This is an optimization exercise on Yosys and OpenROAD, whose aim is small area, not a production implementation.
RTL that was checked went through simulation tests only; none was proved equivalent to the original.
Some runs may be left out. An edit can pass the tests and still lose a function that they never use.
Function not checked in runs 2 to 7, 11, 12 and 17: the RTL went through the layout flow alone.
No activity file was given, so power comes from the tool's default toggle rates.

[design.v]
module timer_top (
input wire sys_clk,
input wire sys_rst_n,
input wire dbg_mode,
input wire [11:0] tim_paddr,
input wire tim_psel,
input wire tim_penable,
input wire tim_pwrite,
input wire [31:0] tim_pwdata,
input wire [3:0] tim_pstrb,
output wire [31:0] tim_prdata,
output wire tim_pready,
output wire tim_pslverr,
output wire tim_int
);
wire [63:0] cnt_64b;
wire timer_en;
wire div_en;
wire [3:0] div_val;
wire halt_req;
wire cnt_en;
wire int_en;
wire int_st;
apb_reg_cnt u_apb_reg_cnt(
	.clk(sys_clk), 
	.rst_n(sys_rst_n),
	.paddr(tim_paddr),
	.pstrb(tim_pstrb),
	.pwdata(tim_pwdata),
	.psel(tim_psel),
	.pwrite(tim_pwrite),
	.penable(tim_penable),
	.pready(tim_pready),
	.prdata(tim_prdata),
	.pslverr(tim_pslverr),
	.cnt_en(cnt_en),
	.timer_en(timer_en),
	.div_en(div_en),
	.div_val(div_val),
	.halt_req(halt_req),
	.cnt_64b(cnt_64b),
	.int_en(int_en),
	.int_st(int_st),
	.dbg_mode(dbg_mode)
);
cnt_ctrl u_cnt_ctrl(
	.clk(sys_clk),
	.rst_n(sys_rst_n),
	.timer_en(timer_en),
	.div_en(div_en),
	.div_val(div_val),
	.dbg_mode(dbg_mode),
	.halt_req(halt_req),
	.cnt_en(cnt_en)
);
interrupt u_interrupt(
      .int_en(int_en),
      .int_st(int_st),
      .interrupt(tim_int)
);
endmodule
module cnt_ctrl
(
input wire clk,
input wire rst_n,
input wire halt_req,
input wire timer_en,
input wire div_en,
input wire [3:0] div_val,
input wire dbg_mode,
output wire cnt_en
);
reg [7:0] int_cnt;
wire [7:0] int_cnt_pre;
wire int_cnt_rst;
reg [7:0] max_val;
wire [7:0] tmp0;
wire [7:0] tmp1;
wire tmp3;
wire pulse;
assign int_cnt_pre = (halt_req & dbg_mode) ? int_cnt : tmp0;
assign tmp0 = int_cnt_rst ? 8'b0 : tmp1;
assign tmp1 = (timer_en && div_en && (div_val !=0)) ? (int_cnt + 1'b1) : int_cnt; 
always @(posedge clk or negedge rst_n) begin
	  if(!rst_n) begin
		int_cnt <= 8'b0;
	  end else begin
		int_cnt <= int_cnt_pre;
	end
end
assign int_cnt_rst = (!div_en) | (!timer_en) | pulse;
always @(*) begin
	max_val = (8'b1 << div_val) - 8'b1;  
end
assign cnt_en = (halt_req & dbg_mode ) ? 1'b0: tmp3;
assign tmp3 = (timer_en && div_en && (div_val == 4'h0) )  | (timer_en && (div_en == 1'b0) ) | ( (timer_en && div_en && ( div_val != 0)) & pulse ) ;
assign pulse = (int_cnt == max_val);
endmodule
module interrupt 
(
input wire int_en,
input wire int_st,
output wire interrupt
);
assign interrupt = int_en & int_st;
endmodule
module apb_reg_cnt
(
input wire clk,
input wire rst_n,
input wire [11:0] paddr,
input wire [3:0]  pstrb,
input wire [31:0] pwdata,
input wire psel,
input wire pwrite,
input wire penable,
output reg pready,
output reg [31:0] prdata,
output wire pslverr,
input reg cnt_en,
output reg timer_en,
output reg div_en,
output reg [3:0] div_val,
output reg halt_req,
output wire [63:0] cnt_64b,
output reg int_en,
output reg int_st,
input wire dbg_mode
);
localparam TCR     = 12'h00;
localparam TDR0    = 12'h04;
localparam TDR1    = 12'h08;
localparam TCMP0   = 12'h0C;
localparam TCMP1   = 12'h10;
localparam TIER    = 12'h14;
localparam TISR    = 12'h18;
localparam THCSR   = 12'h1C;
reg wr_en, rd_en;
always @(posedge clk or negedge rst_n) begin
	if(!rst_n) begin
		wr_en <= 1'b0;
	end else begin
		wr_en <= psel & pwrite & penable & (!wr_en);
	end
end
always @(posedge clk or negedge rst_n) begin
	if(!rst_n) begin
		rd_en <= 1'b0;
	end else begin
		rd_en <= psel & (!pwrite) & penable & (!rd_en);
	end
end
wire tcr_sel;
assign tcr_sel = (paddr == TCR) && (wr_en == 1)  ;
wire timer_en_pre,timer_en_pre_pre;
wire pwdata_timer_en_check1,pwdata_timer_en_check2;
wire pwdata_timer_en_check1_reset;
wire timer_en_clr;
wire check;
always @(posedge clk or negedge rst_n) begin
	if(!rst_n) begin
		timer_en <= 1'b0;
	end else begin
		timer_en <= timer_en_pre;
	end
end
assign timer_en_pre = timer_en_clr ? 1'b0 : timer_en_pre_pre;
assign timer_en_pre_pre = (tcr_sel && (pstrb[0]==1)) ? pwdata_timer_en_check1 : timer_en;
assign pwdata_timer_en_check1 = (pwdata_timer_en_check1_reset  )? timer_en: pwdata_timer_en_check2; 
assign pwdata_timer_en_check2 = ( check )? timer_en : pwdata[0] ; 
assign pwdata_timer_en_check1_reset =  (pstrb[1] == 1)  &  ( pwdata[11:8] > 8 | ( (pwdata[11:8]<9)&&(timer_en==1) ) );
assign timer_en_clr =     ( (pstrb[1:0]== 2'b11) && (pwdata ==32'h0)   &&                                           (wr_en == 1) && (paddr == TCR))
		  	| ( (pstrb[0] == 1)      && (timer_en == 1)    && (div_en==0) && (pwdata[1:0] == 2'b00)  && (wr_en == 1) && (paddr == TCR) && (pwdata[11:8] == div_val))     
		  	| ( (pstrb[0] == 1)      && (timer_en == 1)    && (div_en==1) && (pwdata[1:0] == 2'b10)  && (wr_en == 1) && (paddr == TCR) && (pwdata[11:8] == div_val) );
assign check = ( ((pstrb[0] == 1) && (timer_en == 1) && (div_en==0) && ((pwdata[1:0] == 2'b10)|(pwdata[1:0] == 2'b11) )  )   ) | ((pstrb[0] == 1) && (timer_en == 1) && (div_en==1) && ((pwdata[1:0] == 2'b00)|(pwdata[1:0] == 2'b01) )  )  ;
wire div_en_pre;
wire pwdata_div_en_check;
always @(posedge clk or negedge rst_n) begin
	if(!rst_n) begin
		div_en <= 1'b0;
	end else begin
		div_en <= div_en_pre;
	end
end
assign div_en_pre = (tcr_sel && (pstrb[0]==1) && (timer_en == 0))  ? pwdata_div_en_check : div_en;
assign pwdata_div_en_check= ((pwdata[11:8] > 8) && (pstrb[1]==1) ) ? div_en : pwdata[1];
wire [3:0] div_val_pre;
wire [3:0] pwdata_div_val_check;
always @(posedge clk or negedge rst_n) begin
	if(!rst_n) begin
		div_val <= 4'b0001;
	end else begin
		div_val <= div_val_pre;
	end
end
assign div_val_pre =  (tcr_sel && (pstrb[1]==1) && (timer_en==0)) ? pwdata_div_val_check  : div_val;
assign pwdata_div_val_check= (pwdata[11:8] < 9) ? pwdata[11:8] : div_val;
reg [31:0] tdr0, tdr1;
wire [31:0] tdr0_pre , tdr1_pre;
wire tdr0_sel, tdr1_sel;
always @(posedge clk or negedge rst_n) begin
	if(!rst_n) begin
		tdr0 <= 32'b0;
		tdr1 <= 32'b0;
	end else if( (timer_en==1) && (timer_en_pre==0)) begin
		tdr0 <= 32'b0;
		tdr1 <= 32'b0;
	end else begin
		tdr0 <= tdr0_pre;
		tdr1 <= tdr1_pre;
	end
end
    assign tdr0_sel =  (paddr == 12'h4) && wr_en;
    assign tdr0_pre[7:0] = (tdr0_sel && pstrb[0]) ? pwdata[7:0] : cnt_64b[7:0]; 
    assign tdr0_pre[15:8] = (tdr0_sel && pstrb[1]) ? pwdata[15:8] : cnt_64b[15:8]; 
    assign tdr0_pre[23:16] = (tdr0_sel && pstrb[2]) ? pwdata[23:16] : cnt_64b[23:16]; 
    assign tdr0_pre[31:24] = (tdr0_sel && pstrb[3]) ? pwdata[31:24] : cnt_64b[31:24]; 
    assign tdr1_sel =  (paddr == 12'h8) && wr_en;
   assign tdr1_pre[7:0] = (tdr1_sel && pstrb[0]) ? pwdata[7:0] : cnt_64b[39:32]; 
    assign tdr1_pre[15:8] = (tdr1_sel && pstrb[1]) ? pwdata[15:8] : cnt_64b[47:40]; 
    assign tdr1_pre[23:16] = (tdr1_sel && pstrb[2]) ? pwdata[23:16] : cnt_64b[55:48]; 
    assign tdr1_pre[31:24] = (tdr1_sel && pstrb[3]) ? pwdata[31:24] : cnt_64b[63:56]; 
assign cnt_64b = cnt_en ?  ( {tdr1,tdr0} + 1 ) : {tdr1,tdr0};
reg [31:0] tcmp0, tcmp1;
wire [31:0] tcmp0_pre , tcmp1_pre;
wire tcmp0_sel, tcmp1_sel;
reg [63:0] cmp_64b;
always @(posedge clk or negedge rst_n) begin
	if(!rst_n) begin
		tcmp0 <= 32'hffff_ffff;
	end else begin
		tcmp0 <= tcmp0_pre;
	end
end
assign tcmp0_sel = (paddr == TCMP0) && (wr_en == 1) ;
assign tcmp0_pre[7:0]   = (tcmp0_sel && (pstrb[0]==1)) ? pwdata[7:0] : tcmp0[7:0];
assign tcmp0_pre[15:8]  = (tcmp0_sel && (pstrb[1]==1)) ? pwdata[15:8] : tcmp0[15:8];
assign tcmp0_pre[23:16] = (tcmp0_sel && (pstrb[2]==1)) ? pwdata[23:16] : tcmp0[23:16];
assign tcmp0_pre[31:24] = (tcmp0_sel && (pstrb[3]==1)) ? pwdata[31:24] : tcmp0[31:24];
always @(posedge clk or negedge rst_n) begin
	if(!rst_n) begin
		tcmp1 <= 32'hffff_ffff;
	end else begin
		tcmp1 <= tcmp1_pre;
	end
end
assign tcmp1_sel = (paddr == TCMP1) && (wr_en == 1) ;
assign tcmp1_pre[7:0]   = (tcmp1_sel && (pstrb[0]==1)) ? pwdata[7:0] : tcmp1[7:0];
assign tcmp1_pre[15:8]  = (tcmp1_sel && (pstrb[1]==1)) ? pwdata[15:8] : tcmp1[15:8];
assign tcmp1_pre[23:16] = (tcmp1_sel && (pstrb[2]==1)) ? pwdata[23:16] : tcmp1[23:16];
assign tcmp1_pre[31:24] = (tcmp1_sel && (pstrb[3]==1)) ? pwdata[31:24] : tcmp1[31:24];
always @(*) begin
	cmp_64b = { tcmp1,tcmp0 };
end
wire int_en_pre;
wire int_en_sel;
always @(posedge clk or negedge rst_n) begin
	if(!rst_n) begin
		int_en <= 1'b0;
	end else begin
		int_en <= int_en_pre;
	end
end
assign int_en_sel = (paddr == TIER) && (wr_en == 1) && (pstrb[0] == 1'b1);
assign int_en_pre = int_en_sel ? pwdata[0] : int_en;
wire int_st_pre;
wire int_st_clr;
wire int_st_back;
always @(posedge clk or negedge rst_n) begin
	if(!rst_n) begin
		int_st <= 1'b0;
	end else begin
		int_st <= int_st_pre;
	end
end
assign int_st_clr = (paddr == TISR) && (wr_en == 1) && (pstrb[0] == 1'b1) && (pwdata[0] == 1);
assign int_st_pre = int_st_clr ? 1'b0 : int_st_back;
assign int_st_back = (cnt_64b == cmp_64b) ? 1'b1 : int_st;
reg halt_ack;
wire  halt_req_pre , halt_ack_pre;
wire thcsr_sel;
always @(posedge clk or negedge rst_n) begin
	if(!rst_n) begin
		halt_req <= 1'b0;
	end else begin
		halt_req <= halt_req_pre;
	end
end
assign thcsr_sel = (paddr == THCSR) && (wr_en == 1) && (pstrb[0] == 1'b1);
assign halt_req_pre = thcsr_sel ? pwdata[0] : halt_req;
always @(posedge clk or negedge rst_n) begin
	if(!rst_n) begin
		halt_ack <= 1'b0;
	end else begin
		halt_ack <= halt_ack_pre;
	end
end
assign halt_ack_pre = dbg_mode ? halt_req : 1'b0;
wire tmp20, tmp21, tmp22, tmp23;
assign pslverr = (tmp20 == 1) && (tcr_sel==1); 
assign tmp20 = tmp21 | tmp22 | tmp23;
assign tmp21 = (timer_en == 1) && (pstrb[1] == 1'b1) && ( pwdata[11:8] != div_val );
assign tmp22 = (timer_en == 1) && (pstrb[0] == 1'b1) && ( pwdata[1] != div_en );
assign tmp23 = (pwdata[11:8] > 4'h8) && (pstrb[1] == 1'b1);
always @(*) begin
	pready = wr_en | rd_en;
end
always @(*) begin
	case(rd_en)
		0: prdata = 32'h0;
		1: case(paddr)
			  TCR   : prdata = {20'b0, div_val, 6'b0, div_en, timer_en};
			  TDR0  : prdata = cnt_64b[31:0];
			  TDR1  : prdata = cnt_64b[63:32];
			  TCMP0 : prdata = cmp_64b[31:0];
			  TCMP1 : prdata = cmp_64b[63:32];
			  TIER  : prdata = {31'b0, int_en};
			  TISR  : prdata = {31'b0, int_st};
			  THCSR : prdata = {30'b0, halt_ack, halt_req};
			  default    : prdata = 32'h0000_0000;
		  endcase
	endcase
end
endmodule
[run.sh]
#!/bin/bash
# synth_recipe.tcl (not shown) runs the flow's synth.tcl, then flattens the netlist and writes it again
# the make line also repeats each setting of config.mk as NAME=value (left out here)
make -C /OpenROAD-flow-scripts/flow DESIGN_CONFIG=/design/flow/config.mk WORK_HOME=/design/flow/orfs CLKGATE_MAP_FILE= SYNTH_SCRIPT=/design/flow/synth_recipe.tcl finish
[config.mk]
export PLATFORM = sky130hd
export DESIGN_NAME = timer_top
export DESIGN_NICKNAME = timer_top
export VERILOG_FILES = /design/flow/design.v
export SDC_FILE = /design/flow/constraint.sdc
export NUM_CORES = 4
export LEC_CHECK = 0
export CAP_MARGIN = 20
export CORE_MARGIN = 2
export CORE_UTILIZATION = 40
export SLEW_MARGIN = 20
[constraint.sdc]
create_clock -name core_clock -period 5.5 [get_ports {sys_clk}]
set_input_delay 1.1000 -clock core_clock [delete_from_list [all_inputs] [get_ports {sys_clk}]]
set_output_delay 1.1000 -clock core_clock [all_outputs]
set_load 0.01 [all_outputs]
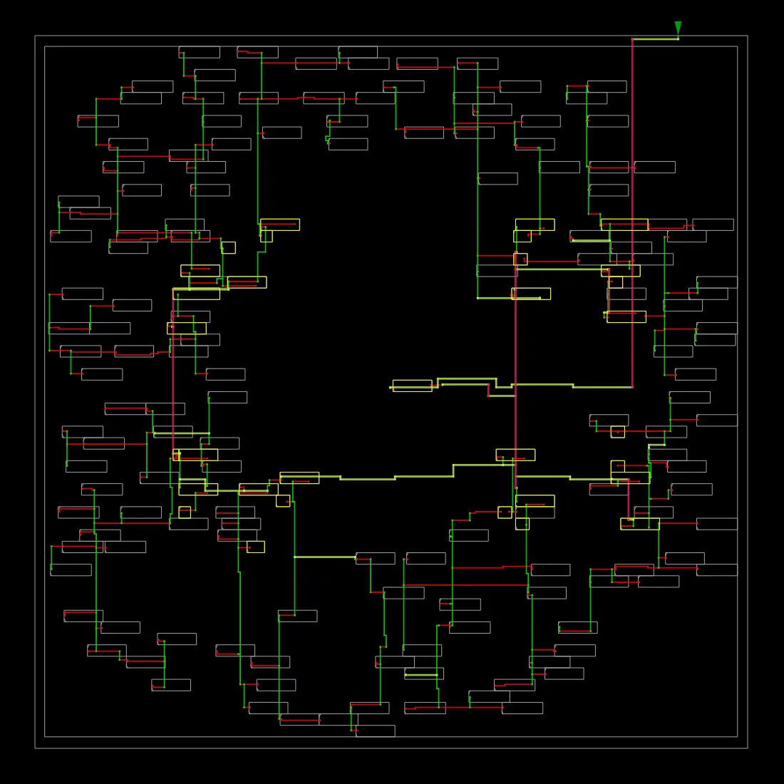
Fig. 1. Clock wiring as the flow saved it (run 1).
clock latency of the later-clocked register in the worst-skew pair: 440 ps
clock buffers created by TritonCTS: 17

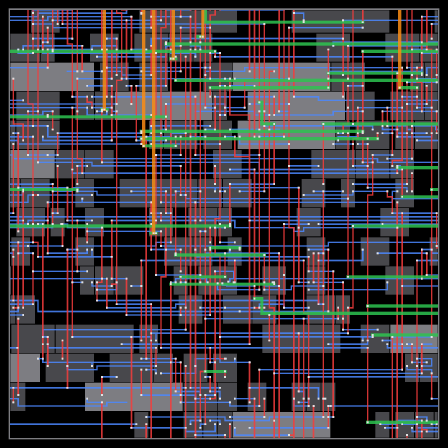
Fig. 2. A small window of the routed layout (run 1).
Region (22, 22) to (62, 62) um. Cells in gray, sequential cells in the stronger gray; small squares are vias.
[blue] M1
[red] M2
[orange] M4
[green] M3
cells with their middle in the window: 109
netlist names of flops here include: u_apb_reg_cnt.tdr1 (3)
sequential cells in the window: 7
most frequent: buf_4 (13), nand2_1 (12)

==> notes.md, run 1 <==
Post-Place Cells=~1600; number of flops mapped to enable cells by yosys=0; simple-gate portion of the synthesized area=0.2401; Max IR drop VDD=between 150 and 200 uV; detail-routed net length per standard cell=approximately 26 um; biggest area consumer among cell classes=multi-input gates; final standard cell area without fillers=between 0.01 and 0.015 sq mm; Total Routed Length=between 40000 and 50000 um; starting utilization of the core area=0.4048; Worst-path clk slew=70 ps; family with the most delay on the worst path=simple AND/OR/NAND/NOR gates; pin count of the biggest net entering global routing=78; routed length on met3=4188 um; internal power component=1.822 mW; Layout Nets=approximately 1400; status=timing/DRC/antenna clean; sequential-to-total area share from yosys stat=0.3498; inserted tap cell count=between 300 and 400; Post-Syn Area=roughly 0.011 sq mm; arrival time of the worst setup path=approximately 4300 ps; number of hold-slack violations in the final timing report=0; proportion of register bits with asynchronous set or reset after synthesis=1.000; terminus of the critical flop-to-flop path=u_apb_reg_cnt.int_st; dpl cell area=~0.013 sq mm; startpoint of the most critical setup path=u_apb_reg_cnt.div_val[2]; Worst R2R Start=u_apb_reg_cnt.div_val[2]; # IOs=89; reported clock group power=1.23 mW; count leader, synth=nor2_1; CTS tree=yes; Worst Clk Skew=roughly 18 ps; non-clock inverter instance count of the final layout=18; power density of the placed cells=about 180 mW/mm^2; largest fanout on the critical path=22; most frequently used flop master after synthesis=dfrtp_1; non-filler cells in the finished layout=approximately 1700; transition at the pin with the smallest max-transition slack=roughly 1200 ps; endpoint of the worst setup timing path=tim_prdata[6]
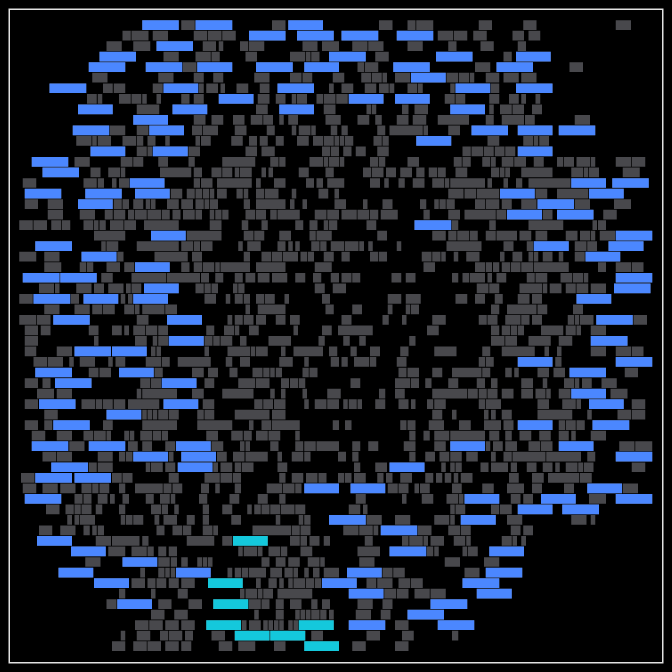
Fig. 3. Hierarchy map of the flops (run 1).
Other cells in gray.
[cyan] u_cnt_ctrl | placed flops: 8
[blue] u_apb_reg_cnt | placed flops: 140 | where: widely spread

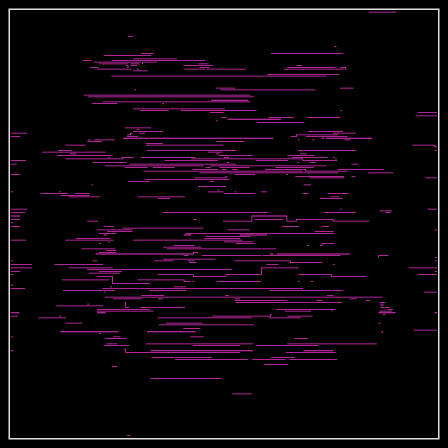
Fig. 4. Metal 3 (run 1).
nets with wire on the layer: 226
main direction: horizontal
share of all routed wire: 9.6%
longest straight run: 109 um

Fig. 5: run 1, clock wires, drivers and flops
Bar = 50 um.
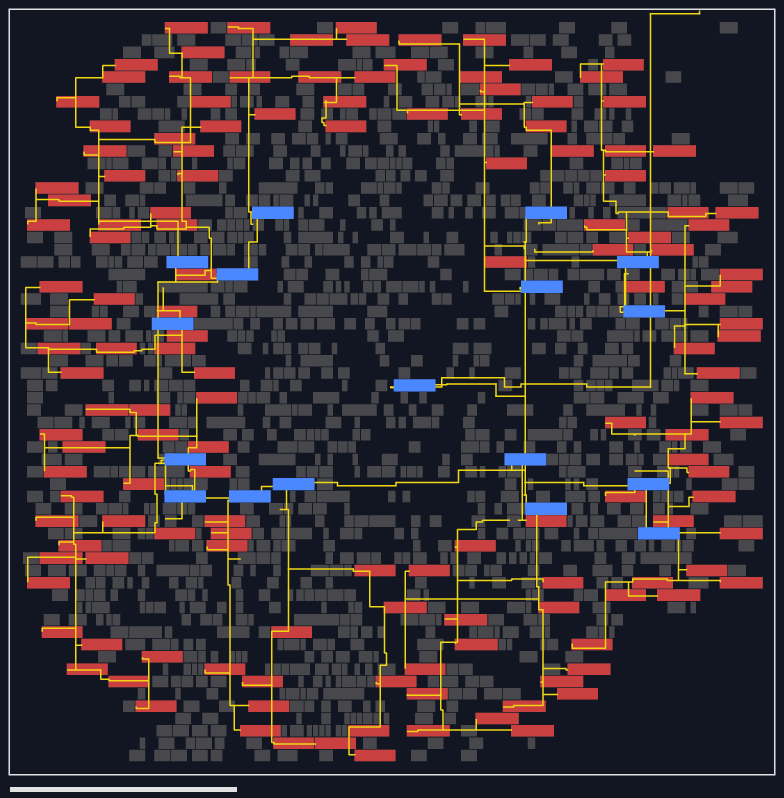

--- run 2 (changed files replaced; the others as in run 1) ---
==> design.v <==
module timer_top (
input wire sys_clk,
input wire sys_rst_n,
input wire dbg_mode,
input wire [11:0] tim_paddr,
input wire tim_psel,
input wire tim_penable,
input wire tim_pwrite,
input wire [31:0] tim_pwdata,
input wire [3:0] tim_pstrb,
output reg [31:0] tim_prdata,
output wire tim_pready,
output wire tim_pslverr,
output wire tim_int
);
reg rdy;
always @(posedge sys_clk or negedge sys_rst_n)
	if (!sys_rst_n) rdy <= 1'b0;
	else            rdy <= tim_psel & tim_penable & ~rdy;
wire wr = rdy & tim_pwrite;
wire rd = rdy & ~tim_pwrite;
assign tim_pready = rdy;
wire       a_ok = (tim_paddr[11:5] == 7'd0) && (tim_paddr[1:0] == 2'd0);
wire [2:0] ai   = tim_paddr[4:2];
wire [31:0] d   = tim_pwdata;
wire [3:0]  s   = tim_pstrb;
wire tcr_w   = wr & a_ok & (ai == 3'd0);
wire tdr0_w  = wr & a_ok & (ai == 3'd1);
wire tdr1_w  = wr & a_ok & (ai == 3'd2);
wire tcmp0_w = wr & a_ok & (ai == 3'd3);
wire tcmp1_w = wr & a_ok & (ai == 3'd4);
wire tier_w  = wr & a_ok & (ai == 3'd5) & s[0];
wire tisr_w  = wr & a_ok & (ai == 3'd6) & s[0];
wire thcsr_w = wr & a_ok & (ai == 3'd7) & s[0];
reg       timer_en, div_en, int_en, int_st, halt_req, halt_ack;
reg [3:0] div_val;
wire [3:0] pdv    = d[11:8];
wire       pdv_bad = pdv[3] & (pdv[2:0] != 3'd0);
wire       dv_same = (pdv == div_val);
wire te_clr = tcr_w & ( ((s[1:0] == 2'b11) && (d == 32'h0))
			| (s[0] && timer_en && !div_en && (d[1:0] == 2'b00) && dv_same)
			| (s[0] && timer_en &&  div_en && (d[1:0] == 2'b10) && dv_same) );
wire te_keep = (s[1] & (pdv_bad | timer_en)) | (timer_en & (d[1] ^ div_en));
wire te_nxt  = te_clr ? 1'b0 : ((tcr_w & s[0]) ? (te_keep ? timer_en : d[0]) : timer_en);
wire de_nxt = (tcr_w & s[0] & ~timer_en) ? ((pdv_bad & s[1]) ? div_en : d[1]) : div_en;
wire [3:0] dv_nxt = (tcr_w & s[1] & ~timer_en & ~pdv_bad) ? pdv : div_val;
assign tim_pslverr = tcr_w & ( (timer_en & s[1] & ~dv_same)
			| (timer_en & s[0] & (d[1] ^ div_en))
			| (pdv_bad & s[1]) );
wire halt = halt_req & dbg_mode;
reg  [7:0] int_cnt;
wire [7:0] max_val;
genvar gi;
generate for (gi = 0; gi < 8; gi = gi + 1) begin : g_max
	assign max_val[gi] = div_val[3] | (div_val[2:0] > gi);
end endgenerate
wire dv_nz  = (div_val != 4'd0);
wire pulse  = (int_cnt == max_val);
wire cnt_en = ~halt & timer_en & (~div_en | ~dv_nz | pulse);
wire [7:0] ic_nxt = halt ? int_cnt :
		(~div_en | ~timer_en | pulse) ? 8'd0 :
		(dv_nz ? int_cnt + 8'd1 : int_cnt);
reg  [63:0] cnt;
wire [7:0] blk_one, blk_pre;
wire [63:0] cy;
generate for (gi = 0; gi < 8; gi = gi + 1) begin : g_blk
	assign blk_one[gi] = &cnt[8*gi+7:8*gi];
	if (gi == 0) begin : g0
		assign blk_pre[gi] = 1'b1;
	end else begin : gn
		assign blk_pre[gi] = blk_pre[gi-1] & blk_one[gi-1];
	end
end endgenerate
generate for (gi = 0; gi < 64; gi = gi + 1) begin : g_cy
	if (gi % 8 == 0) begin : gb
		assign cy[gi] = cnt_en & blk_pre[gi/8];
	end else begin : gr
		assign cy[gi] = cy[gi-1] & cnt[gi-1];
	end
end endgenerate
wire [63:0] inc = cnt ^ cy;
wire cnt_clr = timer_en & ~te_nxt;
wire [7:0] wb = {{4{tdr1_w}} & s, {4{tdr0_w}} & s};
reg  [63:0] cnt_nxt;
integer k;
always @(*) begin
	for (k = 0; k < 64; k = k + 1)
		cnt_nxt[k] = cnt_clr ? 1'b0 : (wb[k/8] ? d[k%32] : inc[k]);
end
reg  [63:0] cmp;
wire [7:0] cb = {{4{tcmp1_w}} & s, {4{tcmp0_w}} & s};
reg  [63:0] cmp_nxt;
always @(*) begin
	for (k = 0; k < 64; k = k + 1)
		cmp_nxt[k] = cb[k/8] ? d[k%32] : cmp[k];
end
wire eq = (inc == cmp);
always @(posedge sys_clk or negedge sys_rst_n) begin
	if (!sys_rst_n) begin
		timer_en <= 1'b0;
		div_en   <= 1'b0;
		div_val  <= 4'd1;
		int_en   <= 1'b0;
		int_st   <= 1'b0;
		halt_req <= 1'b0;
		halt_ack <= 1'b0;
		int_cnt  <= 8'd0;
		cnt      <= 64'd0;
		cmp      <= {64{1'b1}};
	end else begin
		timer_en <= te_nxt;
		div_en   <= de_nxt;
		div_val  <= dv_nxt;
		int_en   <= tier_w ? d[0] : int_en;
		int_st   <= (tisr_w & d[0]) ? 1'b0 : (eq | int_st);
		halt_req <= thcsr_w ? d[0] : halt_req;
		halt_ack <= dbg_mode & halt_req;
		int_cnt  <= ic_nxt;
		cnt      <= cnt_nxt;
		cmp      <= cmp_nxt;
	end
end
assign tim_int = int_en & int_st;
always @(*) begin
	tim_prdata = 32'h0;
	if (rd & a_ok)
		case (ai)
			3'd0: tim_prdata = {20'b0, div_val, 6'b0, div_en, timer_en};
			3'd1: tim_prdata = inc[31:0];
			3'd2: tim_prdata = inc[63:32];
			3'd3: tim_prdata = cmp[31:0];
			3'd4: tim_prdata = cmp[63:32];
			3'd5: tim_prdata = {31'b0, int_en};
			3'd6: tim_prdata = {31'b0, int_st};
			3'd7: tim_prdata = {30'b0, halt_ack, halt_req};
		endcase
end
endmodule
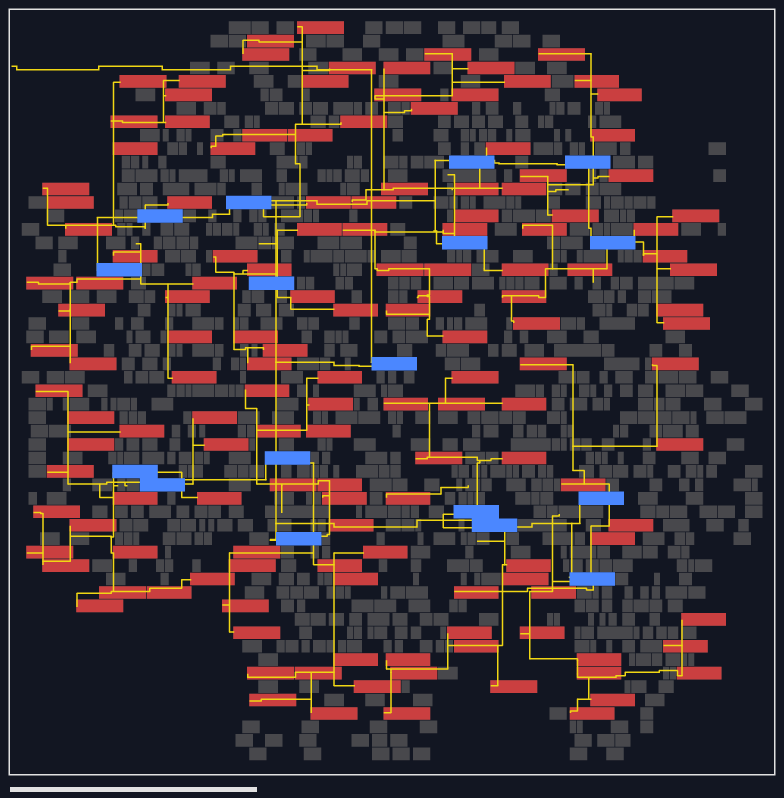
Fig. 6. Clock wires, drivers and flops (run 2).
Bar = 50 um.
[blue] clock-net drivers | count: 17
[yellow] clock wires | length: 2150 um
[red] flip-flops | count: 147
routed clock nets: 18

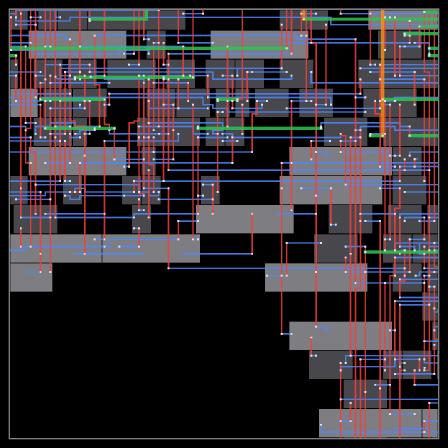
Fig. 7. A small window of the routed layout (run 2).
Region (19, 19) to (59, 59) um. Cells in gray, sequential cells in the stronger gray; small squares are vias.
[red] M2
[orange] M4
[green] M3
[blue] M1
most frequent: a22oi_1 (9), a21oi_1 (9), xor2_1 (8)
cells with their middle in the window: 65
sequential cells in the window: 12
netlist names of flops here include: cmp (7), cnt (5)

==> notes.md, run 2 <==
Total GRT Usage=0.2452 (was 0.3055); count leader, synth=nand2_1 (was nor2_1); Post-Syn Area=0.009064 sq mm (was 0.01082 sq mm); cell mode on critical path=ha_1; biggest area consumer among cell classes=multi-input gates (unchanged); terminus of the critical flop-to-flop path=int_st (was u_apb_reg_cnt.int_st); starting utilization of the core area=0.4040 (was 0.4048); Worst Clk Skew=8.675 ps (was 17.66 ps); clock latency of the later-clocked register in the worst-skew pair=430 ps (was 440 ps); # IOs=89 (unchanged); Worst-path clk slew=70 ps (about the same); routed length on met3=1897 um (was 4188 um); non-filler cells in the finished layout=1319 (was 1660); status=timing/DRC/antenna clean (unchanged); endpoint of the worst setup timing path=tim_prdata[31] (was tim_prdata[6]); proportion of register bits with asynchronous set or reset after synthesis=1.000 (unchanged); number of flops mapped to enable cells by yosys=0 (unchanged); internal power component=1.829 mW (was 1.822 mW); Max IR drop VDD=184.7 uV (was 170.0 uV); arrival time of the worst setup path=4200 ps (was 4340 ps); multi-input logic area=0.005125 sq mm (was 0.006970 sq mm); clock buffers created by TritonCTS=17 (unchanged); Final HPWL DP=20400 um (was 32370 um); simple-gate portion of the synthesized area=0.1612 (was 0.2401); Layout Nets=1132 (was 1363); family with the most delay on the worst path=adder cells (was simple AND/OR/NAND/NOR gates); worst setup slack after layout=199.3 ps (was 64.20 ps); non-clock inverter instance count of the final layout=8 (was 18); pin count of the biggest net entering global routing=67 (was 78); CTS tree=yes (unchanged); power density of the placed cells=215.5 mW/mm^2 (was 180.0 mW/mm^2); detail-routed net length per standard cell=21.72 um (was 26.26 um); most frequently used flop master after synthesis=dfrtp_1 (unchanged); reported clock group power=1.18 mW (was 1.23 mW); number of combinational gates with multiple inputs=707 (was 938); Total Routed Length=28650 um (was 43600 um); dominant combinational cell family by area after synthesis=simple AND/OR/NAND/NOR gates (unchanged); number of hold-slack violations in the final timing report=0 (unchanged); Switching Share=0.2394 (was 0.2524); dpl cell area=0.01048 sq mm (was 0.01252 sq mm); largest fanout on the critical path=7 (was 22); inserted tap cell count=285 (was 341); busiest grt layer=met2 (unchanged); final standard cell area without fillers=0.01116 sq mm (was 0.01354 sq mm); setup slack, reg-to-reg=880 ps (was 720 ps); Worst R2R Start=div_val[2] (was u_apb_reg_cnt.div_val[2]); sequential-to-total area share from yosys stat=0.4148 (was 0.3498); startpoint of the most critical setup path=div_val[2] (was u_apb_reg_cnt.div_val[2]); Hold Crit Start=rdy (was u_apb_reg_cnt.rd_en); number of setup buffers added after CTS=5 (was 3); number of register bits inferred by synthesis=147 (was 148); Post-Place Cells=1281 (was 1615)
Fig. 8: run 2, register map, names as in the netlist
Other sequential cells in the stronger gray, the rest of the logic in the fainter gray.
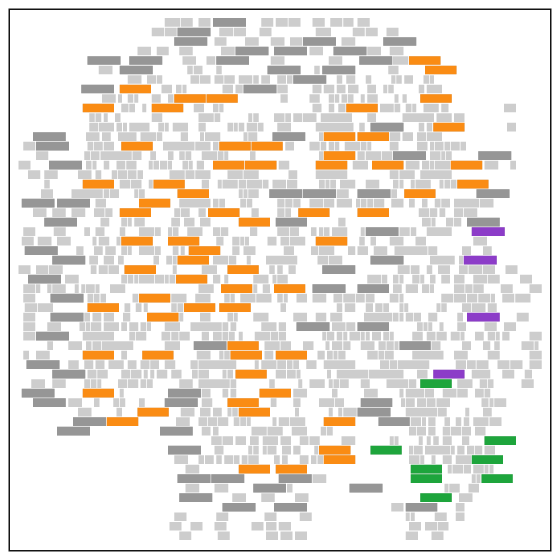

--- run 3 (diff from run 2) ---
--- a/design.v
+++ b/design.v
@@ -87,13 +87,14 @@
 	for (k = 0; k < 64; k = k + 1)
 		cnt_nxt[k] = cnt_clr ? 1'b0 : (wb[k/8] ? d[k%32] : inc[k]);
 end
-reg  [63:0] cmp;
+reg  [63:0] ncmp;    
 wire [7:0] cb = {{4{tcmp1_w}} & s, {4{tcmp0_w}} & s};
 reg  [63:0] cmp_nxt;
 always @(*) begin
 	for (k = 0; k < 64; k = k + 1)
-		cmp_nxt[k] = cb[k/8] ? d[k%32] : cmp[k];
+		cmp_nxt[k] = cb[k/8] ? ~d[k%32] : ncmp[k];
 end
+wire [63:0] cmp = ~ncmp;
 wire eq = (inc == cmp);
 always @(posedge sys_clk or negedge sys_rst_n) begin
 	if (!sys_rst_n) begin
@@ -106,7 +107,7 @@
 		halt_ack <= 1'b0;
 		int_cnt  <= 8'd0;
 		cnt      <= 64'd0;
-		cmp      <= {64{1'b1}};
+		ncmp     <= 64'd0;
 	end else begin
 		timer_en <= te_nxt;
 		div_en   <= de_nxt;
@@ -117,7 +118,7 @@
 		halt_ack <= dbg_mode & halt_req;
 		int_cnt  <= ic_nxt;
 		cnt      <= cnt_nxt;
-		cmp      <= cmp_nxt;
+		ncmp     <= cmp_nxt;
 	end
 end
 assign tim_int = int_en & int_st;
==> flow/run.sh (new file) <==
#!/bin/bash
set -o pipefail
bash standard.sh > standard.log 2>&1
==> standard.sh (new file) <==
#!/bin/bash
# synth_recipe.tcl (not shown) runs the flow's synth.tcl, then flattens the netlist and writes it again
# the make line also repeats each setting of config.mk as NAME=value (left out here)
make -C /OpenROAD-flow-scripts/flow DESIGN_CONFIG=/design/flow/config.mk WORK_HOME=/design/flow/orfs CLKGATE_MAP_FILE= SYNTH_SCRIPT=/design/flow/synth_recipe.tcl "${@:-finish}"
removed: run.sh
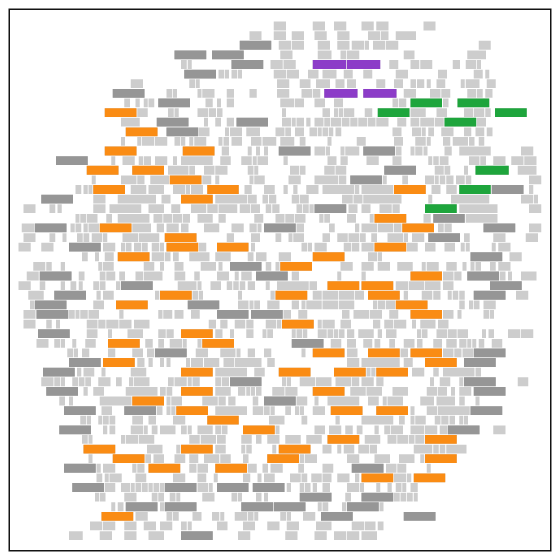
Fig. 9. Register map, names as in the netlist (run 3).
Other sequential cells in the stronger gray, the rest of the logic in the fainter gray.
[purple] div_val | placed flops: 4
[orange] cnt | placed flops: 64
[green] int_cnt | placed flops: 8 | where: north-east
not colored: 71

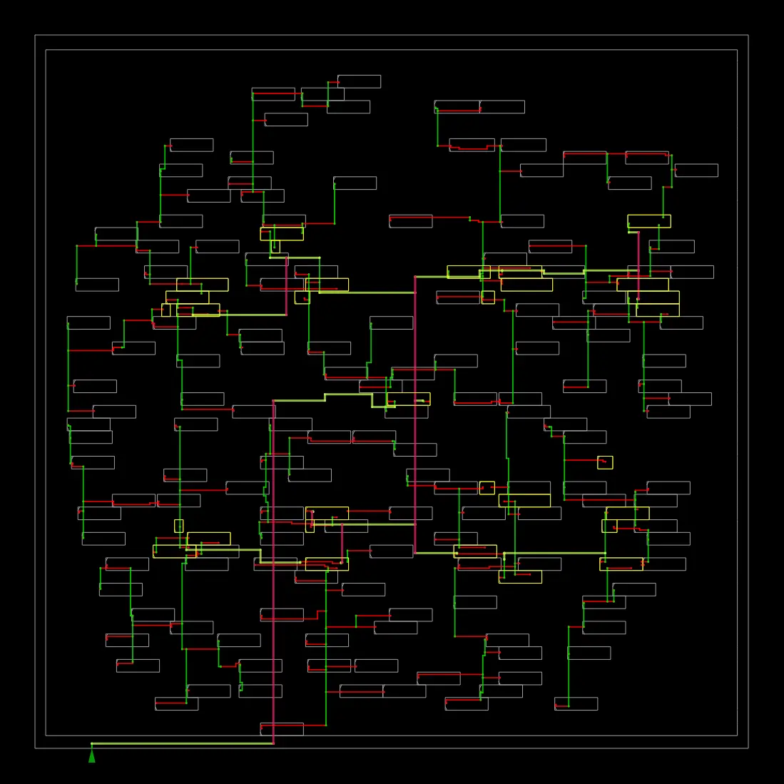
Fig. 10. Clock wiring as the flow saved it (run 3).
reported clock group power: 1.28 mW
Worst Clk Skew: 10.50 ps

==> notes.md, run 3 <==
status=timing/DRC/antenna clean (unchanged); multi-input logic area=0.005032 sq mm (was 0.005125 sq mm); dpl cell area=0.01031 sq mm (was 0.01048 sq mm); power density of the placed cells=225.8 mW/mm^2 (was 215.5 mW/mm^2); Max IR drop VDD=169.7 uV (was 184.7 uV); non-filler cells in the finished layout=1373 (was 1319); pin count of the biggest net entering global routing=67 (unchanged); Layout Nets=1192 (was 1132); arrival time of the worst setup path=4310 ps (was 4200 ps); number of setup buffers added after CTS=2 (was 5); Final HPWL DP=20600 um (was 20400 um); routed length on met3=1672 um (was 1897 um); proportion of register bits with asynchronous set or reset after synthesis=1.000 (unchanged); number of register bits inferred by synthesis=147 (unchanged); Total GRT Usage=0.2457 (was 0.2452); Switching Share=0.2295 (was 0.2394); number of combinational gates with multiple inputs=744 (was 707); biggest area consumer among cell classes=multi-input gates (unchanged); worst setup slack after layout=85.42 ps (was 199.3 ps); terminus of the critical flop-to-flop path=int_st (unchanged); number of flops mapped to enable cells by yosys=0 (unchanged); Hold Crit Start=rdy (unchanged); number of hold-slack violations in the final timing report=0 (unchanged); # IOs=89 (unchanged)
Fig. 11: run 3, clock wires, drivers and flops
Bar = 50 um.
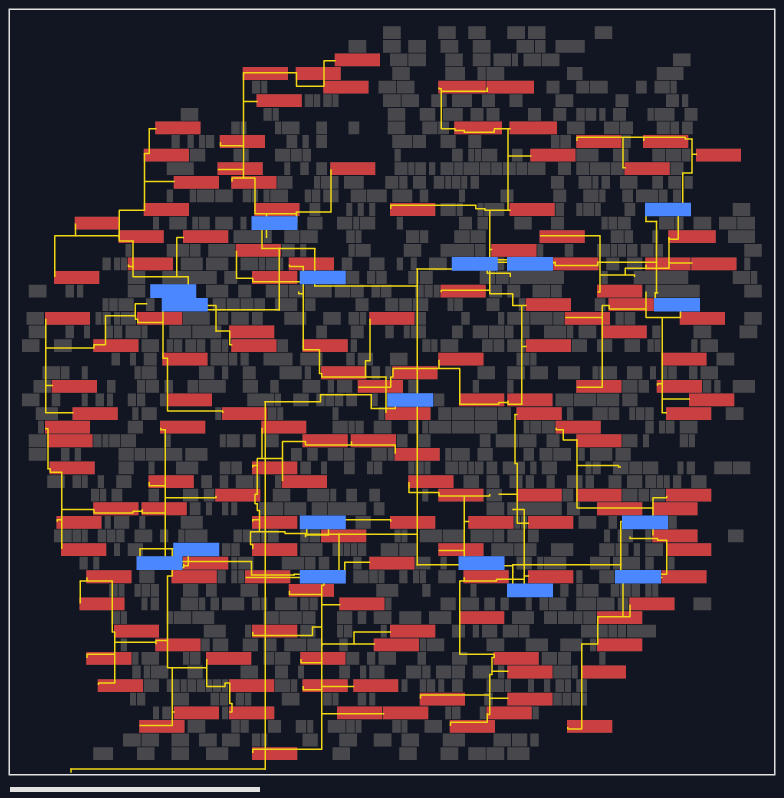

--- run 4 (diff from run 3) ---
==> flow/run.sh (replaced) <==
#!/bin/bash
# Standard ORFS layout with lighter port buffers and no CTS dummy loads.
set -o pipefail
export BUFFER_PORTS_ARGS="-buffer_cell sky130_fd_sc_hd__buf_1"
export CTS_ARGS="-sink_clustering_enable -repair_clock_nets -dont_use_dummy_load"
bash standard.sh > standard.log 2>&1
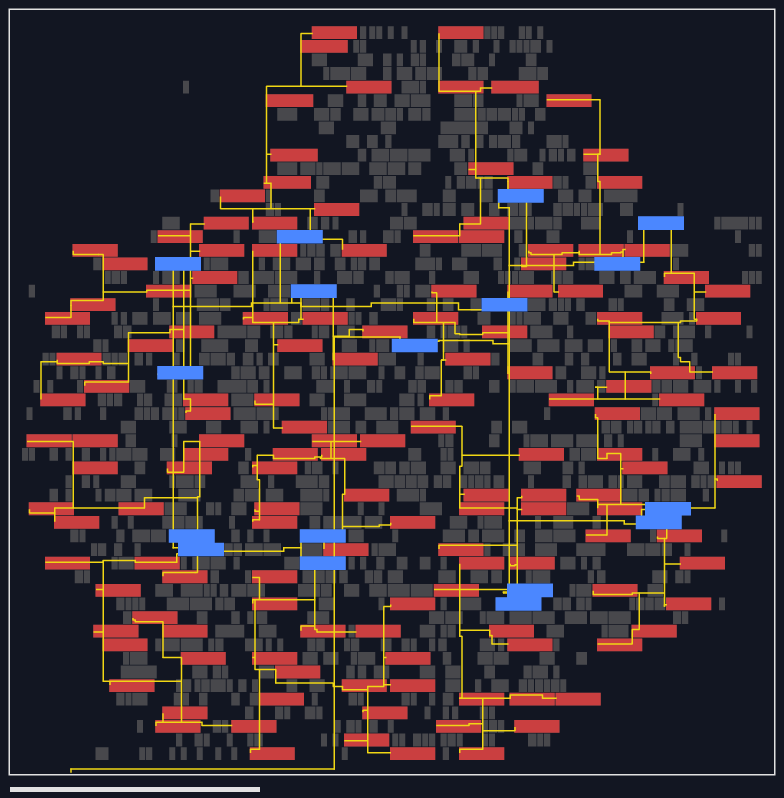
Fig. 12. Clock wires, drivers and flops (run 4).
Bar = 50 um.
[yellow] clock wires | length: 2050 um
[red] flip-flops | count: 147
[blue] clock-net drivers | count: 17
flops lie: widely spread

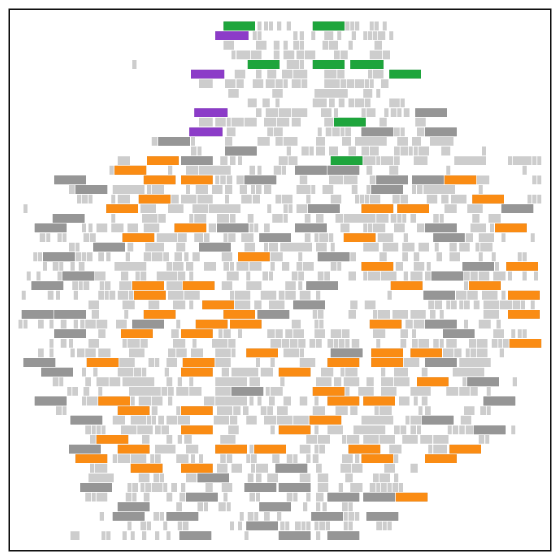
Fig. 13. Register map, names as in the netlist (run 4).
Other sequential cells in the stronger gray, the rest of the logic in the fainter gray.
[purple] div_val | placed flops: 4
[green] int_cnt | placed flops: 8 | where: north
[orange] cnt | placed flops: 64

==> notes.md, run 4 <==
status=timing/DRC/antenna clean (unchanged); dpl cell area=0.009412 sq mm (was 0.01031 sq mm); clock buffers created by TritonCTS=17 (unchanged); pin count of the biggest net entering global routing=83 (was 67); terminus of the critical flop-to-flop path=int_st (unchanged); endpoint of the worst setup timing path=tim_prdata[6] (was tim_prdata[31]); clock latency of the later-clocked register in the worst-skew pair=440 ps (was 430 ps); Post-Place Cells=1283 (was 1332); number of setup buffers added after CTS=0 (was 2); CLK BUF=17 (unchanged); # IOs=89 (unchanged); Final HPWL DP=20150 um (was 20600 um); Total GRT Usage=0.2413 (was 0.2457); largest fanout on the critical path=11 (was 8); inserted tap cell count=280 (unchanged); internal power component=1.651 mW (was 1.942 mW); CTS tree=yes (unchanged); final standard cell area without fillers=0.009975 sq mm (was 0.01116 sq mm); number of flops mapped to enable cells by yosys=0 (unchanged); most frequently used flop master after synthesis=dfrtp_1 (unchanged); GR Overflow Total=0 (unchanged); Worst R2R Start=div_val[1] (unchanged); routed length on met3=1643 um (was 1672 um); dominant combinational cell family by area after synthesis=simple AND/OR/NAND/NOR gates (unchanged); number of hold-slack violations in the final timing report=0 (unchanged); leading cell type in the layout, fill and taps excluded=nor2_1 (unchanged); busiest grt layer=met2 (unchanged); main area contributors after synthesis=dfrtp_1, ha_1, nor2_1 (unchanged); Post-Syn Area=0.008853 sq mm (unchanged); startpoint of the most critical setup path=div_val[0] (was div_val[1]); transition at the pin with the smallest max-transition slack=1055 ps (was 737.8 ps); biggest area consumer among cell classes=multi-input gates (unchanged); cell mode on critical path=ha_1 (unchanged); power density of the placed cells=216.7 mW/mm^2 (was 225.8 mW/mm^2); class of the tightest hold or removal check=register to register (unchanged); proportion of register bits with asynchronous set or reset after synthesis=1.000 (unchanged); Layout Nets=1137 (was 1192); number of combinational gates with multiple inputs=744 (unchanged); Worst-path clk slew=60 ps (about the same); starting utilization of the core area=0.4069 (unchanged); y dimension of the die=152.8 um (unchanged); GRT met3 Usage=0.04067 (was 0.05034); Hold Crit Start=rdy (unchanged); arrival time of the worst setup path=4230 ps (was 4310 ps); Max IR drop VDD=162.6 uV (was 169.7 uV); simple-gate portion of the synthesized area=0.1785 (unchanged); count leader, synth=nor2_1 (unchanged); multi-input logic area=0.005006 sq mm (was 0.005032 sq mm); Total Routed Length=27850 um (was 28750 um); detail-routed net length per standard cell=21.36 um (was 20.94 um); sequential-to-total area share from yosys stat=0.4156 (unchanged); non-filler cells in the finished layout=1304 (was 1373)
Fig. 14: run 4, metal 3
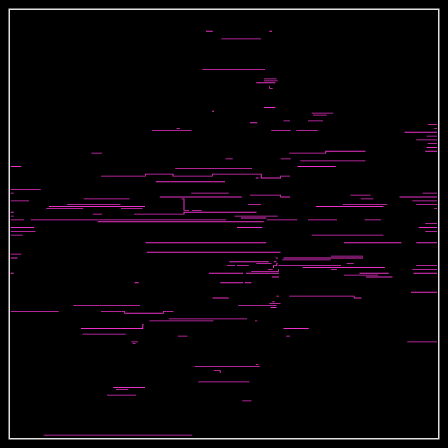

--- run 5 (diff from run 4) ---
==> flow/run.sh (replaced) <==
#!/bin/bash
# Standard ORFS layout with lighter port buffers, no CTS dummy loads and
# power recovery (downsizing of non-critical cells) after global routing.
set -o pipefail
export BUFFER_PORTS_ARGS="-buffer_cell sky130_fd_sc_hd__buf_1"
export CTS_ARGS="-sink_clustering_enable -repair_clock_nets -dont_use_dummy_load"
export RECOVER_POWER=100
bash standard.sh > standard.log 2>&1
--- a/config.mk
+++ b/config.mk
@@ -7,5 +7,5 @@
 export LEC_CHECK = 0
 export CAP_MARGIN = 20
 export CORE_MARGIN = 2
-export CORE_UTILIZATION = 40
+export CORE_UTILIZATION = 60
 export SLEW_MARGIN = 20
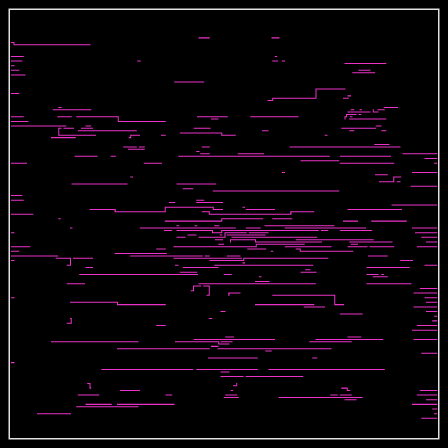
Fig. 15. Metal 3 (run 5).
nets with wire on the layer: 169
share of all routed wire: 7.5%
wire length on this layer: 2040 um
longest straight run: 44.2 um

==> notes.md, run 5 <==
status=finished with violations (was timing/DRC/antenna clean); set of violated layout checks=max-capacitance violations, max-slew violations; Final HPWL DP=19360 um (was 20150 um); Post-Place Cells=1193 (was 1283); endpoint of the worst setup timing path=tim_prdata[31] (was tim_prdata[6]); busiest grt layer=met2 (unchanged); CTS tree=yes (unchanged); Max IR drop VDD=208.6 uV (was 162.6 uV); largest fanout on the critical path=7 (was 11); y dimension of the die=125.5 um (was 152.8 um); number of flops mapped to enable cells by yosys=0 (unchanged); proportion of register bits with asynchronous set or reset after synthesis=1.000 (unchanged); GRT met3 Usage=0.06718 (was 0.04067); family with the most delay on the worst path=adder cells (unchanged); # IOs=89 (unchanged); clock buffers created by TritonCTS=17 (unchanged); sequential-to-total area share from yosys stat=0.4156 (unchanged); number of hold-slack violations in the final timing report=0 (unchanged); Slew Limit Fails=67 (was 0); power density of the placed cells=214.8 mW/mm^2 (was 216.7 mW/mm^2); final standard cell area without fillers=0.01000 sq mm (was 0.009975 sq mm); starting utilization of the core area=0.6115 (was 0.4069); non-clock inverter instance count of the final layout=13 (unchanged); clock latency of the later-clocked register in the worst-skew pair=420 ps (was 440 ps); main area contributors after synthesis=dfrtp_1, ha_1, nor2_1 (unchanged); worst setup slack after layout=132.3 ps (was 172.9 ps); Worst Clk Skew=11.67 ps (was 29.55 ps); Switching Share=0.2319 (was 0.2362); Post-Syn Area=0.008853 sq mm (unchanged); Worst-path clk slew=60 ps (about the same); number of setup buffers added after CTS=0 (unchanged); number of maximum-capacitance constraint violations=1 (was 0)
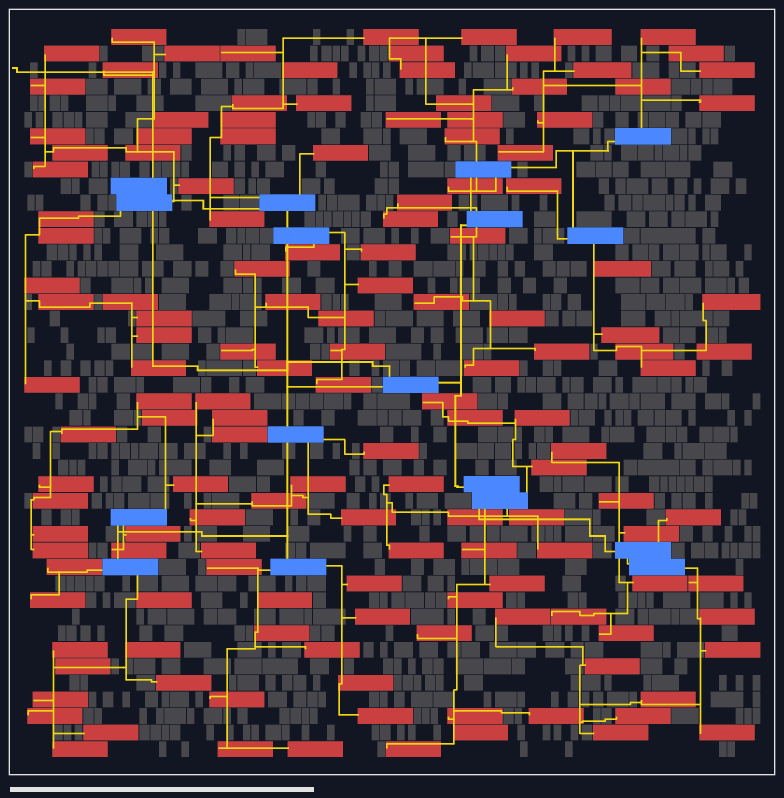
Fig. 16. Clock wires, drivers and flops (run 5).
Bar = 50 um.
[yellow] clock wires | length: 1860 um
[red] flip-flops | count: 147
[blue] clock-net drivers | count: 17
flops lie: widely spread
routed clock nets: 18

Fig. 17: run 5, clock wiring as the flow saved it
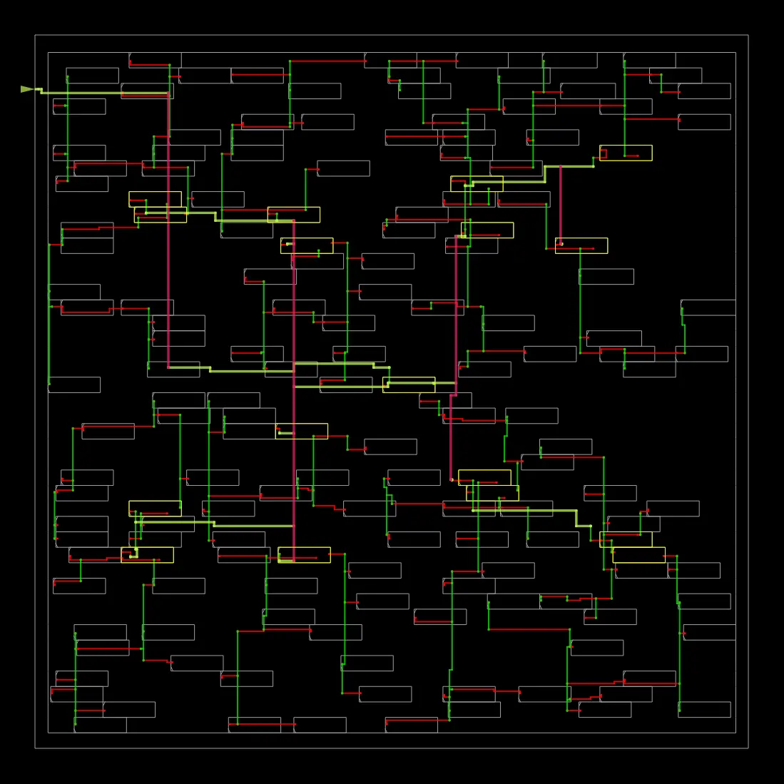

--- run 6 (diff from run 5) ---
--- a/config.mk
+++ b/config.mk
@@ -7,5 +7,5 @@
 export LEC_CHECK = 0
 export CAP_MARGIN = 20
 export CORE_MARGIN = 2
-export CORE_UTILIZATION = 60
+export CORE_UTILIZATION = 40
 export SLEW_MARGIN = 20
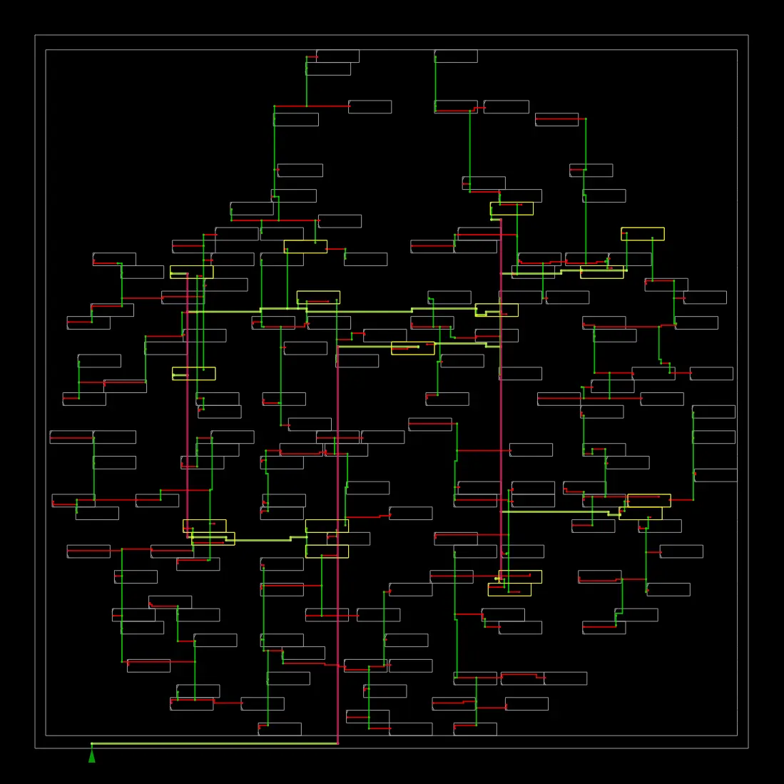
Fig. 18. Clock wiring as the flow saved it (run 6).
number of clock sinks: 147
Worst Clk Skew: 30.05 ps
reported clock group power: 0.945 mW
number of flip-flops and latches: 147
CLK BUF: 17

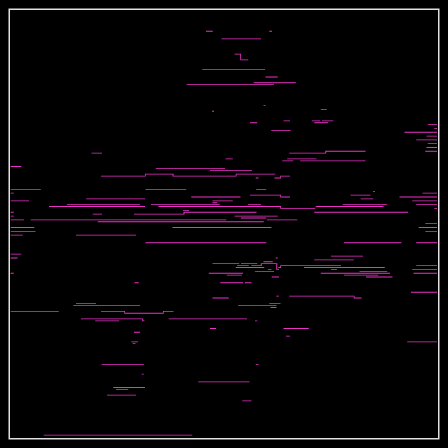
Fig. 19. Metal 3 (run 6).
longest straight run: 69.5 um
nets with wire on the layer: 111

==> notes.md, run 6 <==
status=finished with violations (unchanged); set of violated layout checks=max-capacitance violations, max-slew violations (unchanged); non-filler cells in the finished layout=1304 (was 1232); GR Overflow Total=0 (unchanged); Slew Limit Fails=66 (was 67); number of maximum-capacitance constraint violations=1 (unchanged); number of flops mapped to enable cells by yosys=0 (unchanged); dominant combinational cell family by area after synthesis=simple AND/OR/NAND/NOR gates (unchanged); sequential-to-total area share from yosys stat=0.4156 (unchanged); routed length on met3=1654 um (was 2037 um); largest fanout on the critical path=11 (was 7); leading cell type in the layout, fill and taps excluded=nor2_1 (unchanged); biggest area consumer among cell classes=multi-input gates (unchanged); Max IR drop VDD=162.6 uV (was 208.6 uV); number of combinational gates with multiple inputs=744 (unchanged); detail-routed net length per standard cell=21.33 um (was 22.14 um); arrival time of the worst setup path=4230 ps (was 4270 ps); busiest grt layer=met2 (unchanged); family with the most delay on the worst path=adder cells (unchanged); Worst R2R Start=div_val[1] (unchanged); Final HPWL DP=20150 um (was 19360 um); dpl cell area=0.009412 sq mm (was 0.009324 sq mm); Switching Share=0.2358 (was 0.2319); setup slack, reg-to-reg=590 ps (was 500 ps); simple-gate portion of the synthesized area=0.1785 (unchanged); cell mode on critical path=ha_1 (unchanged); most frequently used flop master after synthesis=dfrtp_1 (unchanged); non-clock inverter instance count of the final layout=13 (unchanged); inserted tap cell count=280 (was 184); startpoint of the most critical setup path=div_val[0] (was div_val[1]); CTS tree=yes (unchanged); Total GRT Usage=0.2413 (was 0.3444); internal power component=1.651 mW (was 1.650 mW); main area contributors after synthesis=dfrtp_1, ha_1, nor2_1 (unchanged); endpoint of the worst setup timing path=tim_prdata[6] (was tim_prdata[31]); Worst-path clk slew=60 ps (about the same)
Fig. 20: run 6, register map, names as in the netlist
Other sequential cells in the stronger gray, the rest of the logic in the fainter gray.
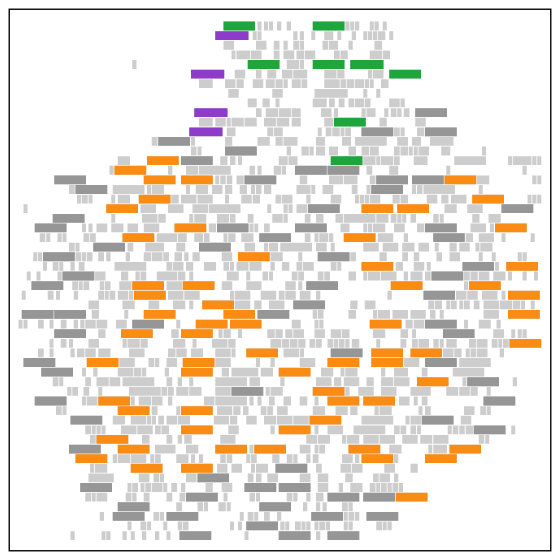

--- run 7 (diff from run 6) ---
==> flow/run.sh (replaced) <==
#!/bin/bash
# Standard ORFS layout with lighter port buffers and no CTS dummy loads.
set -o pipefail
export BUFFER_PORTS_ARGS="-buffer_cell sky130_fd_sc_hd__buf_1"
export CTS_ARGS="-sink_clustering_enable -repair_clock_nets -dont_use_dummy_load -buf_list sky130_fd_sc_hd__clkbuf_8"
bash standard.sh > standard.log 2>&1
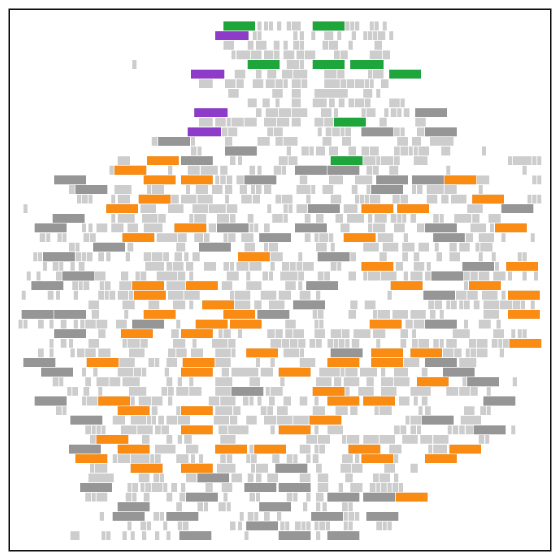
Fig. 21. Register map, names as in the netlist (run 7).
Other sequential cells in the stronger gray, the rest of the logic in the fainter gray.
[purple] div_val | placed flops: 4
[orange] cnt | placed flops: 64
[green] int_cnt | placed flops: 8 | where: north
not colored: 71

==> notes.md, run 7 <==
status=timing/DRC/antenna clean (was finished with violations); mean cell area of the mapped netlist=9.271 sq um (unchanged); Layout Nets=1144 (was 1137); leading cell type in the layout, fill and taps excluded=nor2_1 (unchanged); non-clock inverter instance count of the final layout=13 (unchanged); startpoint of the most critical setup path=div_val[0] (unchanged); number of maximum-capacitance constraint violations=0 (was 1); number of setup buffers added after CTS=1 (was 0); GR Overflow Total=0 (unchanged); number of flops mapped to enable cells by yosys=0 (unchanged); CTS tree=yes (unchanged); class of the tightest hold or removal check=register to register (unchanged); clock period minus final worst setup slack=5336 ps (was 5331 ps); biggest area consumer among cell classes=multi-input gates (unchanged); multi-input logic area=0.005046 sq mm (was 0.005001 sq mm); y dimension of the die=152.8 um (unchanged); Slew Limit Fails=0 (was 66); most frequently used flop master after synthesis=dfrtp_1 (unchanged); non-filler cells in the finished layout=1311 (was 1304); number of clock sinks=147 (unchanged); detail-routed net length per standard cell=21.32 um (was 21.33 um); family with the most delay on the worst path=adder cells (unchanged); Post-Place Cells=1283 (unchanged); cell mode on critical path=ha_1 (unchanged); simple-gate portion of the synthesized area=0.1785 (unchanged); Die Area=0.02334 sq mm (unchanged); Post-Syn Area=0.008853 sq mm (unchanged); # IOs=89 (unchanged); GRT met3 Usage=0.04465 (was 0.04067); terminus of the critical flop-to-flop path=int_st (unchanged); dominant combinational cell family by area after synthesis=simple AND/OR/NAND/NOR gates (unchanged); Regs by FF count=cnt: 64 flops, ncmp: 64 flops, int_cnt: 8 flops (unchanged); number of register bits inferred by synthesis=147 (unchanged); Worst-path clk slew=70 ps (was 60 ps); Total GRT Usage=0.2405 (was 0.2413); Switching Share=0.2511 (was 0.2358); arrival time of the worst setup path=4240 ps (was 4230 ps); endpoint of the worst setup timing path=tim_prdata[6] (unchanged); internal power component=1.387 mW (was 1.651 mW); number of combinational gates with multiple inputs=744 (unchanged); clock buffers created by TritonCTS=17 (unchanged); number of flip-flops and latches=147 (unchanged); Hold Crit Start=rdy (unchanged); CLK BUF=17 (unchanged); number of cell instances on the worst register-to-register path=21 (was 20); transition at the pin with the smallest max-transition slack=1027 ps (was 3745 ps); Worst R2R Start=div_val[0] (was div_val[1]); starting utilization of the core area=0.4069 (unchanged); number of hold-slack violations in the final timing report=0 (unchanged); main area contributors after synthesis=dfrtp_1, ha_1, nor2_1 (unchanged); pin count of the biggest net entering global routing=83 (unchanged); Total Routed Length=27950 um (was 27810 um); worst setup slack after layout=164.1 ps (was 168.9 ps); final standard cell area without fillers=0.009873 sq mm (was 0.009962 sq mm); setup slack, reg-to-reg=650 ps (was 590 ps); count leader, synth=nor2_1 (unchanged); Max IR drop VDD=117.9 uV (was 162.6 uV); power density of the placed cells=187.6 mW/mm^2 (was 216.8 mW/mm^2); largest fanout on the critical path=7 (was 11); busiest grt layer=met2 (unchanged)
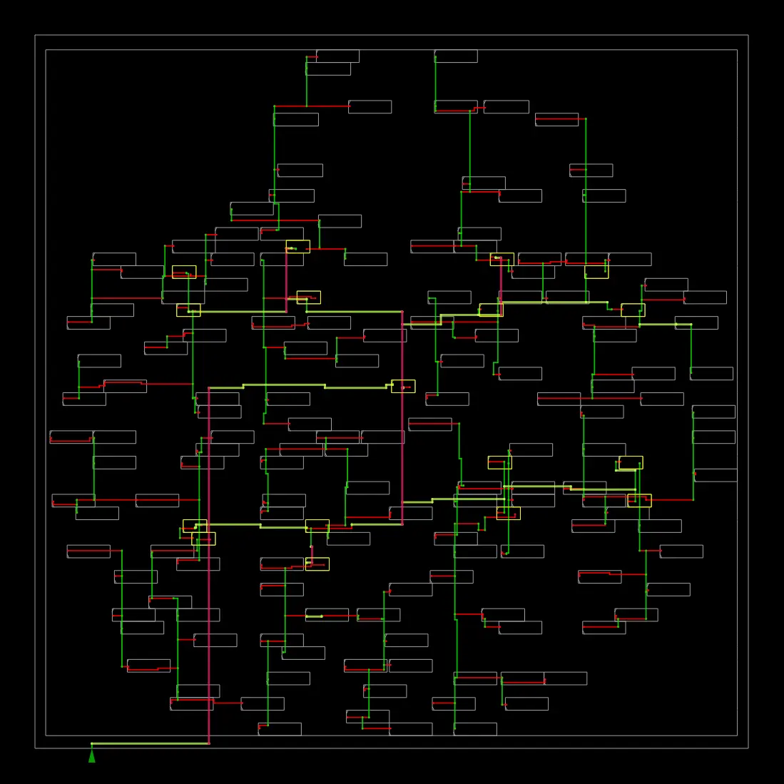
Fig. 22. Clock wiring as the flow saved it (run 7).
Worst Clk Skew: 35.42 ps
clock latency of the later-clocked register in the worst-skew pair: 470 ps
reported clock group power: 0.637 mW

Fig. 23: run 7, clock wires, drivers and flops
Bar = 50 um.
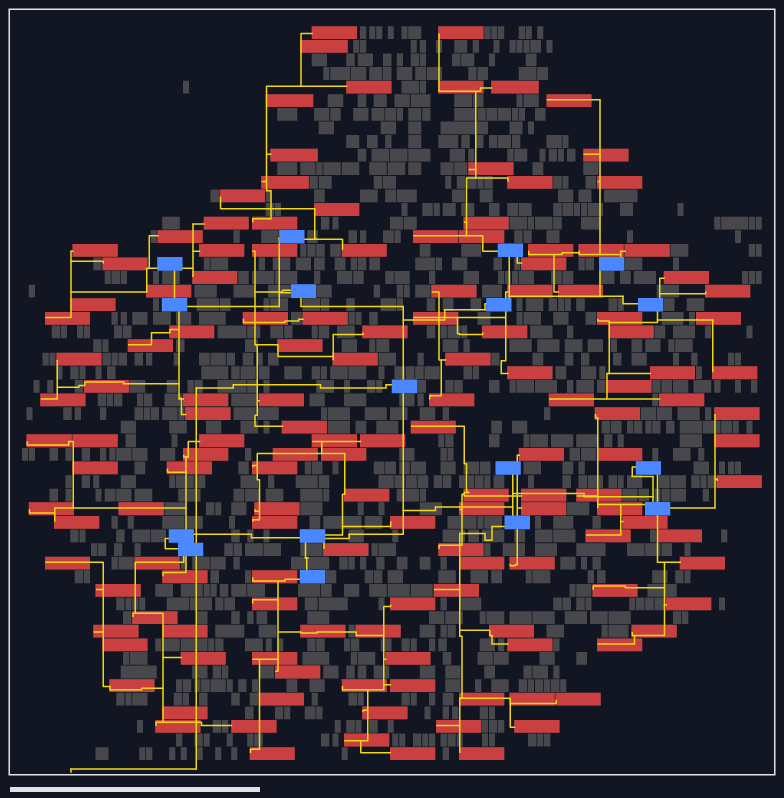

--- run 8 (diff from run 7) ---
--- a/design.v
+++ b/design.v
@@ -13,6 +13,7 @@
 output wire tim_pslverr,
 output wire tim_int
 );
+reg rst_q;    
 reg rdy;
 always @(posedge sys_clk or negedge sys_rst_n)
 	if (!sys_rst_n) rdy <= 1'b0;
@@ -79,7 +80,7 @@
 	end
 end endgenerate
 wire [63:0] inc = cnt ^ cy;
-wire cnt_clr = timer_en & ~te_nxt;
+wire cnt_clr = (timer_en & ~te_nxt) | ~rst_q;
 wire [7:0] wb = {{4{tdr1_w}} & s, {4{tdr0_w}} & s};
 reg  [63:0] cnt_nxt;
 integer k;
@@ -88,16 +89,20 @@
 		cnt_nxt[k] = cnt_clr ? 1'b0 : (wb[k/8] ? d[k%32] : inc[k]);
 end
 reg  [63:0] ncmp;    
-wire [7:0] cb = {{4{tcmp1_w}} & s, {4{tcmp0_w}} & s};
+wire [7:0] cb = {{4{tcmp1_w}} & s, {4{tcmp0_w}} & s} | {8{~rst_q}};
+wire [31:0] ncd = ~d & {32{rst_q}};
 reg  [63:0] cmp_nxt;
 always @(*) begin
 	for (k = 0; k < 64; k = k + 1)
-		cmp_nxt[k] = cb[k/8] ? ~d[k%32] : ncmp[k];
+		cmp_nxt[k] = cb[k/8] ? ncd[k%32] : ncmp[k];
 end
 wire [63:0] cmp = ~ncmp;
 wire eq = (inc == cmp);
-always @(posedge sys_clk or negedge sys_rst_n) begin
-	if (!sys_rst_n) begin
+always @(posedge sys_clk or negedge sys_rst_n)
+	if (!sys_rst_n) rst_q <= 1'b0;
+	else            rst_q <= 1'b1;
+always @(posedge sys_clk) begin
+	if (!rst_q) begin
 		timer_en <= 1'b0;
 		div_en   <= 1'b0;
 		div_val  <= 4'd1;
@@ -106,8 +111,6 @@
 		halt_req <= 1'b0;
 		halt_ack <= 1'b0;
 		int_cnt  <= 8'd0;
-		cnt      <= 64'd0;
-		ncmp     <= 64'd0;
 	end else begin
 		timer_en <= te_nxt;
 		div_en   <= de_nxt;
@@ -117,11 +120,13 @@
 		halt_req <= thcsr_w ? d[0] : halt_req;
 		halt_ack <= dbg_mode & halt_req;
 		int_cnt  <= ic_nxt;
-		cnt      <= cnt_nxt;
-		ncmp     <= cmp_nxt;
 	end
 end
-assign tim_int = int_en & int_st;
+always @(posedge sys_clk) begin
+	cnt  <= cnt_nxt;
+	ncmp <= cmp_nxt;
+end
+assign tim_int = int_en & int_st & rst_q;
 always @(*) begin
 	tim_prdata = 32'h0;
 	if (rd & a_ok)
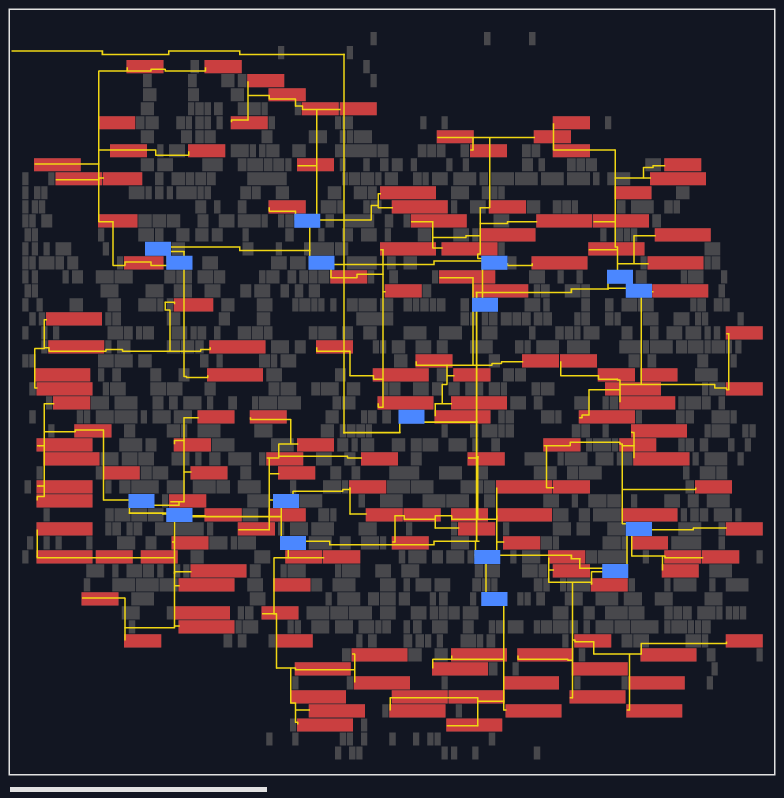
Fig. 24. Clock wires, drivers and flops (run 8).
Bar = 50 um.
[red] flip-flops | count: 148
[yellow] clock wires | length: 1860 um
[blue] clock-net drivers | count: 17
flops lie: widely spread
routed clock nets: 18

==> notes.md, run 8 <==
status=timing/DRC/antenna clean (unchanged); Worst-path clk slew=80 ps (was 70 ps); number of hold-slack violations in the final timing report=0 (unchanged); setup slack, reg-to-reg=880 ps (was 650 ps); final-report setup violation count=0 (unchanged); GRT met3 Usage=0.06350 (was 0.04465); CLK BUF=17 (unchanged); non-filler cells in the finished layout=1250 (was 1311); Max IR drop VDD=130.9 uV (was 117.9 uV); internal power component=1.504 mW (was 1.387 mW); Switching Share=0.2469 (was 0.2511); worst setup slack after layout=197.9 ps (was 164.1 ps); clock period minus final worst setup slack=5302 ps (was 5336 ps); Layout Nets=1092 (was 1144); number of maximum-capacitance constraint violations=0 (unchanged); leading cell type in the layout, fill and taps excluded=nor2_1 (unchanged); sequential-to-total area share from yosys stat=0.4334 (was 0.4156); routed length on met3=2336 um (was 1786 um); number of flip-flops and latches=148 (was 147); y dimension of the die=148.4 um (was 152.8 um); class of the tightest hold or removal check=input pin to asynchronous set/reset pin (was register to register); transition at the pin with the smallest max-transition slack=955.5 ps (was 1027 ps); inserted tap cell count=270 (was 280); most frequently used flop master after synthesis=dfxtp_1 (was dfrtp_1); proportion of register bits with asynchronous set or reset after synthesis=0.01351 (was 1.000); Total GRT Usage=0.2348 (was 0.2405); Post-Place Cells=1230 (was 1283); non-clock inverter instance count of the final layout=10 (was 13); simple-gate portion of the synthesized area=0.1871 (was 0.1785); detail-routed net length per standard cell=20.45 um (was 21.32 um); Die Area=0.02202 sq mm (was 0.02334 sq mm); endpoint of the worst setup timing path=tim_prdata[31] (was tim_prdata[6]); Post-Syn Area=0.008338 sq mm (was 0.008853 sq mm); number of setup buffers added after CTS=1 (unchanged); count leader, synth=nor2_1 (unchanged); final standard cell area without fillers=0.009419 sq mm (was 0.009873 sq mm); dpl cell area=0.009071 sq mm (was 0.009412 sq mm); number of flops mapped to enable cells by yosys=64 (was 0); family with the most delay on the worst path=simple AND/OR/NAND/NOR gates (was adder cells); pin count of the biggest net entering global routing=65 (was 83); CTS tree=yes (unchanged); clock latency of the later-clocked register in the worst-skew pair=440 ps (was 470 ps); number of register bits inferred by synthesis=148 (was 147); Regs by FF count=cnt: 64 flops, ncmp: 64 flops, int_cnt: 8 flops (unchanged); dominant combinational cell family by area after synthesis=simple AND/OR/NAND/NOR gates (unchanged); Final HPWL DP=19010 um (was 20150 um); Total Routed Length=25560 um (was 27950 um); largest fanout on the critical path=11 (was 7); main area contributors after synthesis=edfxtp_1, dfxtp_1, ha_1 (was dfrtp_1, ha_1, nor2_1); power density of the placed cells=212.0 mW/mm^2 (was 187.6 mW/mm^2); startpoint of the most critical setup path=div_val[0] (unchanged); arrival time of the worst setup path=4200 ps (was 4240 ps); number of combinational gates with multiple inputs=684 (was 744); biggest area consumer among cell classes=multi-input gates (unchanged); multi-input logic area=0.004606 sq mm (was 0.005046 sq mm); number of cell instances on the worst register-to-register path=20 (was 21)
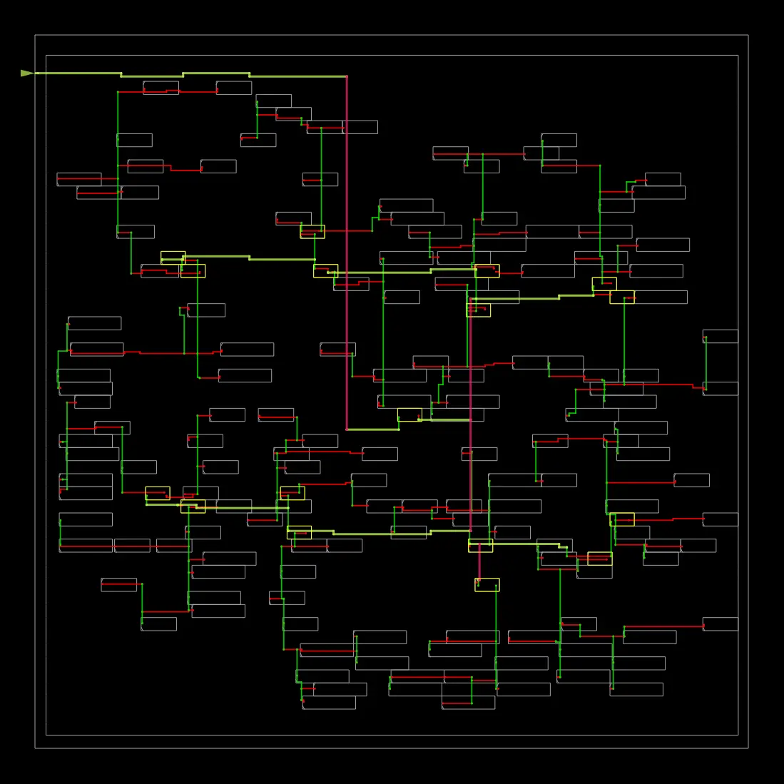
Fig. 25. Clock wiring as the flow saved it (run 8).
Worst Clk Skew: 20.80 ps
number of clock sinks: 148
reported clock group power: 0.628 mW

Fig. 26: run 8, register map, names as in the netlist
Other sequential cells in the stronger gray, the rest of the logic in the fainter gray.
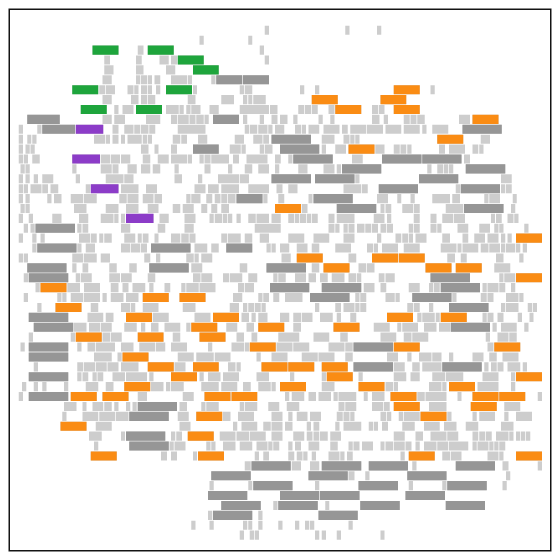

--- run 9 (diff from run 8) ---
==> flow/run.sh (replaced) <==
#!/bin/bash
# The standard ORFS layout, with:
#  - port buffers of sky130_fd_sc_hd__buf_1
#  - clock tree of clkbuf_8, without dummy loads
#  - the standard flow's synthesis script, with only ABC's mapping script replaced by flow/abc.script
set -o pipefail
here=$(pwd)
export BUFFER_PORTS_ARGS="-buffer_cell sky130_fd_sc_hd__buf_1"
export CTS_ARGS="-sink_clustering_enable -repair_clock_nets -dont_use_dummy_load -buf_list sky130_fd_sc_hd__clkbuf_8"
{
  echo "proc abc {args} {"
  echo "  set i [lsearch -exact \$args -script]"
  echo "  if {\$i >= 0} { lset args [expr {\$i + 1}] $here/flow/abc.script }"
  echo "  yosys abc {*}\$args"
  echo "}"
  cat synth_recipe.tcl
} > my_synth.tcl
sed "s#SYNTH_SCRIPT=[^ ]*#SYNTH_SCRIPT=$here/my_synth.tcl#" standard.sh > my_standard.sh
bash my_standard.sh > standard.log 2>&1
==> flow/abc.script (new file) <==
strash
dch
&get -n
&st
&dch
&nf
&put
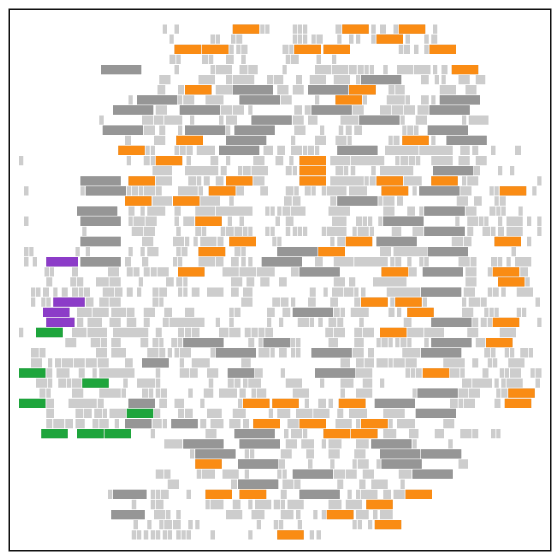
Fig. 27. Register map, names as in the netlist (run 9).
Other sequential cells in the stronger gray, the rest of the logic in the fainter gray.
[purple] div_val | placed flops: 4 | where: west
[green] int_cnt | placed flops: 8 | where: south-west
[orange] cnt | placed flops: 64

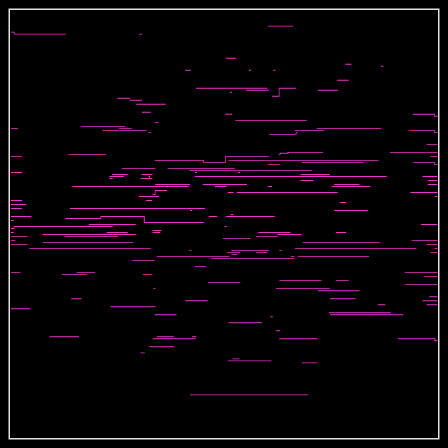
Fig. 28. Metal 3 (run 9).
wire length on this layer: 1680 um
longest straight run: 64.9 um
nets with wire on the layer: 117
main direction: horizontal

==> notes.md, run 9 <==
Layout Nets=1097 (was 1092); Switching Share=0.2504 (was 0.2469); status=timing/DRC/antenna clean (unchanged); class of the tightest hold or removal check=input pin to asynchronous set/reset pin (unchanged); number of flops mapped to enable cells by yosys=64 (unchanged); CTS tree=yes (unchanged); multi-input logic area=0.004691 sq mm (was 0.004606 sq mm); number of hold-slack violations in the final timing report=0 (unchanged); mean cell area of the mapped netlist=9.318 sq um (was 9.348 sq um); core utilization of the finished layout=0.4826 (was 0.4625); # IOs=89 (unchanged); busiest grt layer=met2 (unchanged); number of maximum-capacitance constraint violations=0 (unchanged); pin count of the biggest net entering global routing=65 (unchanged); number of cell instances on the worst register-to-register path=20 (unchanged); leading cell type in the layout, fill and taps excluded=nand2_1 (was nor2_1); clock latency of the later-clocked register in the worst-skew pair=470 ps (was 440 ps); Worst Clk Skew=27.59 ps (was 20.80 ps); y dimension of the die=145.2 um (was 148.4 um); Worst-path clk slew=60 ps (was 80 ps); worst setup slack after layout=147.8 ps (was 197.9 ps); simple-gate portion of the synthesized area=0.2147 (was 0.1871); number of combinational gates with multiple inputs=703 (was 684); Final HPWL DP=19100 um (was 19010 um); starting utilization of the core area=0.4085 (was 0.4094); final standard cell area without fillers=0.009423 sq mm (was 0.009419 sq mm); number of flip-flops and latches=148 (unchanged); dominant combinational cell family by area after synthesis=simple AND/OR/NAND/NOR gates (unchanged); inserted tap cell count=265 (was 270); non-filler cells in the finished layout=1249 (was 1250); number of clock sinks=148 (unchanged); Slew Limit Fails=0 (unchanged); sequential-to-total area share from yosys stat=0.4530 (was 0.4334); transition at the pin with the smallest max-transition slack=812.7 ps (was 955.5 ps); detail-routed net length per standard cell=20.93 um (was 20.45 um); Worst R2R Start=div_val[3] (was div_val[0]); arrival time of the worst setup path=4250 ps (was 4200 ps); Total Routed Length=26140 um (was 25560 um); clock period minus final worst setup slack=5352 ps (was 5302 ps); Max IR drop VDD=156.4 uV (was 130.9 uV); proportion of register bits with asynchronous set or reset after synthesis=0.01351 (unchanged); most frequently used flop master after synthesis=dfxtp_1 (unchanged); internal power component=1.496 mW (was 1.504 mW); Biggest consumer=registers (unchanged); biggest area consumer among cell classes=multi-input gates (unchanged); Total GRT Usage=0.2454 (was 0.2348); GRT met3 Usage=0.04623 (was 0.06350); count leader, synth=nand2_1 (was nor2_1); cell mode on critical path=ha_2 (was ha_1); Regs by FF count=cnt: 64 flops, ncmp: 64 flops, int_cnt: 8 flops (unchanged); setup slack, reg-to-reg=760 ps (was 880 ps); terminus of the critical flop-to-flop path=int_st (unchanged); non-clock inverter instance count of the final layout=5 (was 10); GR Overflow Total=0 (unchanged); CLK BUF=17 (unchanged); endpoint of the worst setup timing path=tim_prdata[15] (was tim_prdata[31]); clock buffers created by TritonCTS=17 (unchanged)
Fig. 29: run 9, a small window of the routed layout
Region (16, 16) to (56, 56) um. Cells in gray, sequential cells in the stronger gray; small squares are vias.
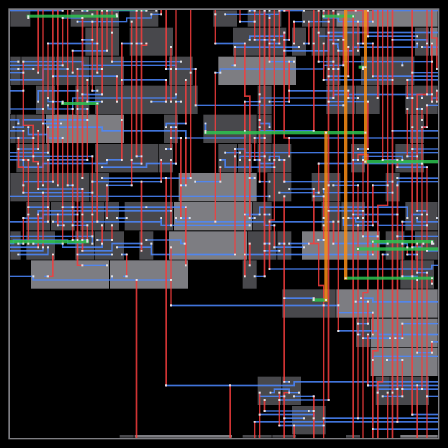

--- run 10 (diff from run 9) ---
==> flow/abc.script (replaced) <==
strash
dch -f
amap
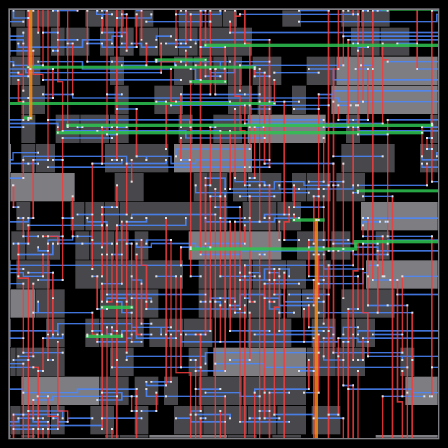
Fig. 30. A small window of the routed layout (run 10).
Region (16, 16) to (56, 56) um. Cells in gray, sequential cells in the stronger gray; small squares are vias.
[red] M2
[green] M3
[orange] M4
[blue] M1
cells with their middle in the window: 128
most frequent: clkinv_1 (17), buf_4 (15), nor2_1 (13)
netlist names of flops here include: ncmp (4), div_val (3), int_cnt (2)
sequential cells in the window: 10

==> notes.md, run 10 <==
internal power component=1.495 mW (was 1.496 mW); Worst-path clk slew=80 ps (was 60 ps); CLK BUF=17 (unchanged); most frequently used flop master after synthesis=dfxtp_1 (unchanged); final-report setup violation count=18 (was 0); routed length on met3=2468 um (was 1675 um); arrival time of the worst setup path=4880 ps (was 4250 ps); family with the most delay on the worst path=compound AO/OA/AOI/OAI gates (was adder cells); startpoint of the most critical setup path=div_val[3] (unchanged); transition at the pin with the smallest max-transition slack=1051 ps (was 812.7 ps); set of violated layout checks=negative setup slack; simple-gate portion of the synthesized area=0.2049 (was 0.2147); worst setup slack after layout=-481.2 ps (was 147.8 ps); sequential-to-total area share from yosys stat=0.4563 (was 0.4530); non-filler cells in the finished layout=1351 (was 1249); mean cell area of the mapped netlist=8.868 sq um (was 9.318 sq um); clock period minus final worst setup slack=5981 ps (was 5352 ps); Biggest consumer=registers (unchanged); endpoint of the worst setup timing path=tim_prdata[31] (was tim_prdata[15]); status=finished with violations (was timing/DRC/antenna clean); terminus of the critical flop-to-flop path=int_st (unchanged); number of setup buffers added after CTS=9 (was 0); clock latency of the later-clocked register in the worst-skew pair=470 ps (about the same); number of combinational gates with multiple inputs=680 (was 703); core utilization of the finished layout=0.5157 (was 0.4826); cell mode on critical path=ha_4 (was ha_2); Total Routed Length=27940 um (was 26140 um); Max IR drop VDD=161.8 uV (was 156.4 uV); Total GRT Usage=0.2731 (was 0.2454); CTS tree=yes (unchanged); main area contributors after synthesis=edfxtp_1, dfxtp_1, nor2_1 (was edfxtp_1, dfxtp_1, ha_1)
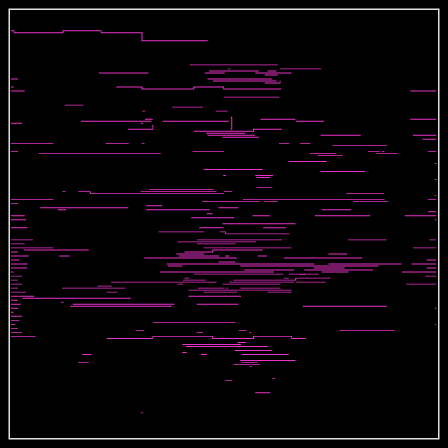
Fig. 31. Metal 3 (run 10).
longest straight run: 49.7 um
main direction: horizontal
wire length on this layer: 2470 um

Fig. 32: run 10, register map, names as in the netlist
Other sequential cells in the stronger gray, the rest of the logic in the fainter gray.
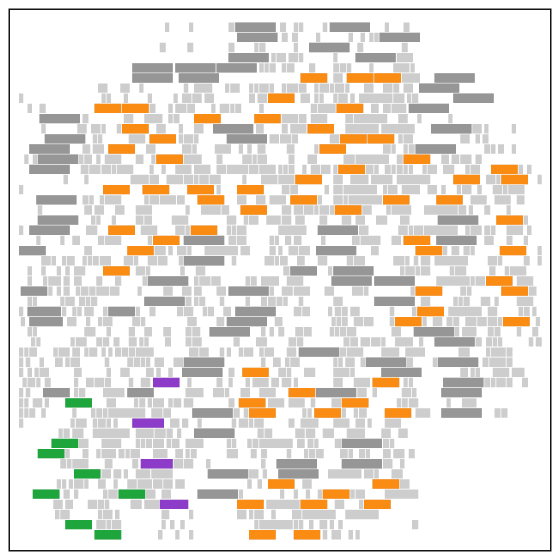

--- run 11 (diff from run 10) ---
--- a/design.v
+++ b/design.v
@@ -50,17 +50,18 @@
 			| (pdv_bad & s[1]) );
 wire halt = halt_req & dbg_mode;
 reg  [7:0] int_cnt;
-wire [7:0] max_val;
+reg        pulse;
+wire [7:0] max_nxt;
 genvar gi;
 generate for (gi = 0; gi < 8; gi = gi + 1) begin : g_max
-	assign max_val[gi] = div_val[3] | (div_val[2:0] > gi);
+	assign max_nxt[gi] = dv_nxt[3] | (dv_nxt[2:0] > gi);
 end endgenerate
 wire dv_nz  = (div_val != 4'd0);
-wire pulse  = (int_cnt == max_val);
 wire cnt_en = ~halt & timer_en & (~div_en | ~dv_nz | pulse);
 wire [7:0] ic_nxt = halt ? int_cnt :
 		(~div_en | ~timer_en | pulse) ? 8'd0 :
 		(dv_nz ? int_cnt + 8'd1 : int_cnt);
+wire pulse_nxt = (ic_nxt == max_nxt);
 reg  [63:0] cnt;
 wire [7:0] blk_one, blk_pre;
 wire [63:0] cy;
@@ -111,6 +112,7 @@
 		halt_req <= 1'b0;
 		halt_ack <= 1'b0;
 		int_cnt  <= 8'd0;
+		pulse    <= 1'b0;
 	end else begin
 		timer_en <= te_nxt;
 		div_en   <= de_nxt;
@@ -120,6 +122,7 @@
 		halt_req <= thcsr_w ? d[0] : halt_req;
 		halt_ack <= dbg_mode & halt_req;
 		int_cnt  <= ic_nxt;
+		pulse    <= pulse_nxt;
 	end
 end
 always @(posedge sys_clk) begin
==> flow/abc.script (replaced) <==
strash
dch
&get -n
&st
&dch
&nf
&put
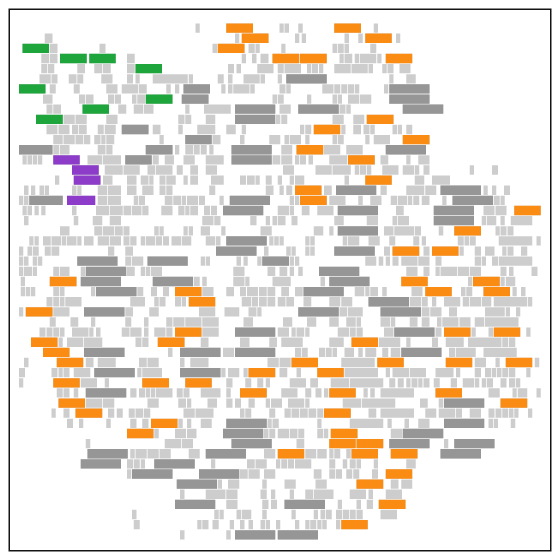
Fig. 33. Register map, names as in the netlist (run 11).
Other sequential cells in the stronger gray, the rest of the logic in the fainter gray.
[orange] cnt | placed flops: 64 | where: widely spread
[purple] div_val | placed flops: 4
[green] int_cnt | placed flops: 8 | where: north-west

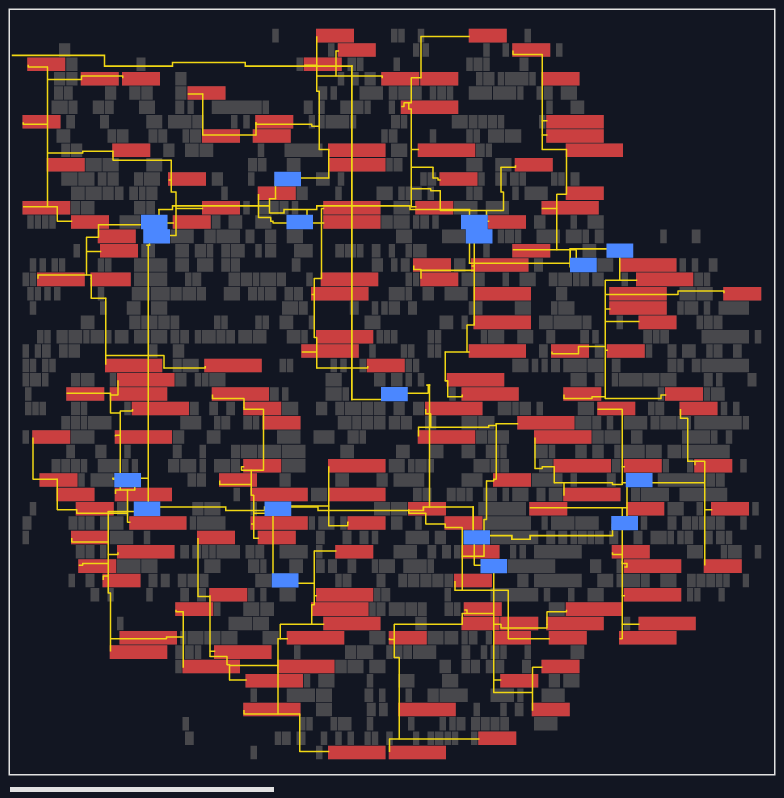
Fig. 34. Clock wires, drivers and flops (run 11).
Bar = 50 um.
[blue] clock-net drivers | count: 17
[red] flip-flops | count: 149
[yellow] clock wires | length: 1920 um
routed clock nets: 18
flops lie: widely spread

==> notes.md, run 11 <==
status=finished with violations (unchanged); set of violated layout checks=negative setup slack (unchanged); class of the tightest hold or removal check=input pin to asynchronous set/reset pin (unchanged); CLK BUF=17 (unchanged); sequential-to-total area share from yosys stat=0.4573 (was 0.4563); count leader, synth=nand2_1 (was nor2_1); non-filler cells in the finished layout=1280 (was 1351); non-clock inverter instance count of the final layout=9 (was 65); Total Routed Length=26420 um (was 27940 um); Die Area=0.02101 sq mm (was 0.02094 sq mm); dpl cell area=0.008976 sq mm (was 0.009166 sq mm); inserted tap cell count=265 (unchanged); final-report setup violation count=6 (was 18); Biggest consumer=registers (unchanged); biggest area consumer among cell classes=multi-input gates (unchanged); number of register bits inferred by synthesis=149 (was 148); most frequently used flop master after synthesis=dfxtp_1 (unchanged); number of hold-slack violations in the final timing report=0 (unchanged); detail-routed net length per standard cell=20.64 um (was 20.68 um); leading cell type in the layout, fill and taps excluded=nand2_1 (was nor2_1); worst setup slack after layout=-189.4 ps (was -481.2 ps); setup slack, reg-to-reg=530 ps (was 30 ps); Slew Limit Fails=0 (unchanged); Layout Nets=1128 (was 1199); Post-Syn Area=0.007946 sq mm (was 0.007919 sq mm); GRT met3 Usage=0.04623 (was 0.05824)
--- run 12 (diff from run 11) ---
--- a/flow/run.sh
+++ b/flow/run.sh
@@ -6,7 +6,7 @@
 set -o pipefail
 here=$(pwd)
 export BUFFER_PORTS_ARGS="-buffer_cell sky130_fd_sc_hd__buf_1"
-export CTS_ARGS="-sink_clustering_enable -repair_clock_nets -dont_use_dummy_load -buf_list sky130_fd_sc_hd__clkbuf_8"
+export CTS_ARGS="-sink_clustering_enable -repair_clock_nets -dont_use_dummy_load -buf_list sky130_fd_sc_hd__clkbuf_8 -sink_clustering_size 30 -sink_clustering_max_diameter 100"
 {
   echo "proc abc {args} {"
   echo "  set i [lsearch -exact \$args -script]"
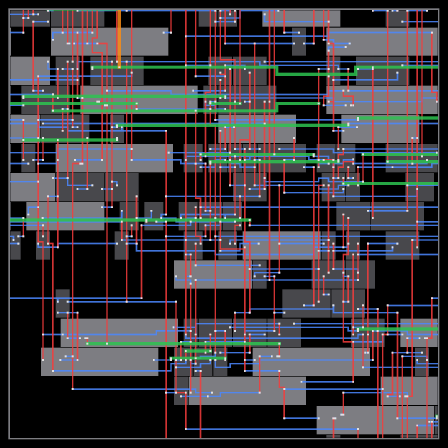
Fig. 35. A small window of the routed layout (run 12).
Region (16, 16) to (56, 56) um. Cells in gray, sequential cells in the stronger gray; small squares are vias.
[green] M3
[orange] M4
[blue] M1
[red] M2
cells with their middle in the window: 81
most frequent: nand2_1 (11), edfxtp_1 (10)
sequential cells in the window: 18
netlist names of flops here include: ncmp (10), cnt (8)

==> notes.md, run 12 <==
final standard cell area without fillers=0.009492 sq mm (unchanged); Regs by FF count=cnt: 64 flops, ncmp: 64 flops, int_cnt: 8 flops (unchanged); multi-input logic area=0.004579 sq mm (unchanged); main area contributors after synthesis=edfxtp_1, dfxtp_1, ha_1 (unchanged); set of violated layout checks=negative setup slack (unchanged); Final HPWL DP=19450 um (unchanged); GR Overflow Total=0 (unchanged); terminus of the critical flop-to-flop path=int_st (unchanged); inserted tap cell count=265 (unchanged); GRT met3 Usage=0.04623 (unchanged); most frequently used flop master after synthesis=dfxtp_1 (unchanged); status=finished with violations (unchanged); Layout Nets=1128 (unchanged); pin count of the biggest net entering global routing=39 (unchanged); non-clock inverter instance count of the final layout=9 (unchanged); Biggest consumer=registers (unchanged); non-filler cells in the finished layout=1280 (unchanged); CLK BUF=17 (unchanged); biggest area consumer among cell classes=multi-input gates (unchanged); Slew Limit Fails=0 (unchanged); worst setup slack after layout=-189.4 ps (unchanged); final-report setup violation count=6 (unchanged); family with the most delay on the worst path=simple AND/OR/NAND/NOR gates (unchanged); proportion of register bits with asynchronous set or reset after synthesis=0.01342 (unchanged); # IOs=89 (unchanged); endpoint of the worst setup timing path=tim_prdata[31] (unchanged); number of cell instances on the worst register-to-register path=21 (unchanged); mean cell area of the mapped netlist=9.165 sq um (unchanged)
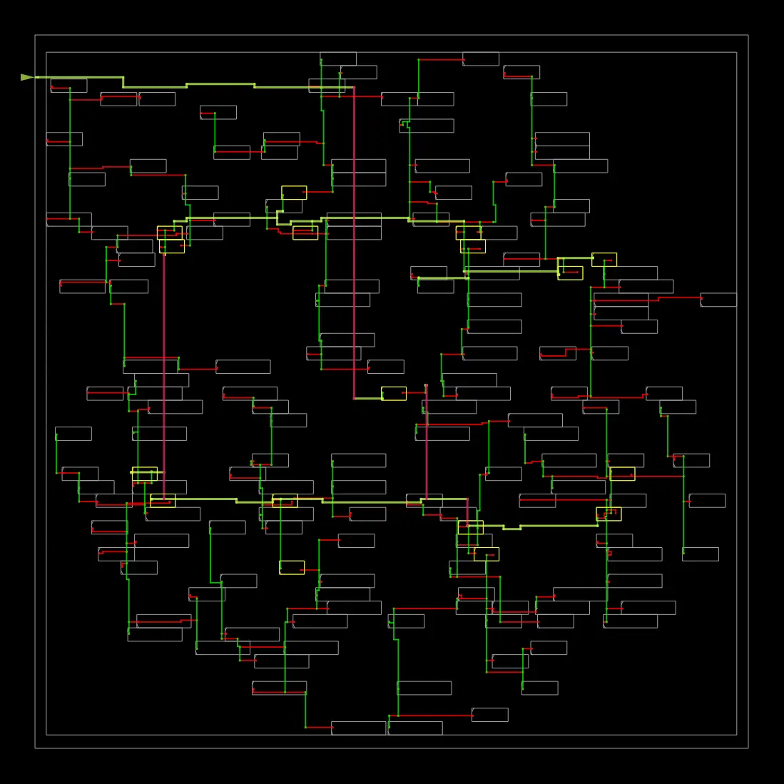
Fig. 36. Clock wiring as the flow saved it (run 12).
Worst Clk Skew: 30.96 ps
reported clock group power: 0.639 mW
clock latency of the later-clocked register in the worst-skew pair: 460 ps
number of flip-flops and latches: 149
number of clock sinks: 149

Fig. 37: run 12, metal 3
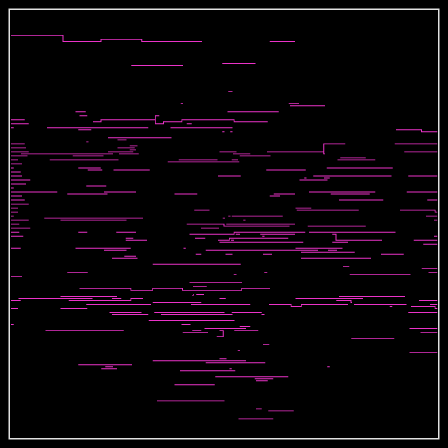

--- run 13 (diff from run 12) ---
--- a/design.v
+++ b/design.v
@@ -57,7 +57,7 @@
 	assign max_nxt[gi] = dv_nxt[3] | (dv_nxt[2:0] > gi);
 end endgenerate
 wire dv_nz  = (div_val != 4'd0);
-wire cnt_en = ~halt & timer_en & (~div_en | ~dv_nz | pulse);
+wire run_en = timer_en & (~div_en | ~dv_nz | pulse);
 wire [7:0] ic_nxt = halt ? int_cnt :
 		(~div_en | ~timer_en | pulse) ? 8'd0 :
 		(dv_nz ? int_cnt + 8'd1 : int_cnt);
@@ -73,9 +73,12 @@
 		assign blk_pre[gi] = blk_pre[gi-1] & blk_one[gi-1];
 	end
 end endgenerate
+wire [7:0] blk_cy;
+timer_cen u_cen (.halt_req(halt_req), .dbg_mode(dbg_mode),
+	.run_en(run_en), .blk_pre(blk_pre), .cy(blk_cy));
 generate for (gi = 0; gi < 64; gi = gi + 1) begin : g_cy
 	if (gi % 8 == 0) begin : gb
-		assign cy[gi] = cnt_en & blk_pre[gi/8];
+		assign cy[gi] = blk_cy[gi/8];
 	end else begin : gr
 		assign cy[gi] = cy[gi-1] & cnt[gi-1];
 	end
@@ -145,3 +148,12 @@
 		endcase
 end
 endmodule
+module timer_cen (
+input wire halt_req,
+input wire dbg_mode,
+input wire run_en,
+input wire [7:0] blk_pre,
+output wire [7:0] cy
+);
+assign cy = blk_pre & {8{run_en & ~(halt_req & dbg_mode)}};
+endmodule
--- a/flow/run.sh
+++ b/flow/run.sh
@@ -6,7 +6,7 @@
 set -o pipefail
 here=$(pwd)
 export BUFFER_PORTS_ARGS="-buffer_cell sky130_fd_sc_hd__buf_1"
-export CTS_ARGS="-sink_clustering_enable -repair_clock_nets -dont_use_dummy_load -buf_list sky130_fd_sc_hd__clkbuf_8 -sink_clustering_size 30 -sink_clustering_max_diameter 100"
+export CTS_ARGS="-sink_clustering_enable -repair_clock_nets -dont_use_dummy_load -buf_list sky130_fd_sc_hd__clkbuf_8"
 {
   echo "proc abc {args} {"
   echo "  set i [lsearch -exact \$args -script]"
--- a/config.mk
+++ b/config.mk
@@ -5,7 +5,8 @@
 export SDC_FILE = /design/flow/constraint.sdc
 export NUM_CORES = 4
 export LEC_CHECK = 0
-export CAP_MARGIN = 20
+export CAP_MARGIN = 0
 export CORE_MARGIN = 2
 export CORE_UTILIZATION = 40
-export SLEW_MARGIN = 20
+export SLEW_MARGIN = 0
+export SYNTH_HIERARCHICAL = 1
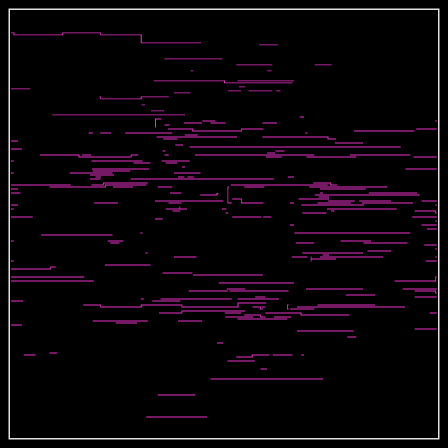
Fig. 38. Metal 3 (run 13).
share of all routed wire: 8.1%
main direction: horizontal
wire length on this layer: 2220 um

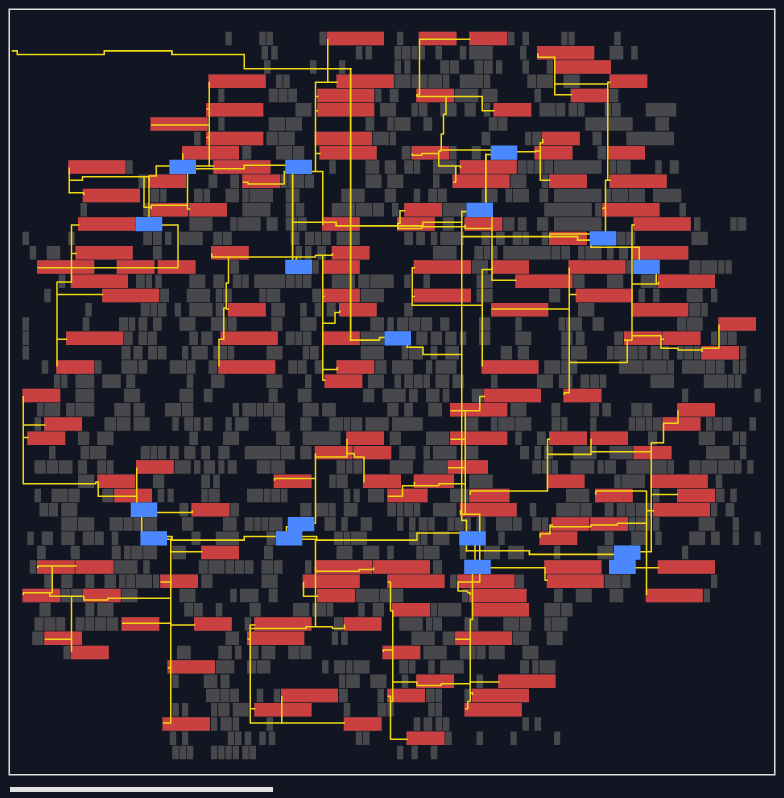
Fig. 39. Clock wires, drivers and flops (run 13).
Bar = 50 um.
[blue] clock-net drivers | count: 17
[red] flip-flops | count: 149
[yellow] clock wires | length: 1810 um
routed clock nets: 18
flops lie: widely spread

==> notes.md, run 13 <==
status=timing/DRC/antenna clean (was finished with violations); count leader, synth=a21oi_1 (was nand2_1); Total GRT Usage=0.2572 (was 0.2519); non-clock inverter instance count of the final layout=12 (was 9); sequential-to-total area share from yosys stat=0.4538 (was 0.4573); worst setup slack after layout=97.26 ps (was -189.4 ps); CTS tree=yes (unchanged); clock buffers created by TritonCTS=17 (unchanged); reported clock group power=0.632 mW (was 0.639 mW); final-report setup violation count=0 (was 6); number of clock sinks=149 (unchanged); endpoint of the worst setup timing path=tim_prdata[31] (unchanged); number of hold-slack violations in the final timing report=0 (unchanged); core utilization of the finished layout=0.4794 (was 0.4877); CLK BUF=17 (unchanged); Final HPWL DP=19920 um (was 19450 um); Max IR drop VDD=139.4 uV (was 160.5 uV); y dimension of the die=145.5 um (was 144.9 um); inserted tap cell count=265 (unchanged); Post-Place Cells=1253 (was 1260); family with the most delay on the worst path=simple AND/OR/NAND/NOR gates (unchanged); class of the tightest hold or removal check=input pin to asynchronous set/reset pin (unchanged); Total Routed Length=27560 um (was 26420 um); number of register bits inferred by synthesis=149 (unchanged); biggest area consumer among cell classes=multi-input gates (unchanged); Worst-path clk slew=80 ps (was 70 ps); main area contributors after synthesis=edfxtp_1, dfxtp_1, ha_1 (unchanged); transition at the pin with the smallest max-transition slack=1069 ps (was 973.6 ps); pin count of the biggest net entering global routing=44 (was 39); simple-gate portion of the synthesized area=0.2173 (was 0.2274); number of combinational gates with multiple inputs=708 (was 709); detail-routed net length per standard cell=21.62 um (was 20.64 um)
Fig. 40: run 13, a small window of the routed layout
Region (16, 16) to (56, 56) um. Cells in gray, sequential cells in the stronger gray; small squares are vias.
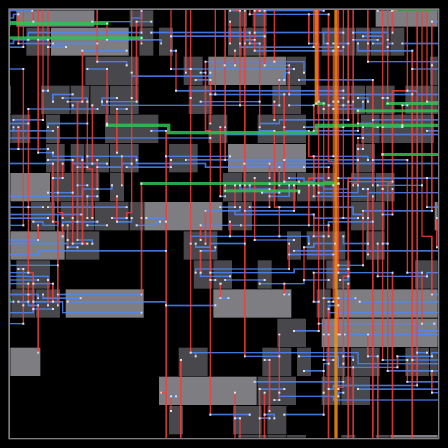

--- run 14 (diff from run 13) ---
--- a/config.mk
+++ b/config.mk
@@ -8,5 +8,6 @@
 export CAP_MARGIN = 0
 export CORE_MARGIN = 2
 export CORE_UTILIZATION = 40
+export GPL_TIMING_DRIVEN = 0
 export SLEW_MARGIN = 0
 export SYNTH_HIERARCHICAL = 1
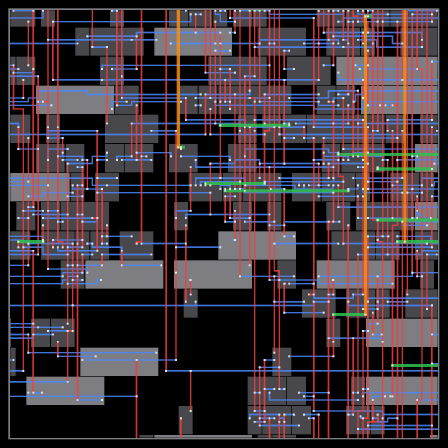
Fig. 41. A small window of the routed layout (run 14).
Region (16, 16) to (56, 56) um. Cells in gray, sequential cells in the stronger gray; small squares are vias.
[blue] M1
[green] M3
[red] M2
[orange] M4
cells with their middle in the window: 107
sequential cells in the window: 13
netlist names of flops here include: int_cnt (4), ncmp (3)
most frequent: a21oi_1 (13), nor2_1 (10), dfxtp_1 (9)

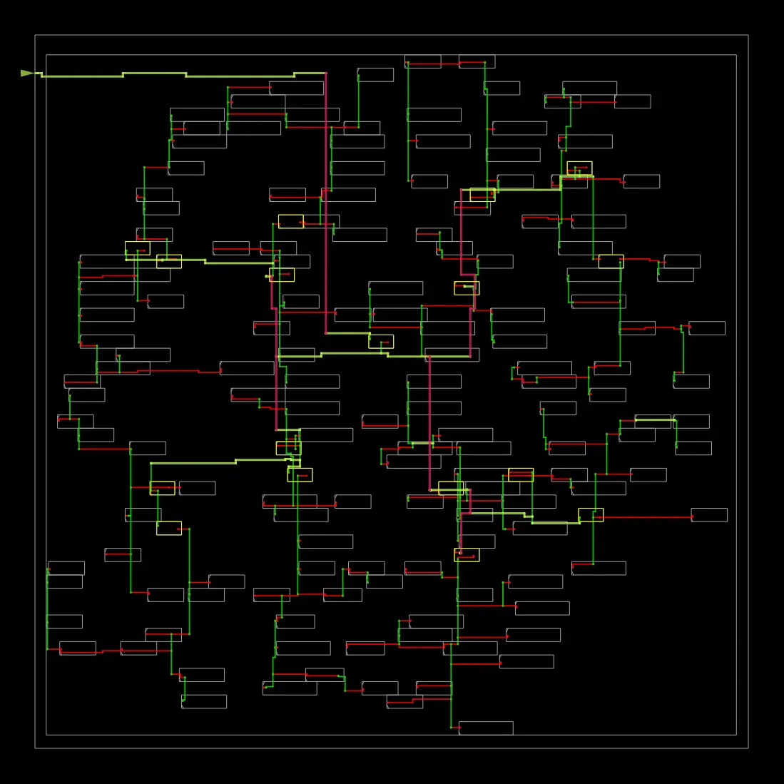
Fig. 42. Clock wiring as the flow saved it (run 14).
clock latency of the later-clocked register in the worst-skew pair: 480 ps
Worst Clk Skew: 34.88 ps
reported clock group power: 0.645 mW

==> notes.md, run 14 <==
non-clock inverter instance count of the final layout=12 (unchanged); class of the tightest hold or removal check=input pin to asynchronous set/reset pin (unchanged); internal power component=1.508 mW (about the same); starting utilization of the core area=0.4101 (unchanged); number of setup buffers added after CTS=6 (was 2); endpoint of the worst setup timing path=tim_prdata[31] (unchanged); y dimension of the die=145.5 um (unchanged); dpl cell area=0.008881 sq mm (was 0.008941 sq mm); setup slack, reg-to-reg=600 ps (was 780 ps); Biggest consumer=registers (unchanged); mean cell area of the mapped netlist=9.225 sq um (unchanged); status=finished with violations (was timing/DRC/antenna clean); main area contributors after synthesis=edfxtp_1, dfxtp_1, ha_1 (unchanged); busiest grt layer=met2 (unchanged); # IOs=89 (unchanged); number of hold-slack violations in the final timing report=0 (unchanged); Total Routed Length=26910 um (was 27560 um); Worst R2R Start=cnt[3] (was cnt[6]); Max IR drop VDD=145.2 uV (was 139.4 uV); set of violated layout checks=negative setup slack; worst setup slack after layout=-313.7 ps (was 97.26 ps); GRT met3 Usage=0.04828 (was 0.06207); Worst-path clk slew=100 ps (was 80 ps); transition at the pin with the smallest max-transition slack=1255 ps (was 1069 ps); Final HPWL DP=19800 um (was 19920 um); number of register bits inferred by synthesis=149 (unchanged); Layout Nets=1107 (was 1123); final-report setup violation count=6 (was 0); Regs by FF count=cnt: 64 flops, ncmp: 64 flops, int_cnt: 8 flops (unchanged); CTS tree=yes (unchanged); number of flip-flops and latches=149 (unchanged); family with the most delay on the worst path=simple AND/OR/NAND/NOR gates (unchanged); clock period minus final worst setup slack=5814 ps (was 5403 ps); pin count of the biggest net entering global routing=45 (was 44); Total GRT Usage=0.2555 (was 0.2572); inserted tap cell count=265 (unchanged); number of combinational gates with multiple inputs=708 (unchanged); count leader, synth=a21oi_1 (unchanged)
Fig. 43: run 14, register map, names as in the netlist
Other sequential cells in the stronger gray, the rest of the logic in the fainter gray.
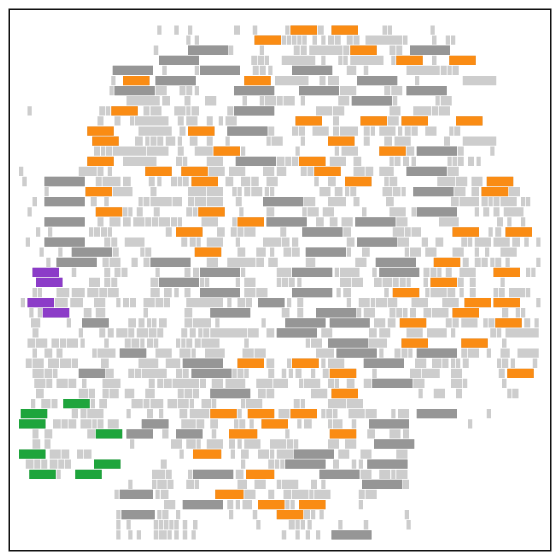

--- run 15 (diff from run 14) ---
--- a/config.mk
+++ b/config.mk
@@ -5,9 +5,8 @@
 export SDC_FILE = /design/flow/constraint.sdc
 export NUM_CORES = 4
 export LEC_CHECK = 0
-export CAP_MARGIN = 0
+export CAP_MARGIN = 20
 export CORE_MARGIN = 2
 export CORE_UTILIZATION = 40
-export GPL_TIMING_DRIVEN = 0
-export SLEW_MARGIN = 0
+export SLEW_MARGIN = 20
 export SYNTH_HIERARCHICAL = 1
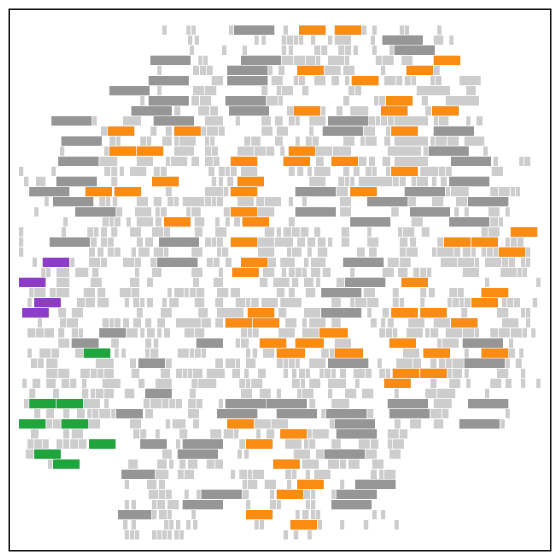
Fig. 44. Register map, names as in the netlist (run 15).
Other sequential cells in the stronger gray, the rest of the logic in the fainter gray.
[purple] div_val | placed flops: 4 | where: west
[green] int_cnt | placed flops: 8 | where: south-west
[orange] cnt | placed flops: 64
not colored: 73

==> notes.md, run 15 <==
class of the tightest hold or removal check=input pin to asynchronous set/reset pin (unchanged); Total Routed Length=27560 um (was 26910 um); status=timing/DRC/antenna clean (was finished with violations); number of register bits inferred by synthesis=149 (unchanged); starting utilization of the core area=0.4101 (unchanged); terminus of the critical flop-to-flop path=int_st (unchanged); clock period minus final worst setup slack=5403 ps (was 5814 ps); Die Area=0.02117 sq mm (unchanged); number of cell instances on the worst register-to-register path=21 (was 19); endpoint of the worst setup timing path=tim_prdata[31] (unchanged); mean cell area of the mapped netlist=9.225 sq um (unchanged); clock buffers created by TritonCTS=17 (unchanged); count leader, synth=a21oi_1 (unchanged); transition at the pin with the smallest max-transition slack=1069 ps (was 1255 ps); most frequently used flop master after synthesis=dfxtp_1 (unchanged); largest fanout on the critical path=2 (unchanged); CTS tree=yes (unchanged); Post-Place Cells=1253 (was 1234); detail-routed net length per standard cell=21.62 um (was 21.37 um); routed length on met3=2219 um (was 1922 um); arrival time of the worst setup path=4300 ps (was 4710 ps); Regs by FF count=cnt: 64 flops, ncmp: 64 flops, int_cnt: 8 flops (unchanged); number of combinational gates with multiple inputs=708 (unchanged); startpoint of the most critical setup path=cnt[6] (was cnt[3]); Worst R2R Start=cnt[6] (was cnt[3]); core utilization of the finished layout=0.4794 (was 0.4850); sequential-to-total area share from yosys stat=0.4538 (unchanged); Slew Limit Fails=0 (unchanged); Layout Nets=1123 (was 1107); number of hold-slack violations in the final timing report=0 (unchanged); Biggest consumer=registers (unchanged); number of flops mapped to enable cells by yosys=64 (unchanged); number of flip-flops and latches=149 (unchanged); final-report setup violation count=0 (was 6); pin count of the biggest net entering global routing=44 (was 45); # IOs=89 (unchanged); Worst-path clk slew=80 ps (was 100 ps); number of clock sinks=149 (unchanged)
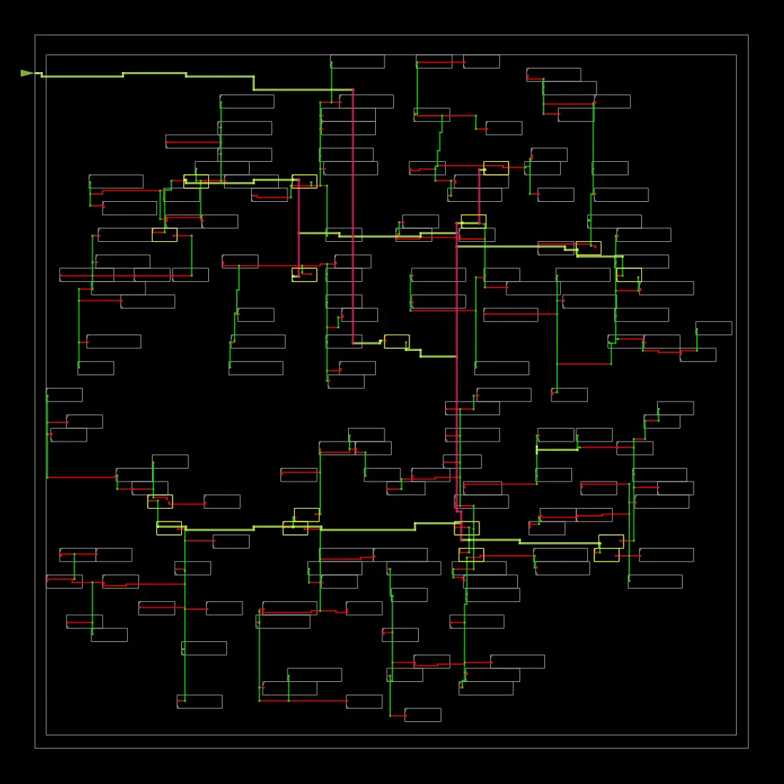
Fig. 45. Clock wiring as the flow saved it (run 15).
clock latency of the later-clocked register in the worst-skew pair: 460 ps
Worst Clk Skew: 35.52 ps
reported clock group power: 0.632 mW

--- run 16 (diff from run 15) ---
--- a/config.mk
+++ b/config.mk
@@ -7,6 +7,6 @@
 export LEC_CHECK = 0
 export CAP_MARGIN = 20
 export CORE_MARGIN = 2
-export CORE_UTILIZATION = 40
+export CORE_UTILIZATION = 50
 export SLEW_MARGIN = 20
 export SYNTH_HIERARCHICAL = 1
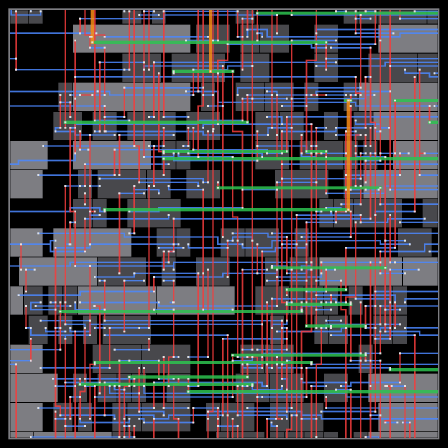
Fig. 46. A small window of the routed layout (run 16).
Region (13, 13) to (53, 53) um. Cells in gray, sequential cells in the stronger gray; small squares are vias.
[red] M2
[green] M3
[blue] M1
[orange] M4
cells with their middle in the window: 110
most frequent: nand2_1 (29), a21oi_1 (14)
netlist names of flops here include: cnt (11), ncmp (4)
sequential cells in the window: 15

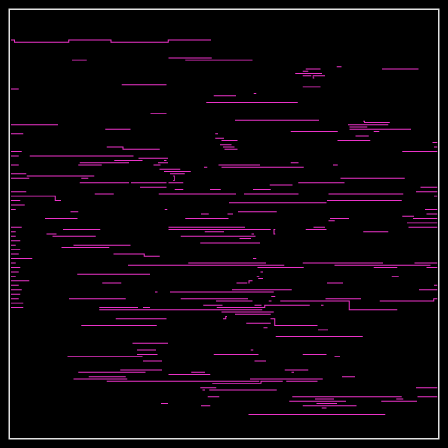
Fig. 47. Metal 3 (run 16).
longest straight run: 49.5 um
nets with wire on the layer: 161
wire length on this layer: 2130 um

==> notes.md, run 16 <==
status=timing/DRC/antenna clean (unchanged); largest fanout on the critical path=2 (unchanged); number of setup buffers added after CTS=15 (was 2); number of clock sinks=149 (unchanged); non-clock inverter instance count of the final layout=12 (unchanged); internal power component=1.507 mW (was 1.508 mW); Worst-path clk slew=70 ps (was 80 ps); sequential-to-total area share from yosys stat=0.4538 (unchanged); Layout Nets=1134 (was 1123); count leader, synth=a21oi_1 (unchanged); number of cell instances on the worst register-to-register path=28 (was 21); Slew Limit Fails=0 (unchanged); number of register bits inferred by synthesis=149 (unchanged); multi-input logic area=0.004542 sq mm (was 0.004497 sq mm); final-report setup violation count=0 (unchanged); core utilization of the finished layout=0.5974 (was 0.4794); final standard cell area without fillers=0.009422 sq mm (was 0.009361 sq mm); dpl cell area=0.008837 sq mm (was 0.008941 sq mm); Max IR drop VDD=120.9 uV (was 139.4 uV); clock buffers created by TritonCTS=17 (unchanged); number of hold-slack violations in the final timing report=0 (unchanged); y dimension of the die=130.6 um (was 145.5 um); inserted tap cell count=216 (was 265); busiest grt layer=met2 (unchanged); number of flip-flops and latches=149 (unchanged); routed length on met3=2128 um (was 2219 um); leading cell type in the layout, fill and taps excluded=a21oi_1 (unchanged); Worst R2R Start=cnt[3] (was cnt[6]); starting utilization of the core area=0.5078 (was 0.4101); Post-Syn Area=0.008008 sq mm (unchanged); CTS tree=yes (unchanged); Biggest consumer=registers (unchanged); Regs by FF count=cnt: 64 flops, ncmp: 64 flops, int_cnt: 8 flops (unchanged); proportion of register bits with asynchronous set or reset after synthesis=0.01342 (unchanged); mean cell area of the mapped netlist=9.225 sq um (unchanged); clock latency of the later-clocked register in the worst-skew pair=460 ps (about the same); GR Overflow Total=0 (unchanged); dominant combinational cell family by area after synthesis=simple AND/OR/NAND/NOR gates (unchanged); Die Area=0.01704 sq mm (was 0.02117 sq mm); arrival time of the worst setup path=4280 ps (was 4300 ps); family with the most delay on the worst path=buffers and inverters (was simple AND/OR/NAND/NOR gates); CLK BUF=17 (unchanged); setup slack, reg-to-reg=870 ps (was 780 ps); simple-gate portion of the synthesized area=0.2173 (unchanged); Switching Share=0.2532 (was 0.2508); main area contributors after synthesis=edfxtp_1, dfxtp_1, ha_1 (unchanged); clock period minus final worst setup slack=5375 ps (was 5403 ps); # IOs=89 (unchanged); number of flops mapped to enable cells by yosys=64 (unchanged); reported clock group power=0.639 mW (was 0.632 mW); Total GRT Usage=0.3235 (was 0.2572); Post-Place Cells=1200 (was 1253); biggest area consumer among cell classes=multi-input gates (unchanged); Worst Clk Skew=21.64 ps (was 35.52 ps); transition at the pin with the smallest max-transition slack=960.8 ps (was 1069 ps)
Fig. 48: run 16, clock wiring as the flow saved it
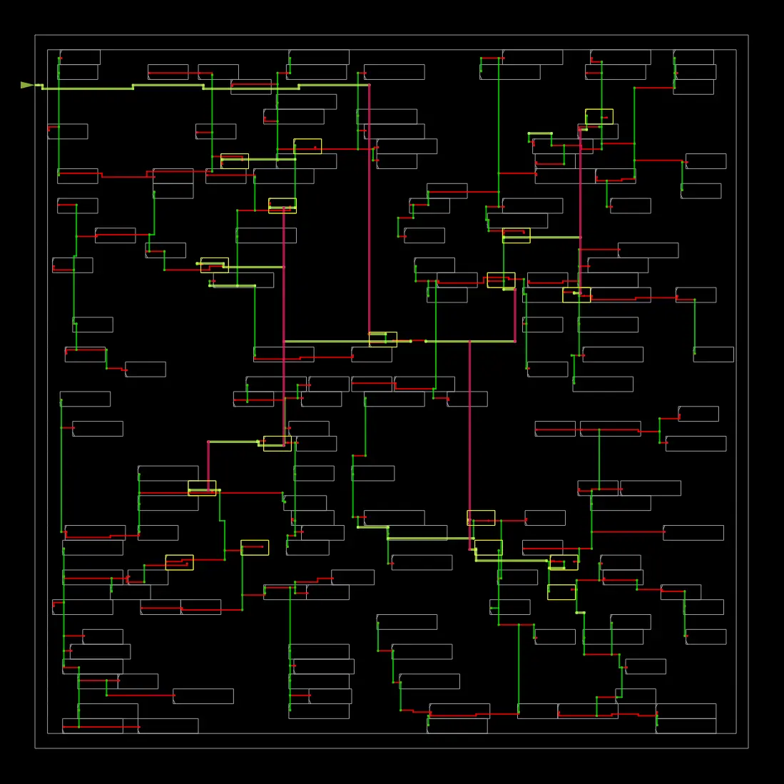

--- run 17 (diff from run 16) ---
--- a/design.v
+++ b/design.v
@@ -86,11 +86,13 @@
 wire [63:0] inc = cnt ^ cy;
 wire cnt_clr = (timer_en & ~te_nxt) | ~rst_q;
 wire [7:0] wb = {{4{tdr1_w}} & s, {4{tdr0_w}} & s};
+wire [7:0] cnt_ld  = wb & ~{8{cnt_clr}};
+wire [7:0] cnt_inc = ~wb & ~{8{cnt_clr}};
 reg  [63:0] cnt_nxt;
 integer k;
 always @(*) begin
 	for (k = 0; k < 64; k = k + 1)
-		cnt_nxt[k] = cnt_clr ? 1'b0 : (wb[k/8] ? d[k%32] : inc[k]);
+		cnt_nxt[k] = (cnt_ld[k/8] & d[k%32]) | (cnt_inc[k/8] & inc[k]);
 end
 reg  [63:0] ncmp;    
 wire [7:0] cb = {{4{tcmp1_w}} & s, {4{tcmp0_w}} & s} | {8{~rst_q}};
--- a/config.mk
+++ b/config.mk
@@ -7,6 +7,6 @@
 export LEC_CHECK = 0
 export CAP_MARGIN = 20
 export CORE_MARGIN = 2
-export CORE_UTILIZATION = 50
+export CORE_UTILIZATION = 40
 export SLEW_MARGIN = 20
 export SYNTH_HIERARCHICAL = 1
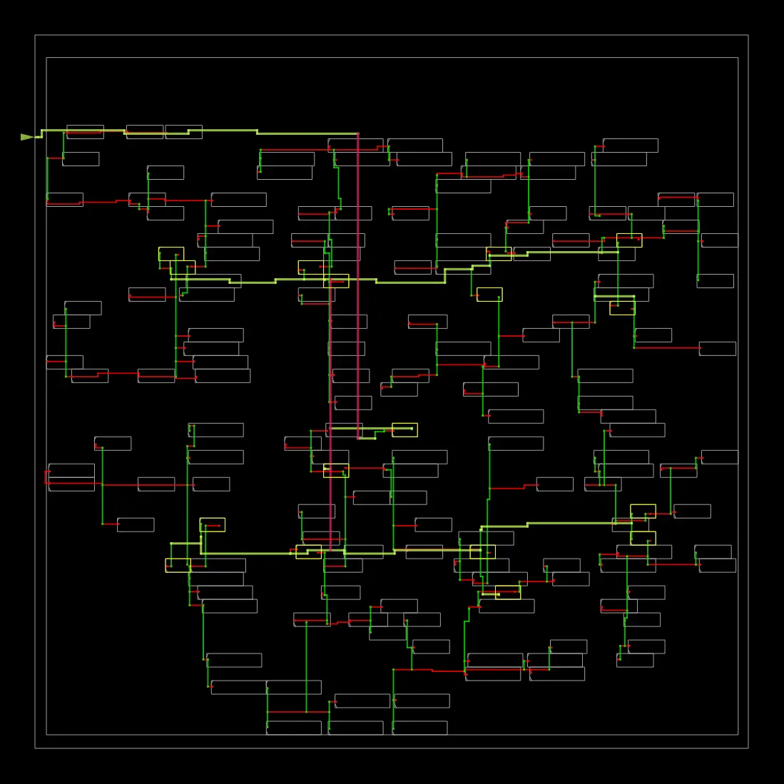
Fig. 49. Clock wiring as the flow saved it (run 17).
clock latency of the later-clocked register in the worst-skew pair: 450 ps
Worst Clk Skew: 23.81 ps
reported clock group power: 0.625 mW

==> notes.md, run 17 <==
setup slack, reg-to-reg=650 ps (was 870 ps); biggest area consumer among cell classes=multi-input gates (unchanged); # IOs=89 (unchanged); number of clock sinks=149 (unchanged); multi-input logic area=0.004378 sq mm (was 0.004542 sq mm); family with the most delay on the worst path=simple AND/OR/NAND/NOR gates (was buffers and inverters); CLK BUF=17 (unchanged); Post-Syn Area=0.007756 sq mm (was 0.008008 sq mm); number of setup buffers added after CTS=10 (was 15); count leader, synth=nor2_1 (was a21oi_1); Total Routed Length=25430 um (was 27410 um); Total GRT Usage=0.2500 (was 0.3235); y dimension of the die=143.3 um (was 130.6 um); Biggest consumer=registers (unchanged); class of the tightest hold or removal check=input pin to asynchronous set/reset pin (unchanged); number of maximum-capacitance constraint violations=0 (unchanged); terminus of the critical flop-to-flop path=int_st (unchanged); Final HPWL DP=18490 um (was 19970 um); cell mode on critical path=ha_4 (was buf_4); status=timing/DRC/antenna clean (unchanged); Die Area=0.02052 sq mm (was 0.01704 sq mm); mean cell area of the mapped netlist=10.26 sq um (was 9.225 sq um); final-report setup violation count=0 (unchanged); clock period minus final worst setup slack=5275 ps (was 5375 ps); number of combinational gates with multiple inputs=599 (was 708); main area contributors after synthesis=edfxtp_1, dfxtp_1, ha_1 (unchanged); Post-Place Cells=1117 (was 1200); routed length on met3=2133 um (was 2128 um)
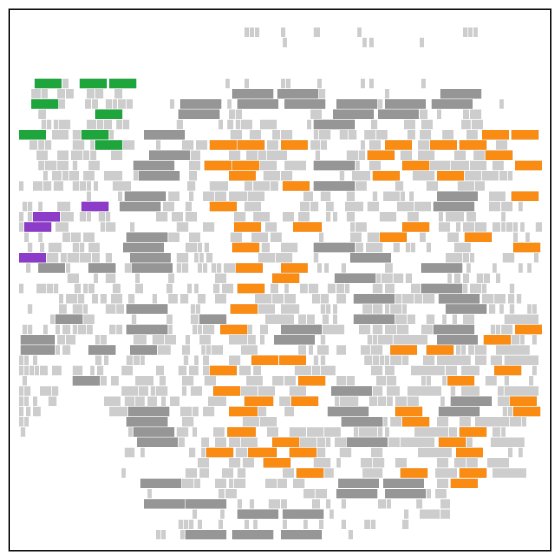
Fig. 50. Register map, names as in the netlist (run 17).
Other sequential cells in the stronger gray, the rest of the logic in the fainter gray.
[orange] cnt | placed flops: 64
[green] int_cnt | placed flops: 8 | where: north-west
[purple] div_val | placed flops: 4 | where: west
not colored: 73

-- what the ideal ports hide --
In the flow no input, the clock included, has a driving cell. The finished layouts below were timed again as built, in two steps. Step 1 (the two cells are an assumption about what drives the block):
set clk [get_ports {sys_clk}]
set_driving_cell -lib_cell sky130_fd_sc_hd__clkbuf_16 $clk
set_driving_cell -lib_cell sky130_fd_sc_hd__buf_2 [delete_from_list [all_inputs] $clk]
Step 2 times the ports against the registers' clock, not the clock port: input delays grow and output delays shrink by t, the midpoint of the rising clock arrivals with the driver on. Slacks: no drivers / after step 1 / after step 2; pairs: no drivers / after step 1.
| run | shift t [ns] | setup WS [ns] | hold WS [ns] | clock arrival spread, ns | worst register clock-pin slew, ns |
|---|---|---|---|---|---|
| run 1 | 0.484 | 0.064 / 0.013 / 0.297 | 0.451 / 0.451 / 0.451 | 0.018 / 0.018 | 0.07 / 0.07 |
| run 2 | 0.477 | 0.199 / 0.152 / 0.208 | 0.444 / 0.444 / 0.444 | 0.009 / 0.009 | 0.07 / 0.07 |
| run 3 | 0.474 | 0.085 / 0.037 / 0.111 | 0.441 / 0.441 / 0.441 | 0.011 / 0.012 | 0.07 / 0.07 |
| run 4 | 0.473 | 0.173 / 0.123 / 0.565 | 0.441 / 0.441 / 0.441 | 0.030 / 0.030 | 0.07 / 0.07 |
| run 5 | 0.457 | 0.132 / 0.087 / 0.405 | 0.433 / 0.433 / 0.433 | 0.012 / 0.012 | 0.06 / 0.06 |
| run 6 | 0.474 | 0.169 / 0.119 / 0.570 | 0.441 / 0.441 / 0.441 | 0.031 / 0.031 | 0.07 / 0.07 |
| run 7 | 0.494 | 0.164 / 0.120 / 0.610 | 0.443 / 0.443 / 0.443 | 0.036 / 0.037 | 0.10 / 0.10 |
| run 8 | 0.478 | 0.198 / 0.153 / 0.382 | 0.425 / 0.402 / 0.454 | 0.020 / 0.021 | 0.08 / 0.08 |
| run 9 | 0.498 | 0.148 / 0.107 / 0.531 | 0.421 / 0.409 / 0.457 | 0.028 / 0.028 | 0.09 / 0.09 |
| run 10 | 0.499 | -0.481 / -0.522 / -0.023 | 0.401 / 0.382 / 0.506 | 0.026 / 0.026 | 0.08 / 0.08 |
| run 11 | 0.485 | -0.189 / -0.230 / -0.141 | 0.422 / 0.406 / 0.459 | 0.031 / 0.031 | 0.09 / 0.09 |
| run 12 | 0.485 | -0.189 / -0.230 / -0.141 | 0.422 / 0.406 / 0.459 | 0.031 / 0.031 | 0.09 / 0.09 |
| run 13 | 0.484 | 0.097 / 0.060 / 0.544 | 0.411 / 0.395 / 0.456 | 0.036 / 0.036 | 0.09 / 0.09 |
| run 14 | 0.496 | -0.314 / -0.352 / 0.145 | 0.409 / 0.393 / 0.453 | 0.035 / 0.035 | 0.10 / 0.10 |
| run 15 | 0.484 | 0.097 / 0.060 / 0.544 | 0.411 / 0.395 / 0.456 | 0.036 / 0.036 | 0.09 / 0.09 |
| run 16 | 0.487 | 0.125 / 0.085 / 0.535 | 0.431 / 0.415 / 0.461 | 0.021 / 0.021 | 0.09 / 0.09 |
| run 17 | 0.478 | 0.225 / 0.183 / 0.544 | 0.432 / 0.416 / 0.452 | 0.033 / 0.034 | 0.09 / 0.09 |
The worst setup slack also covers recovery checks on asynchronous resets.
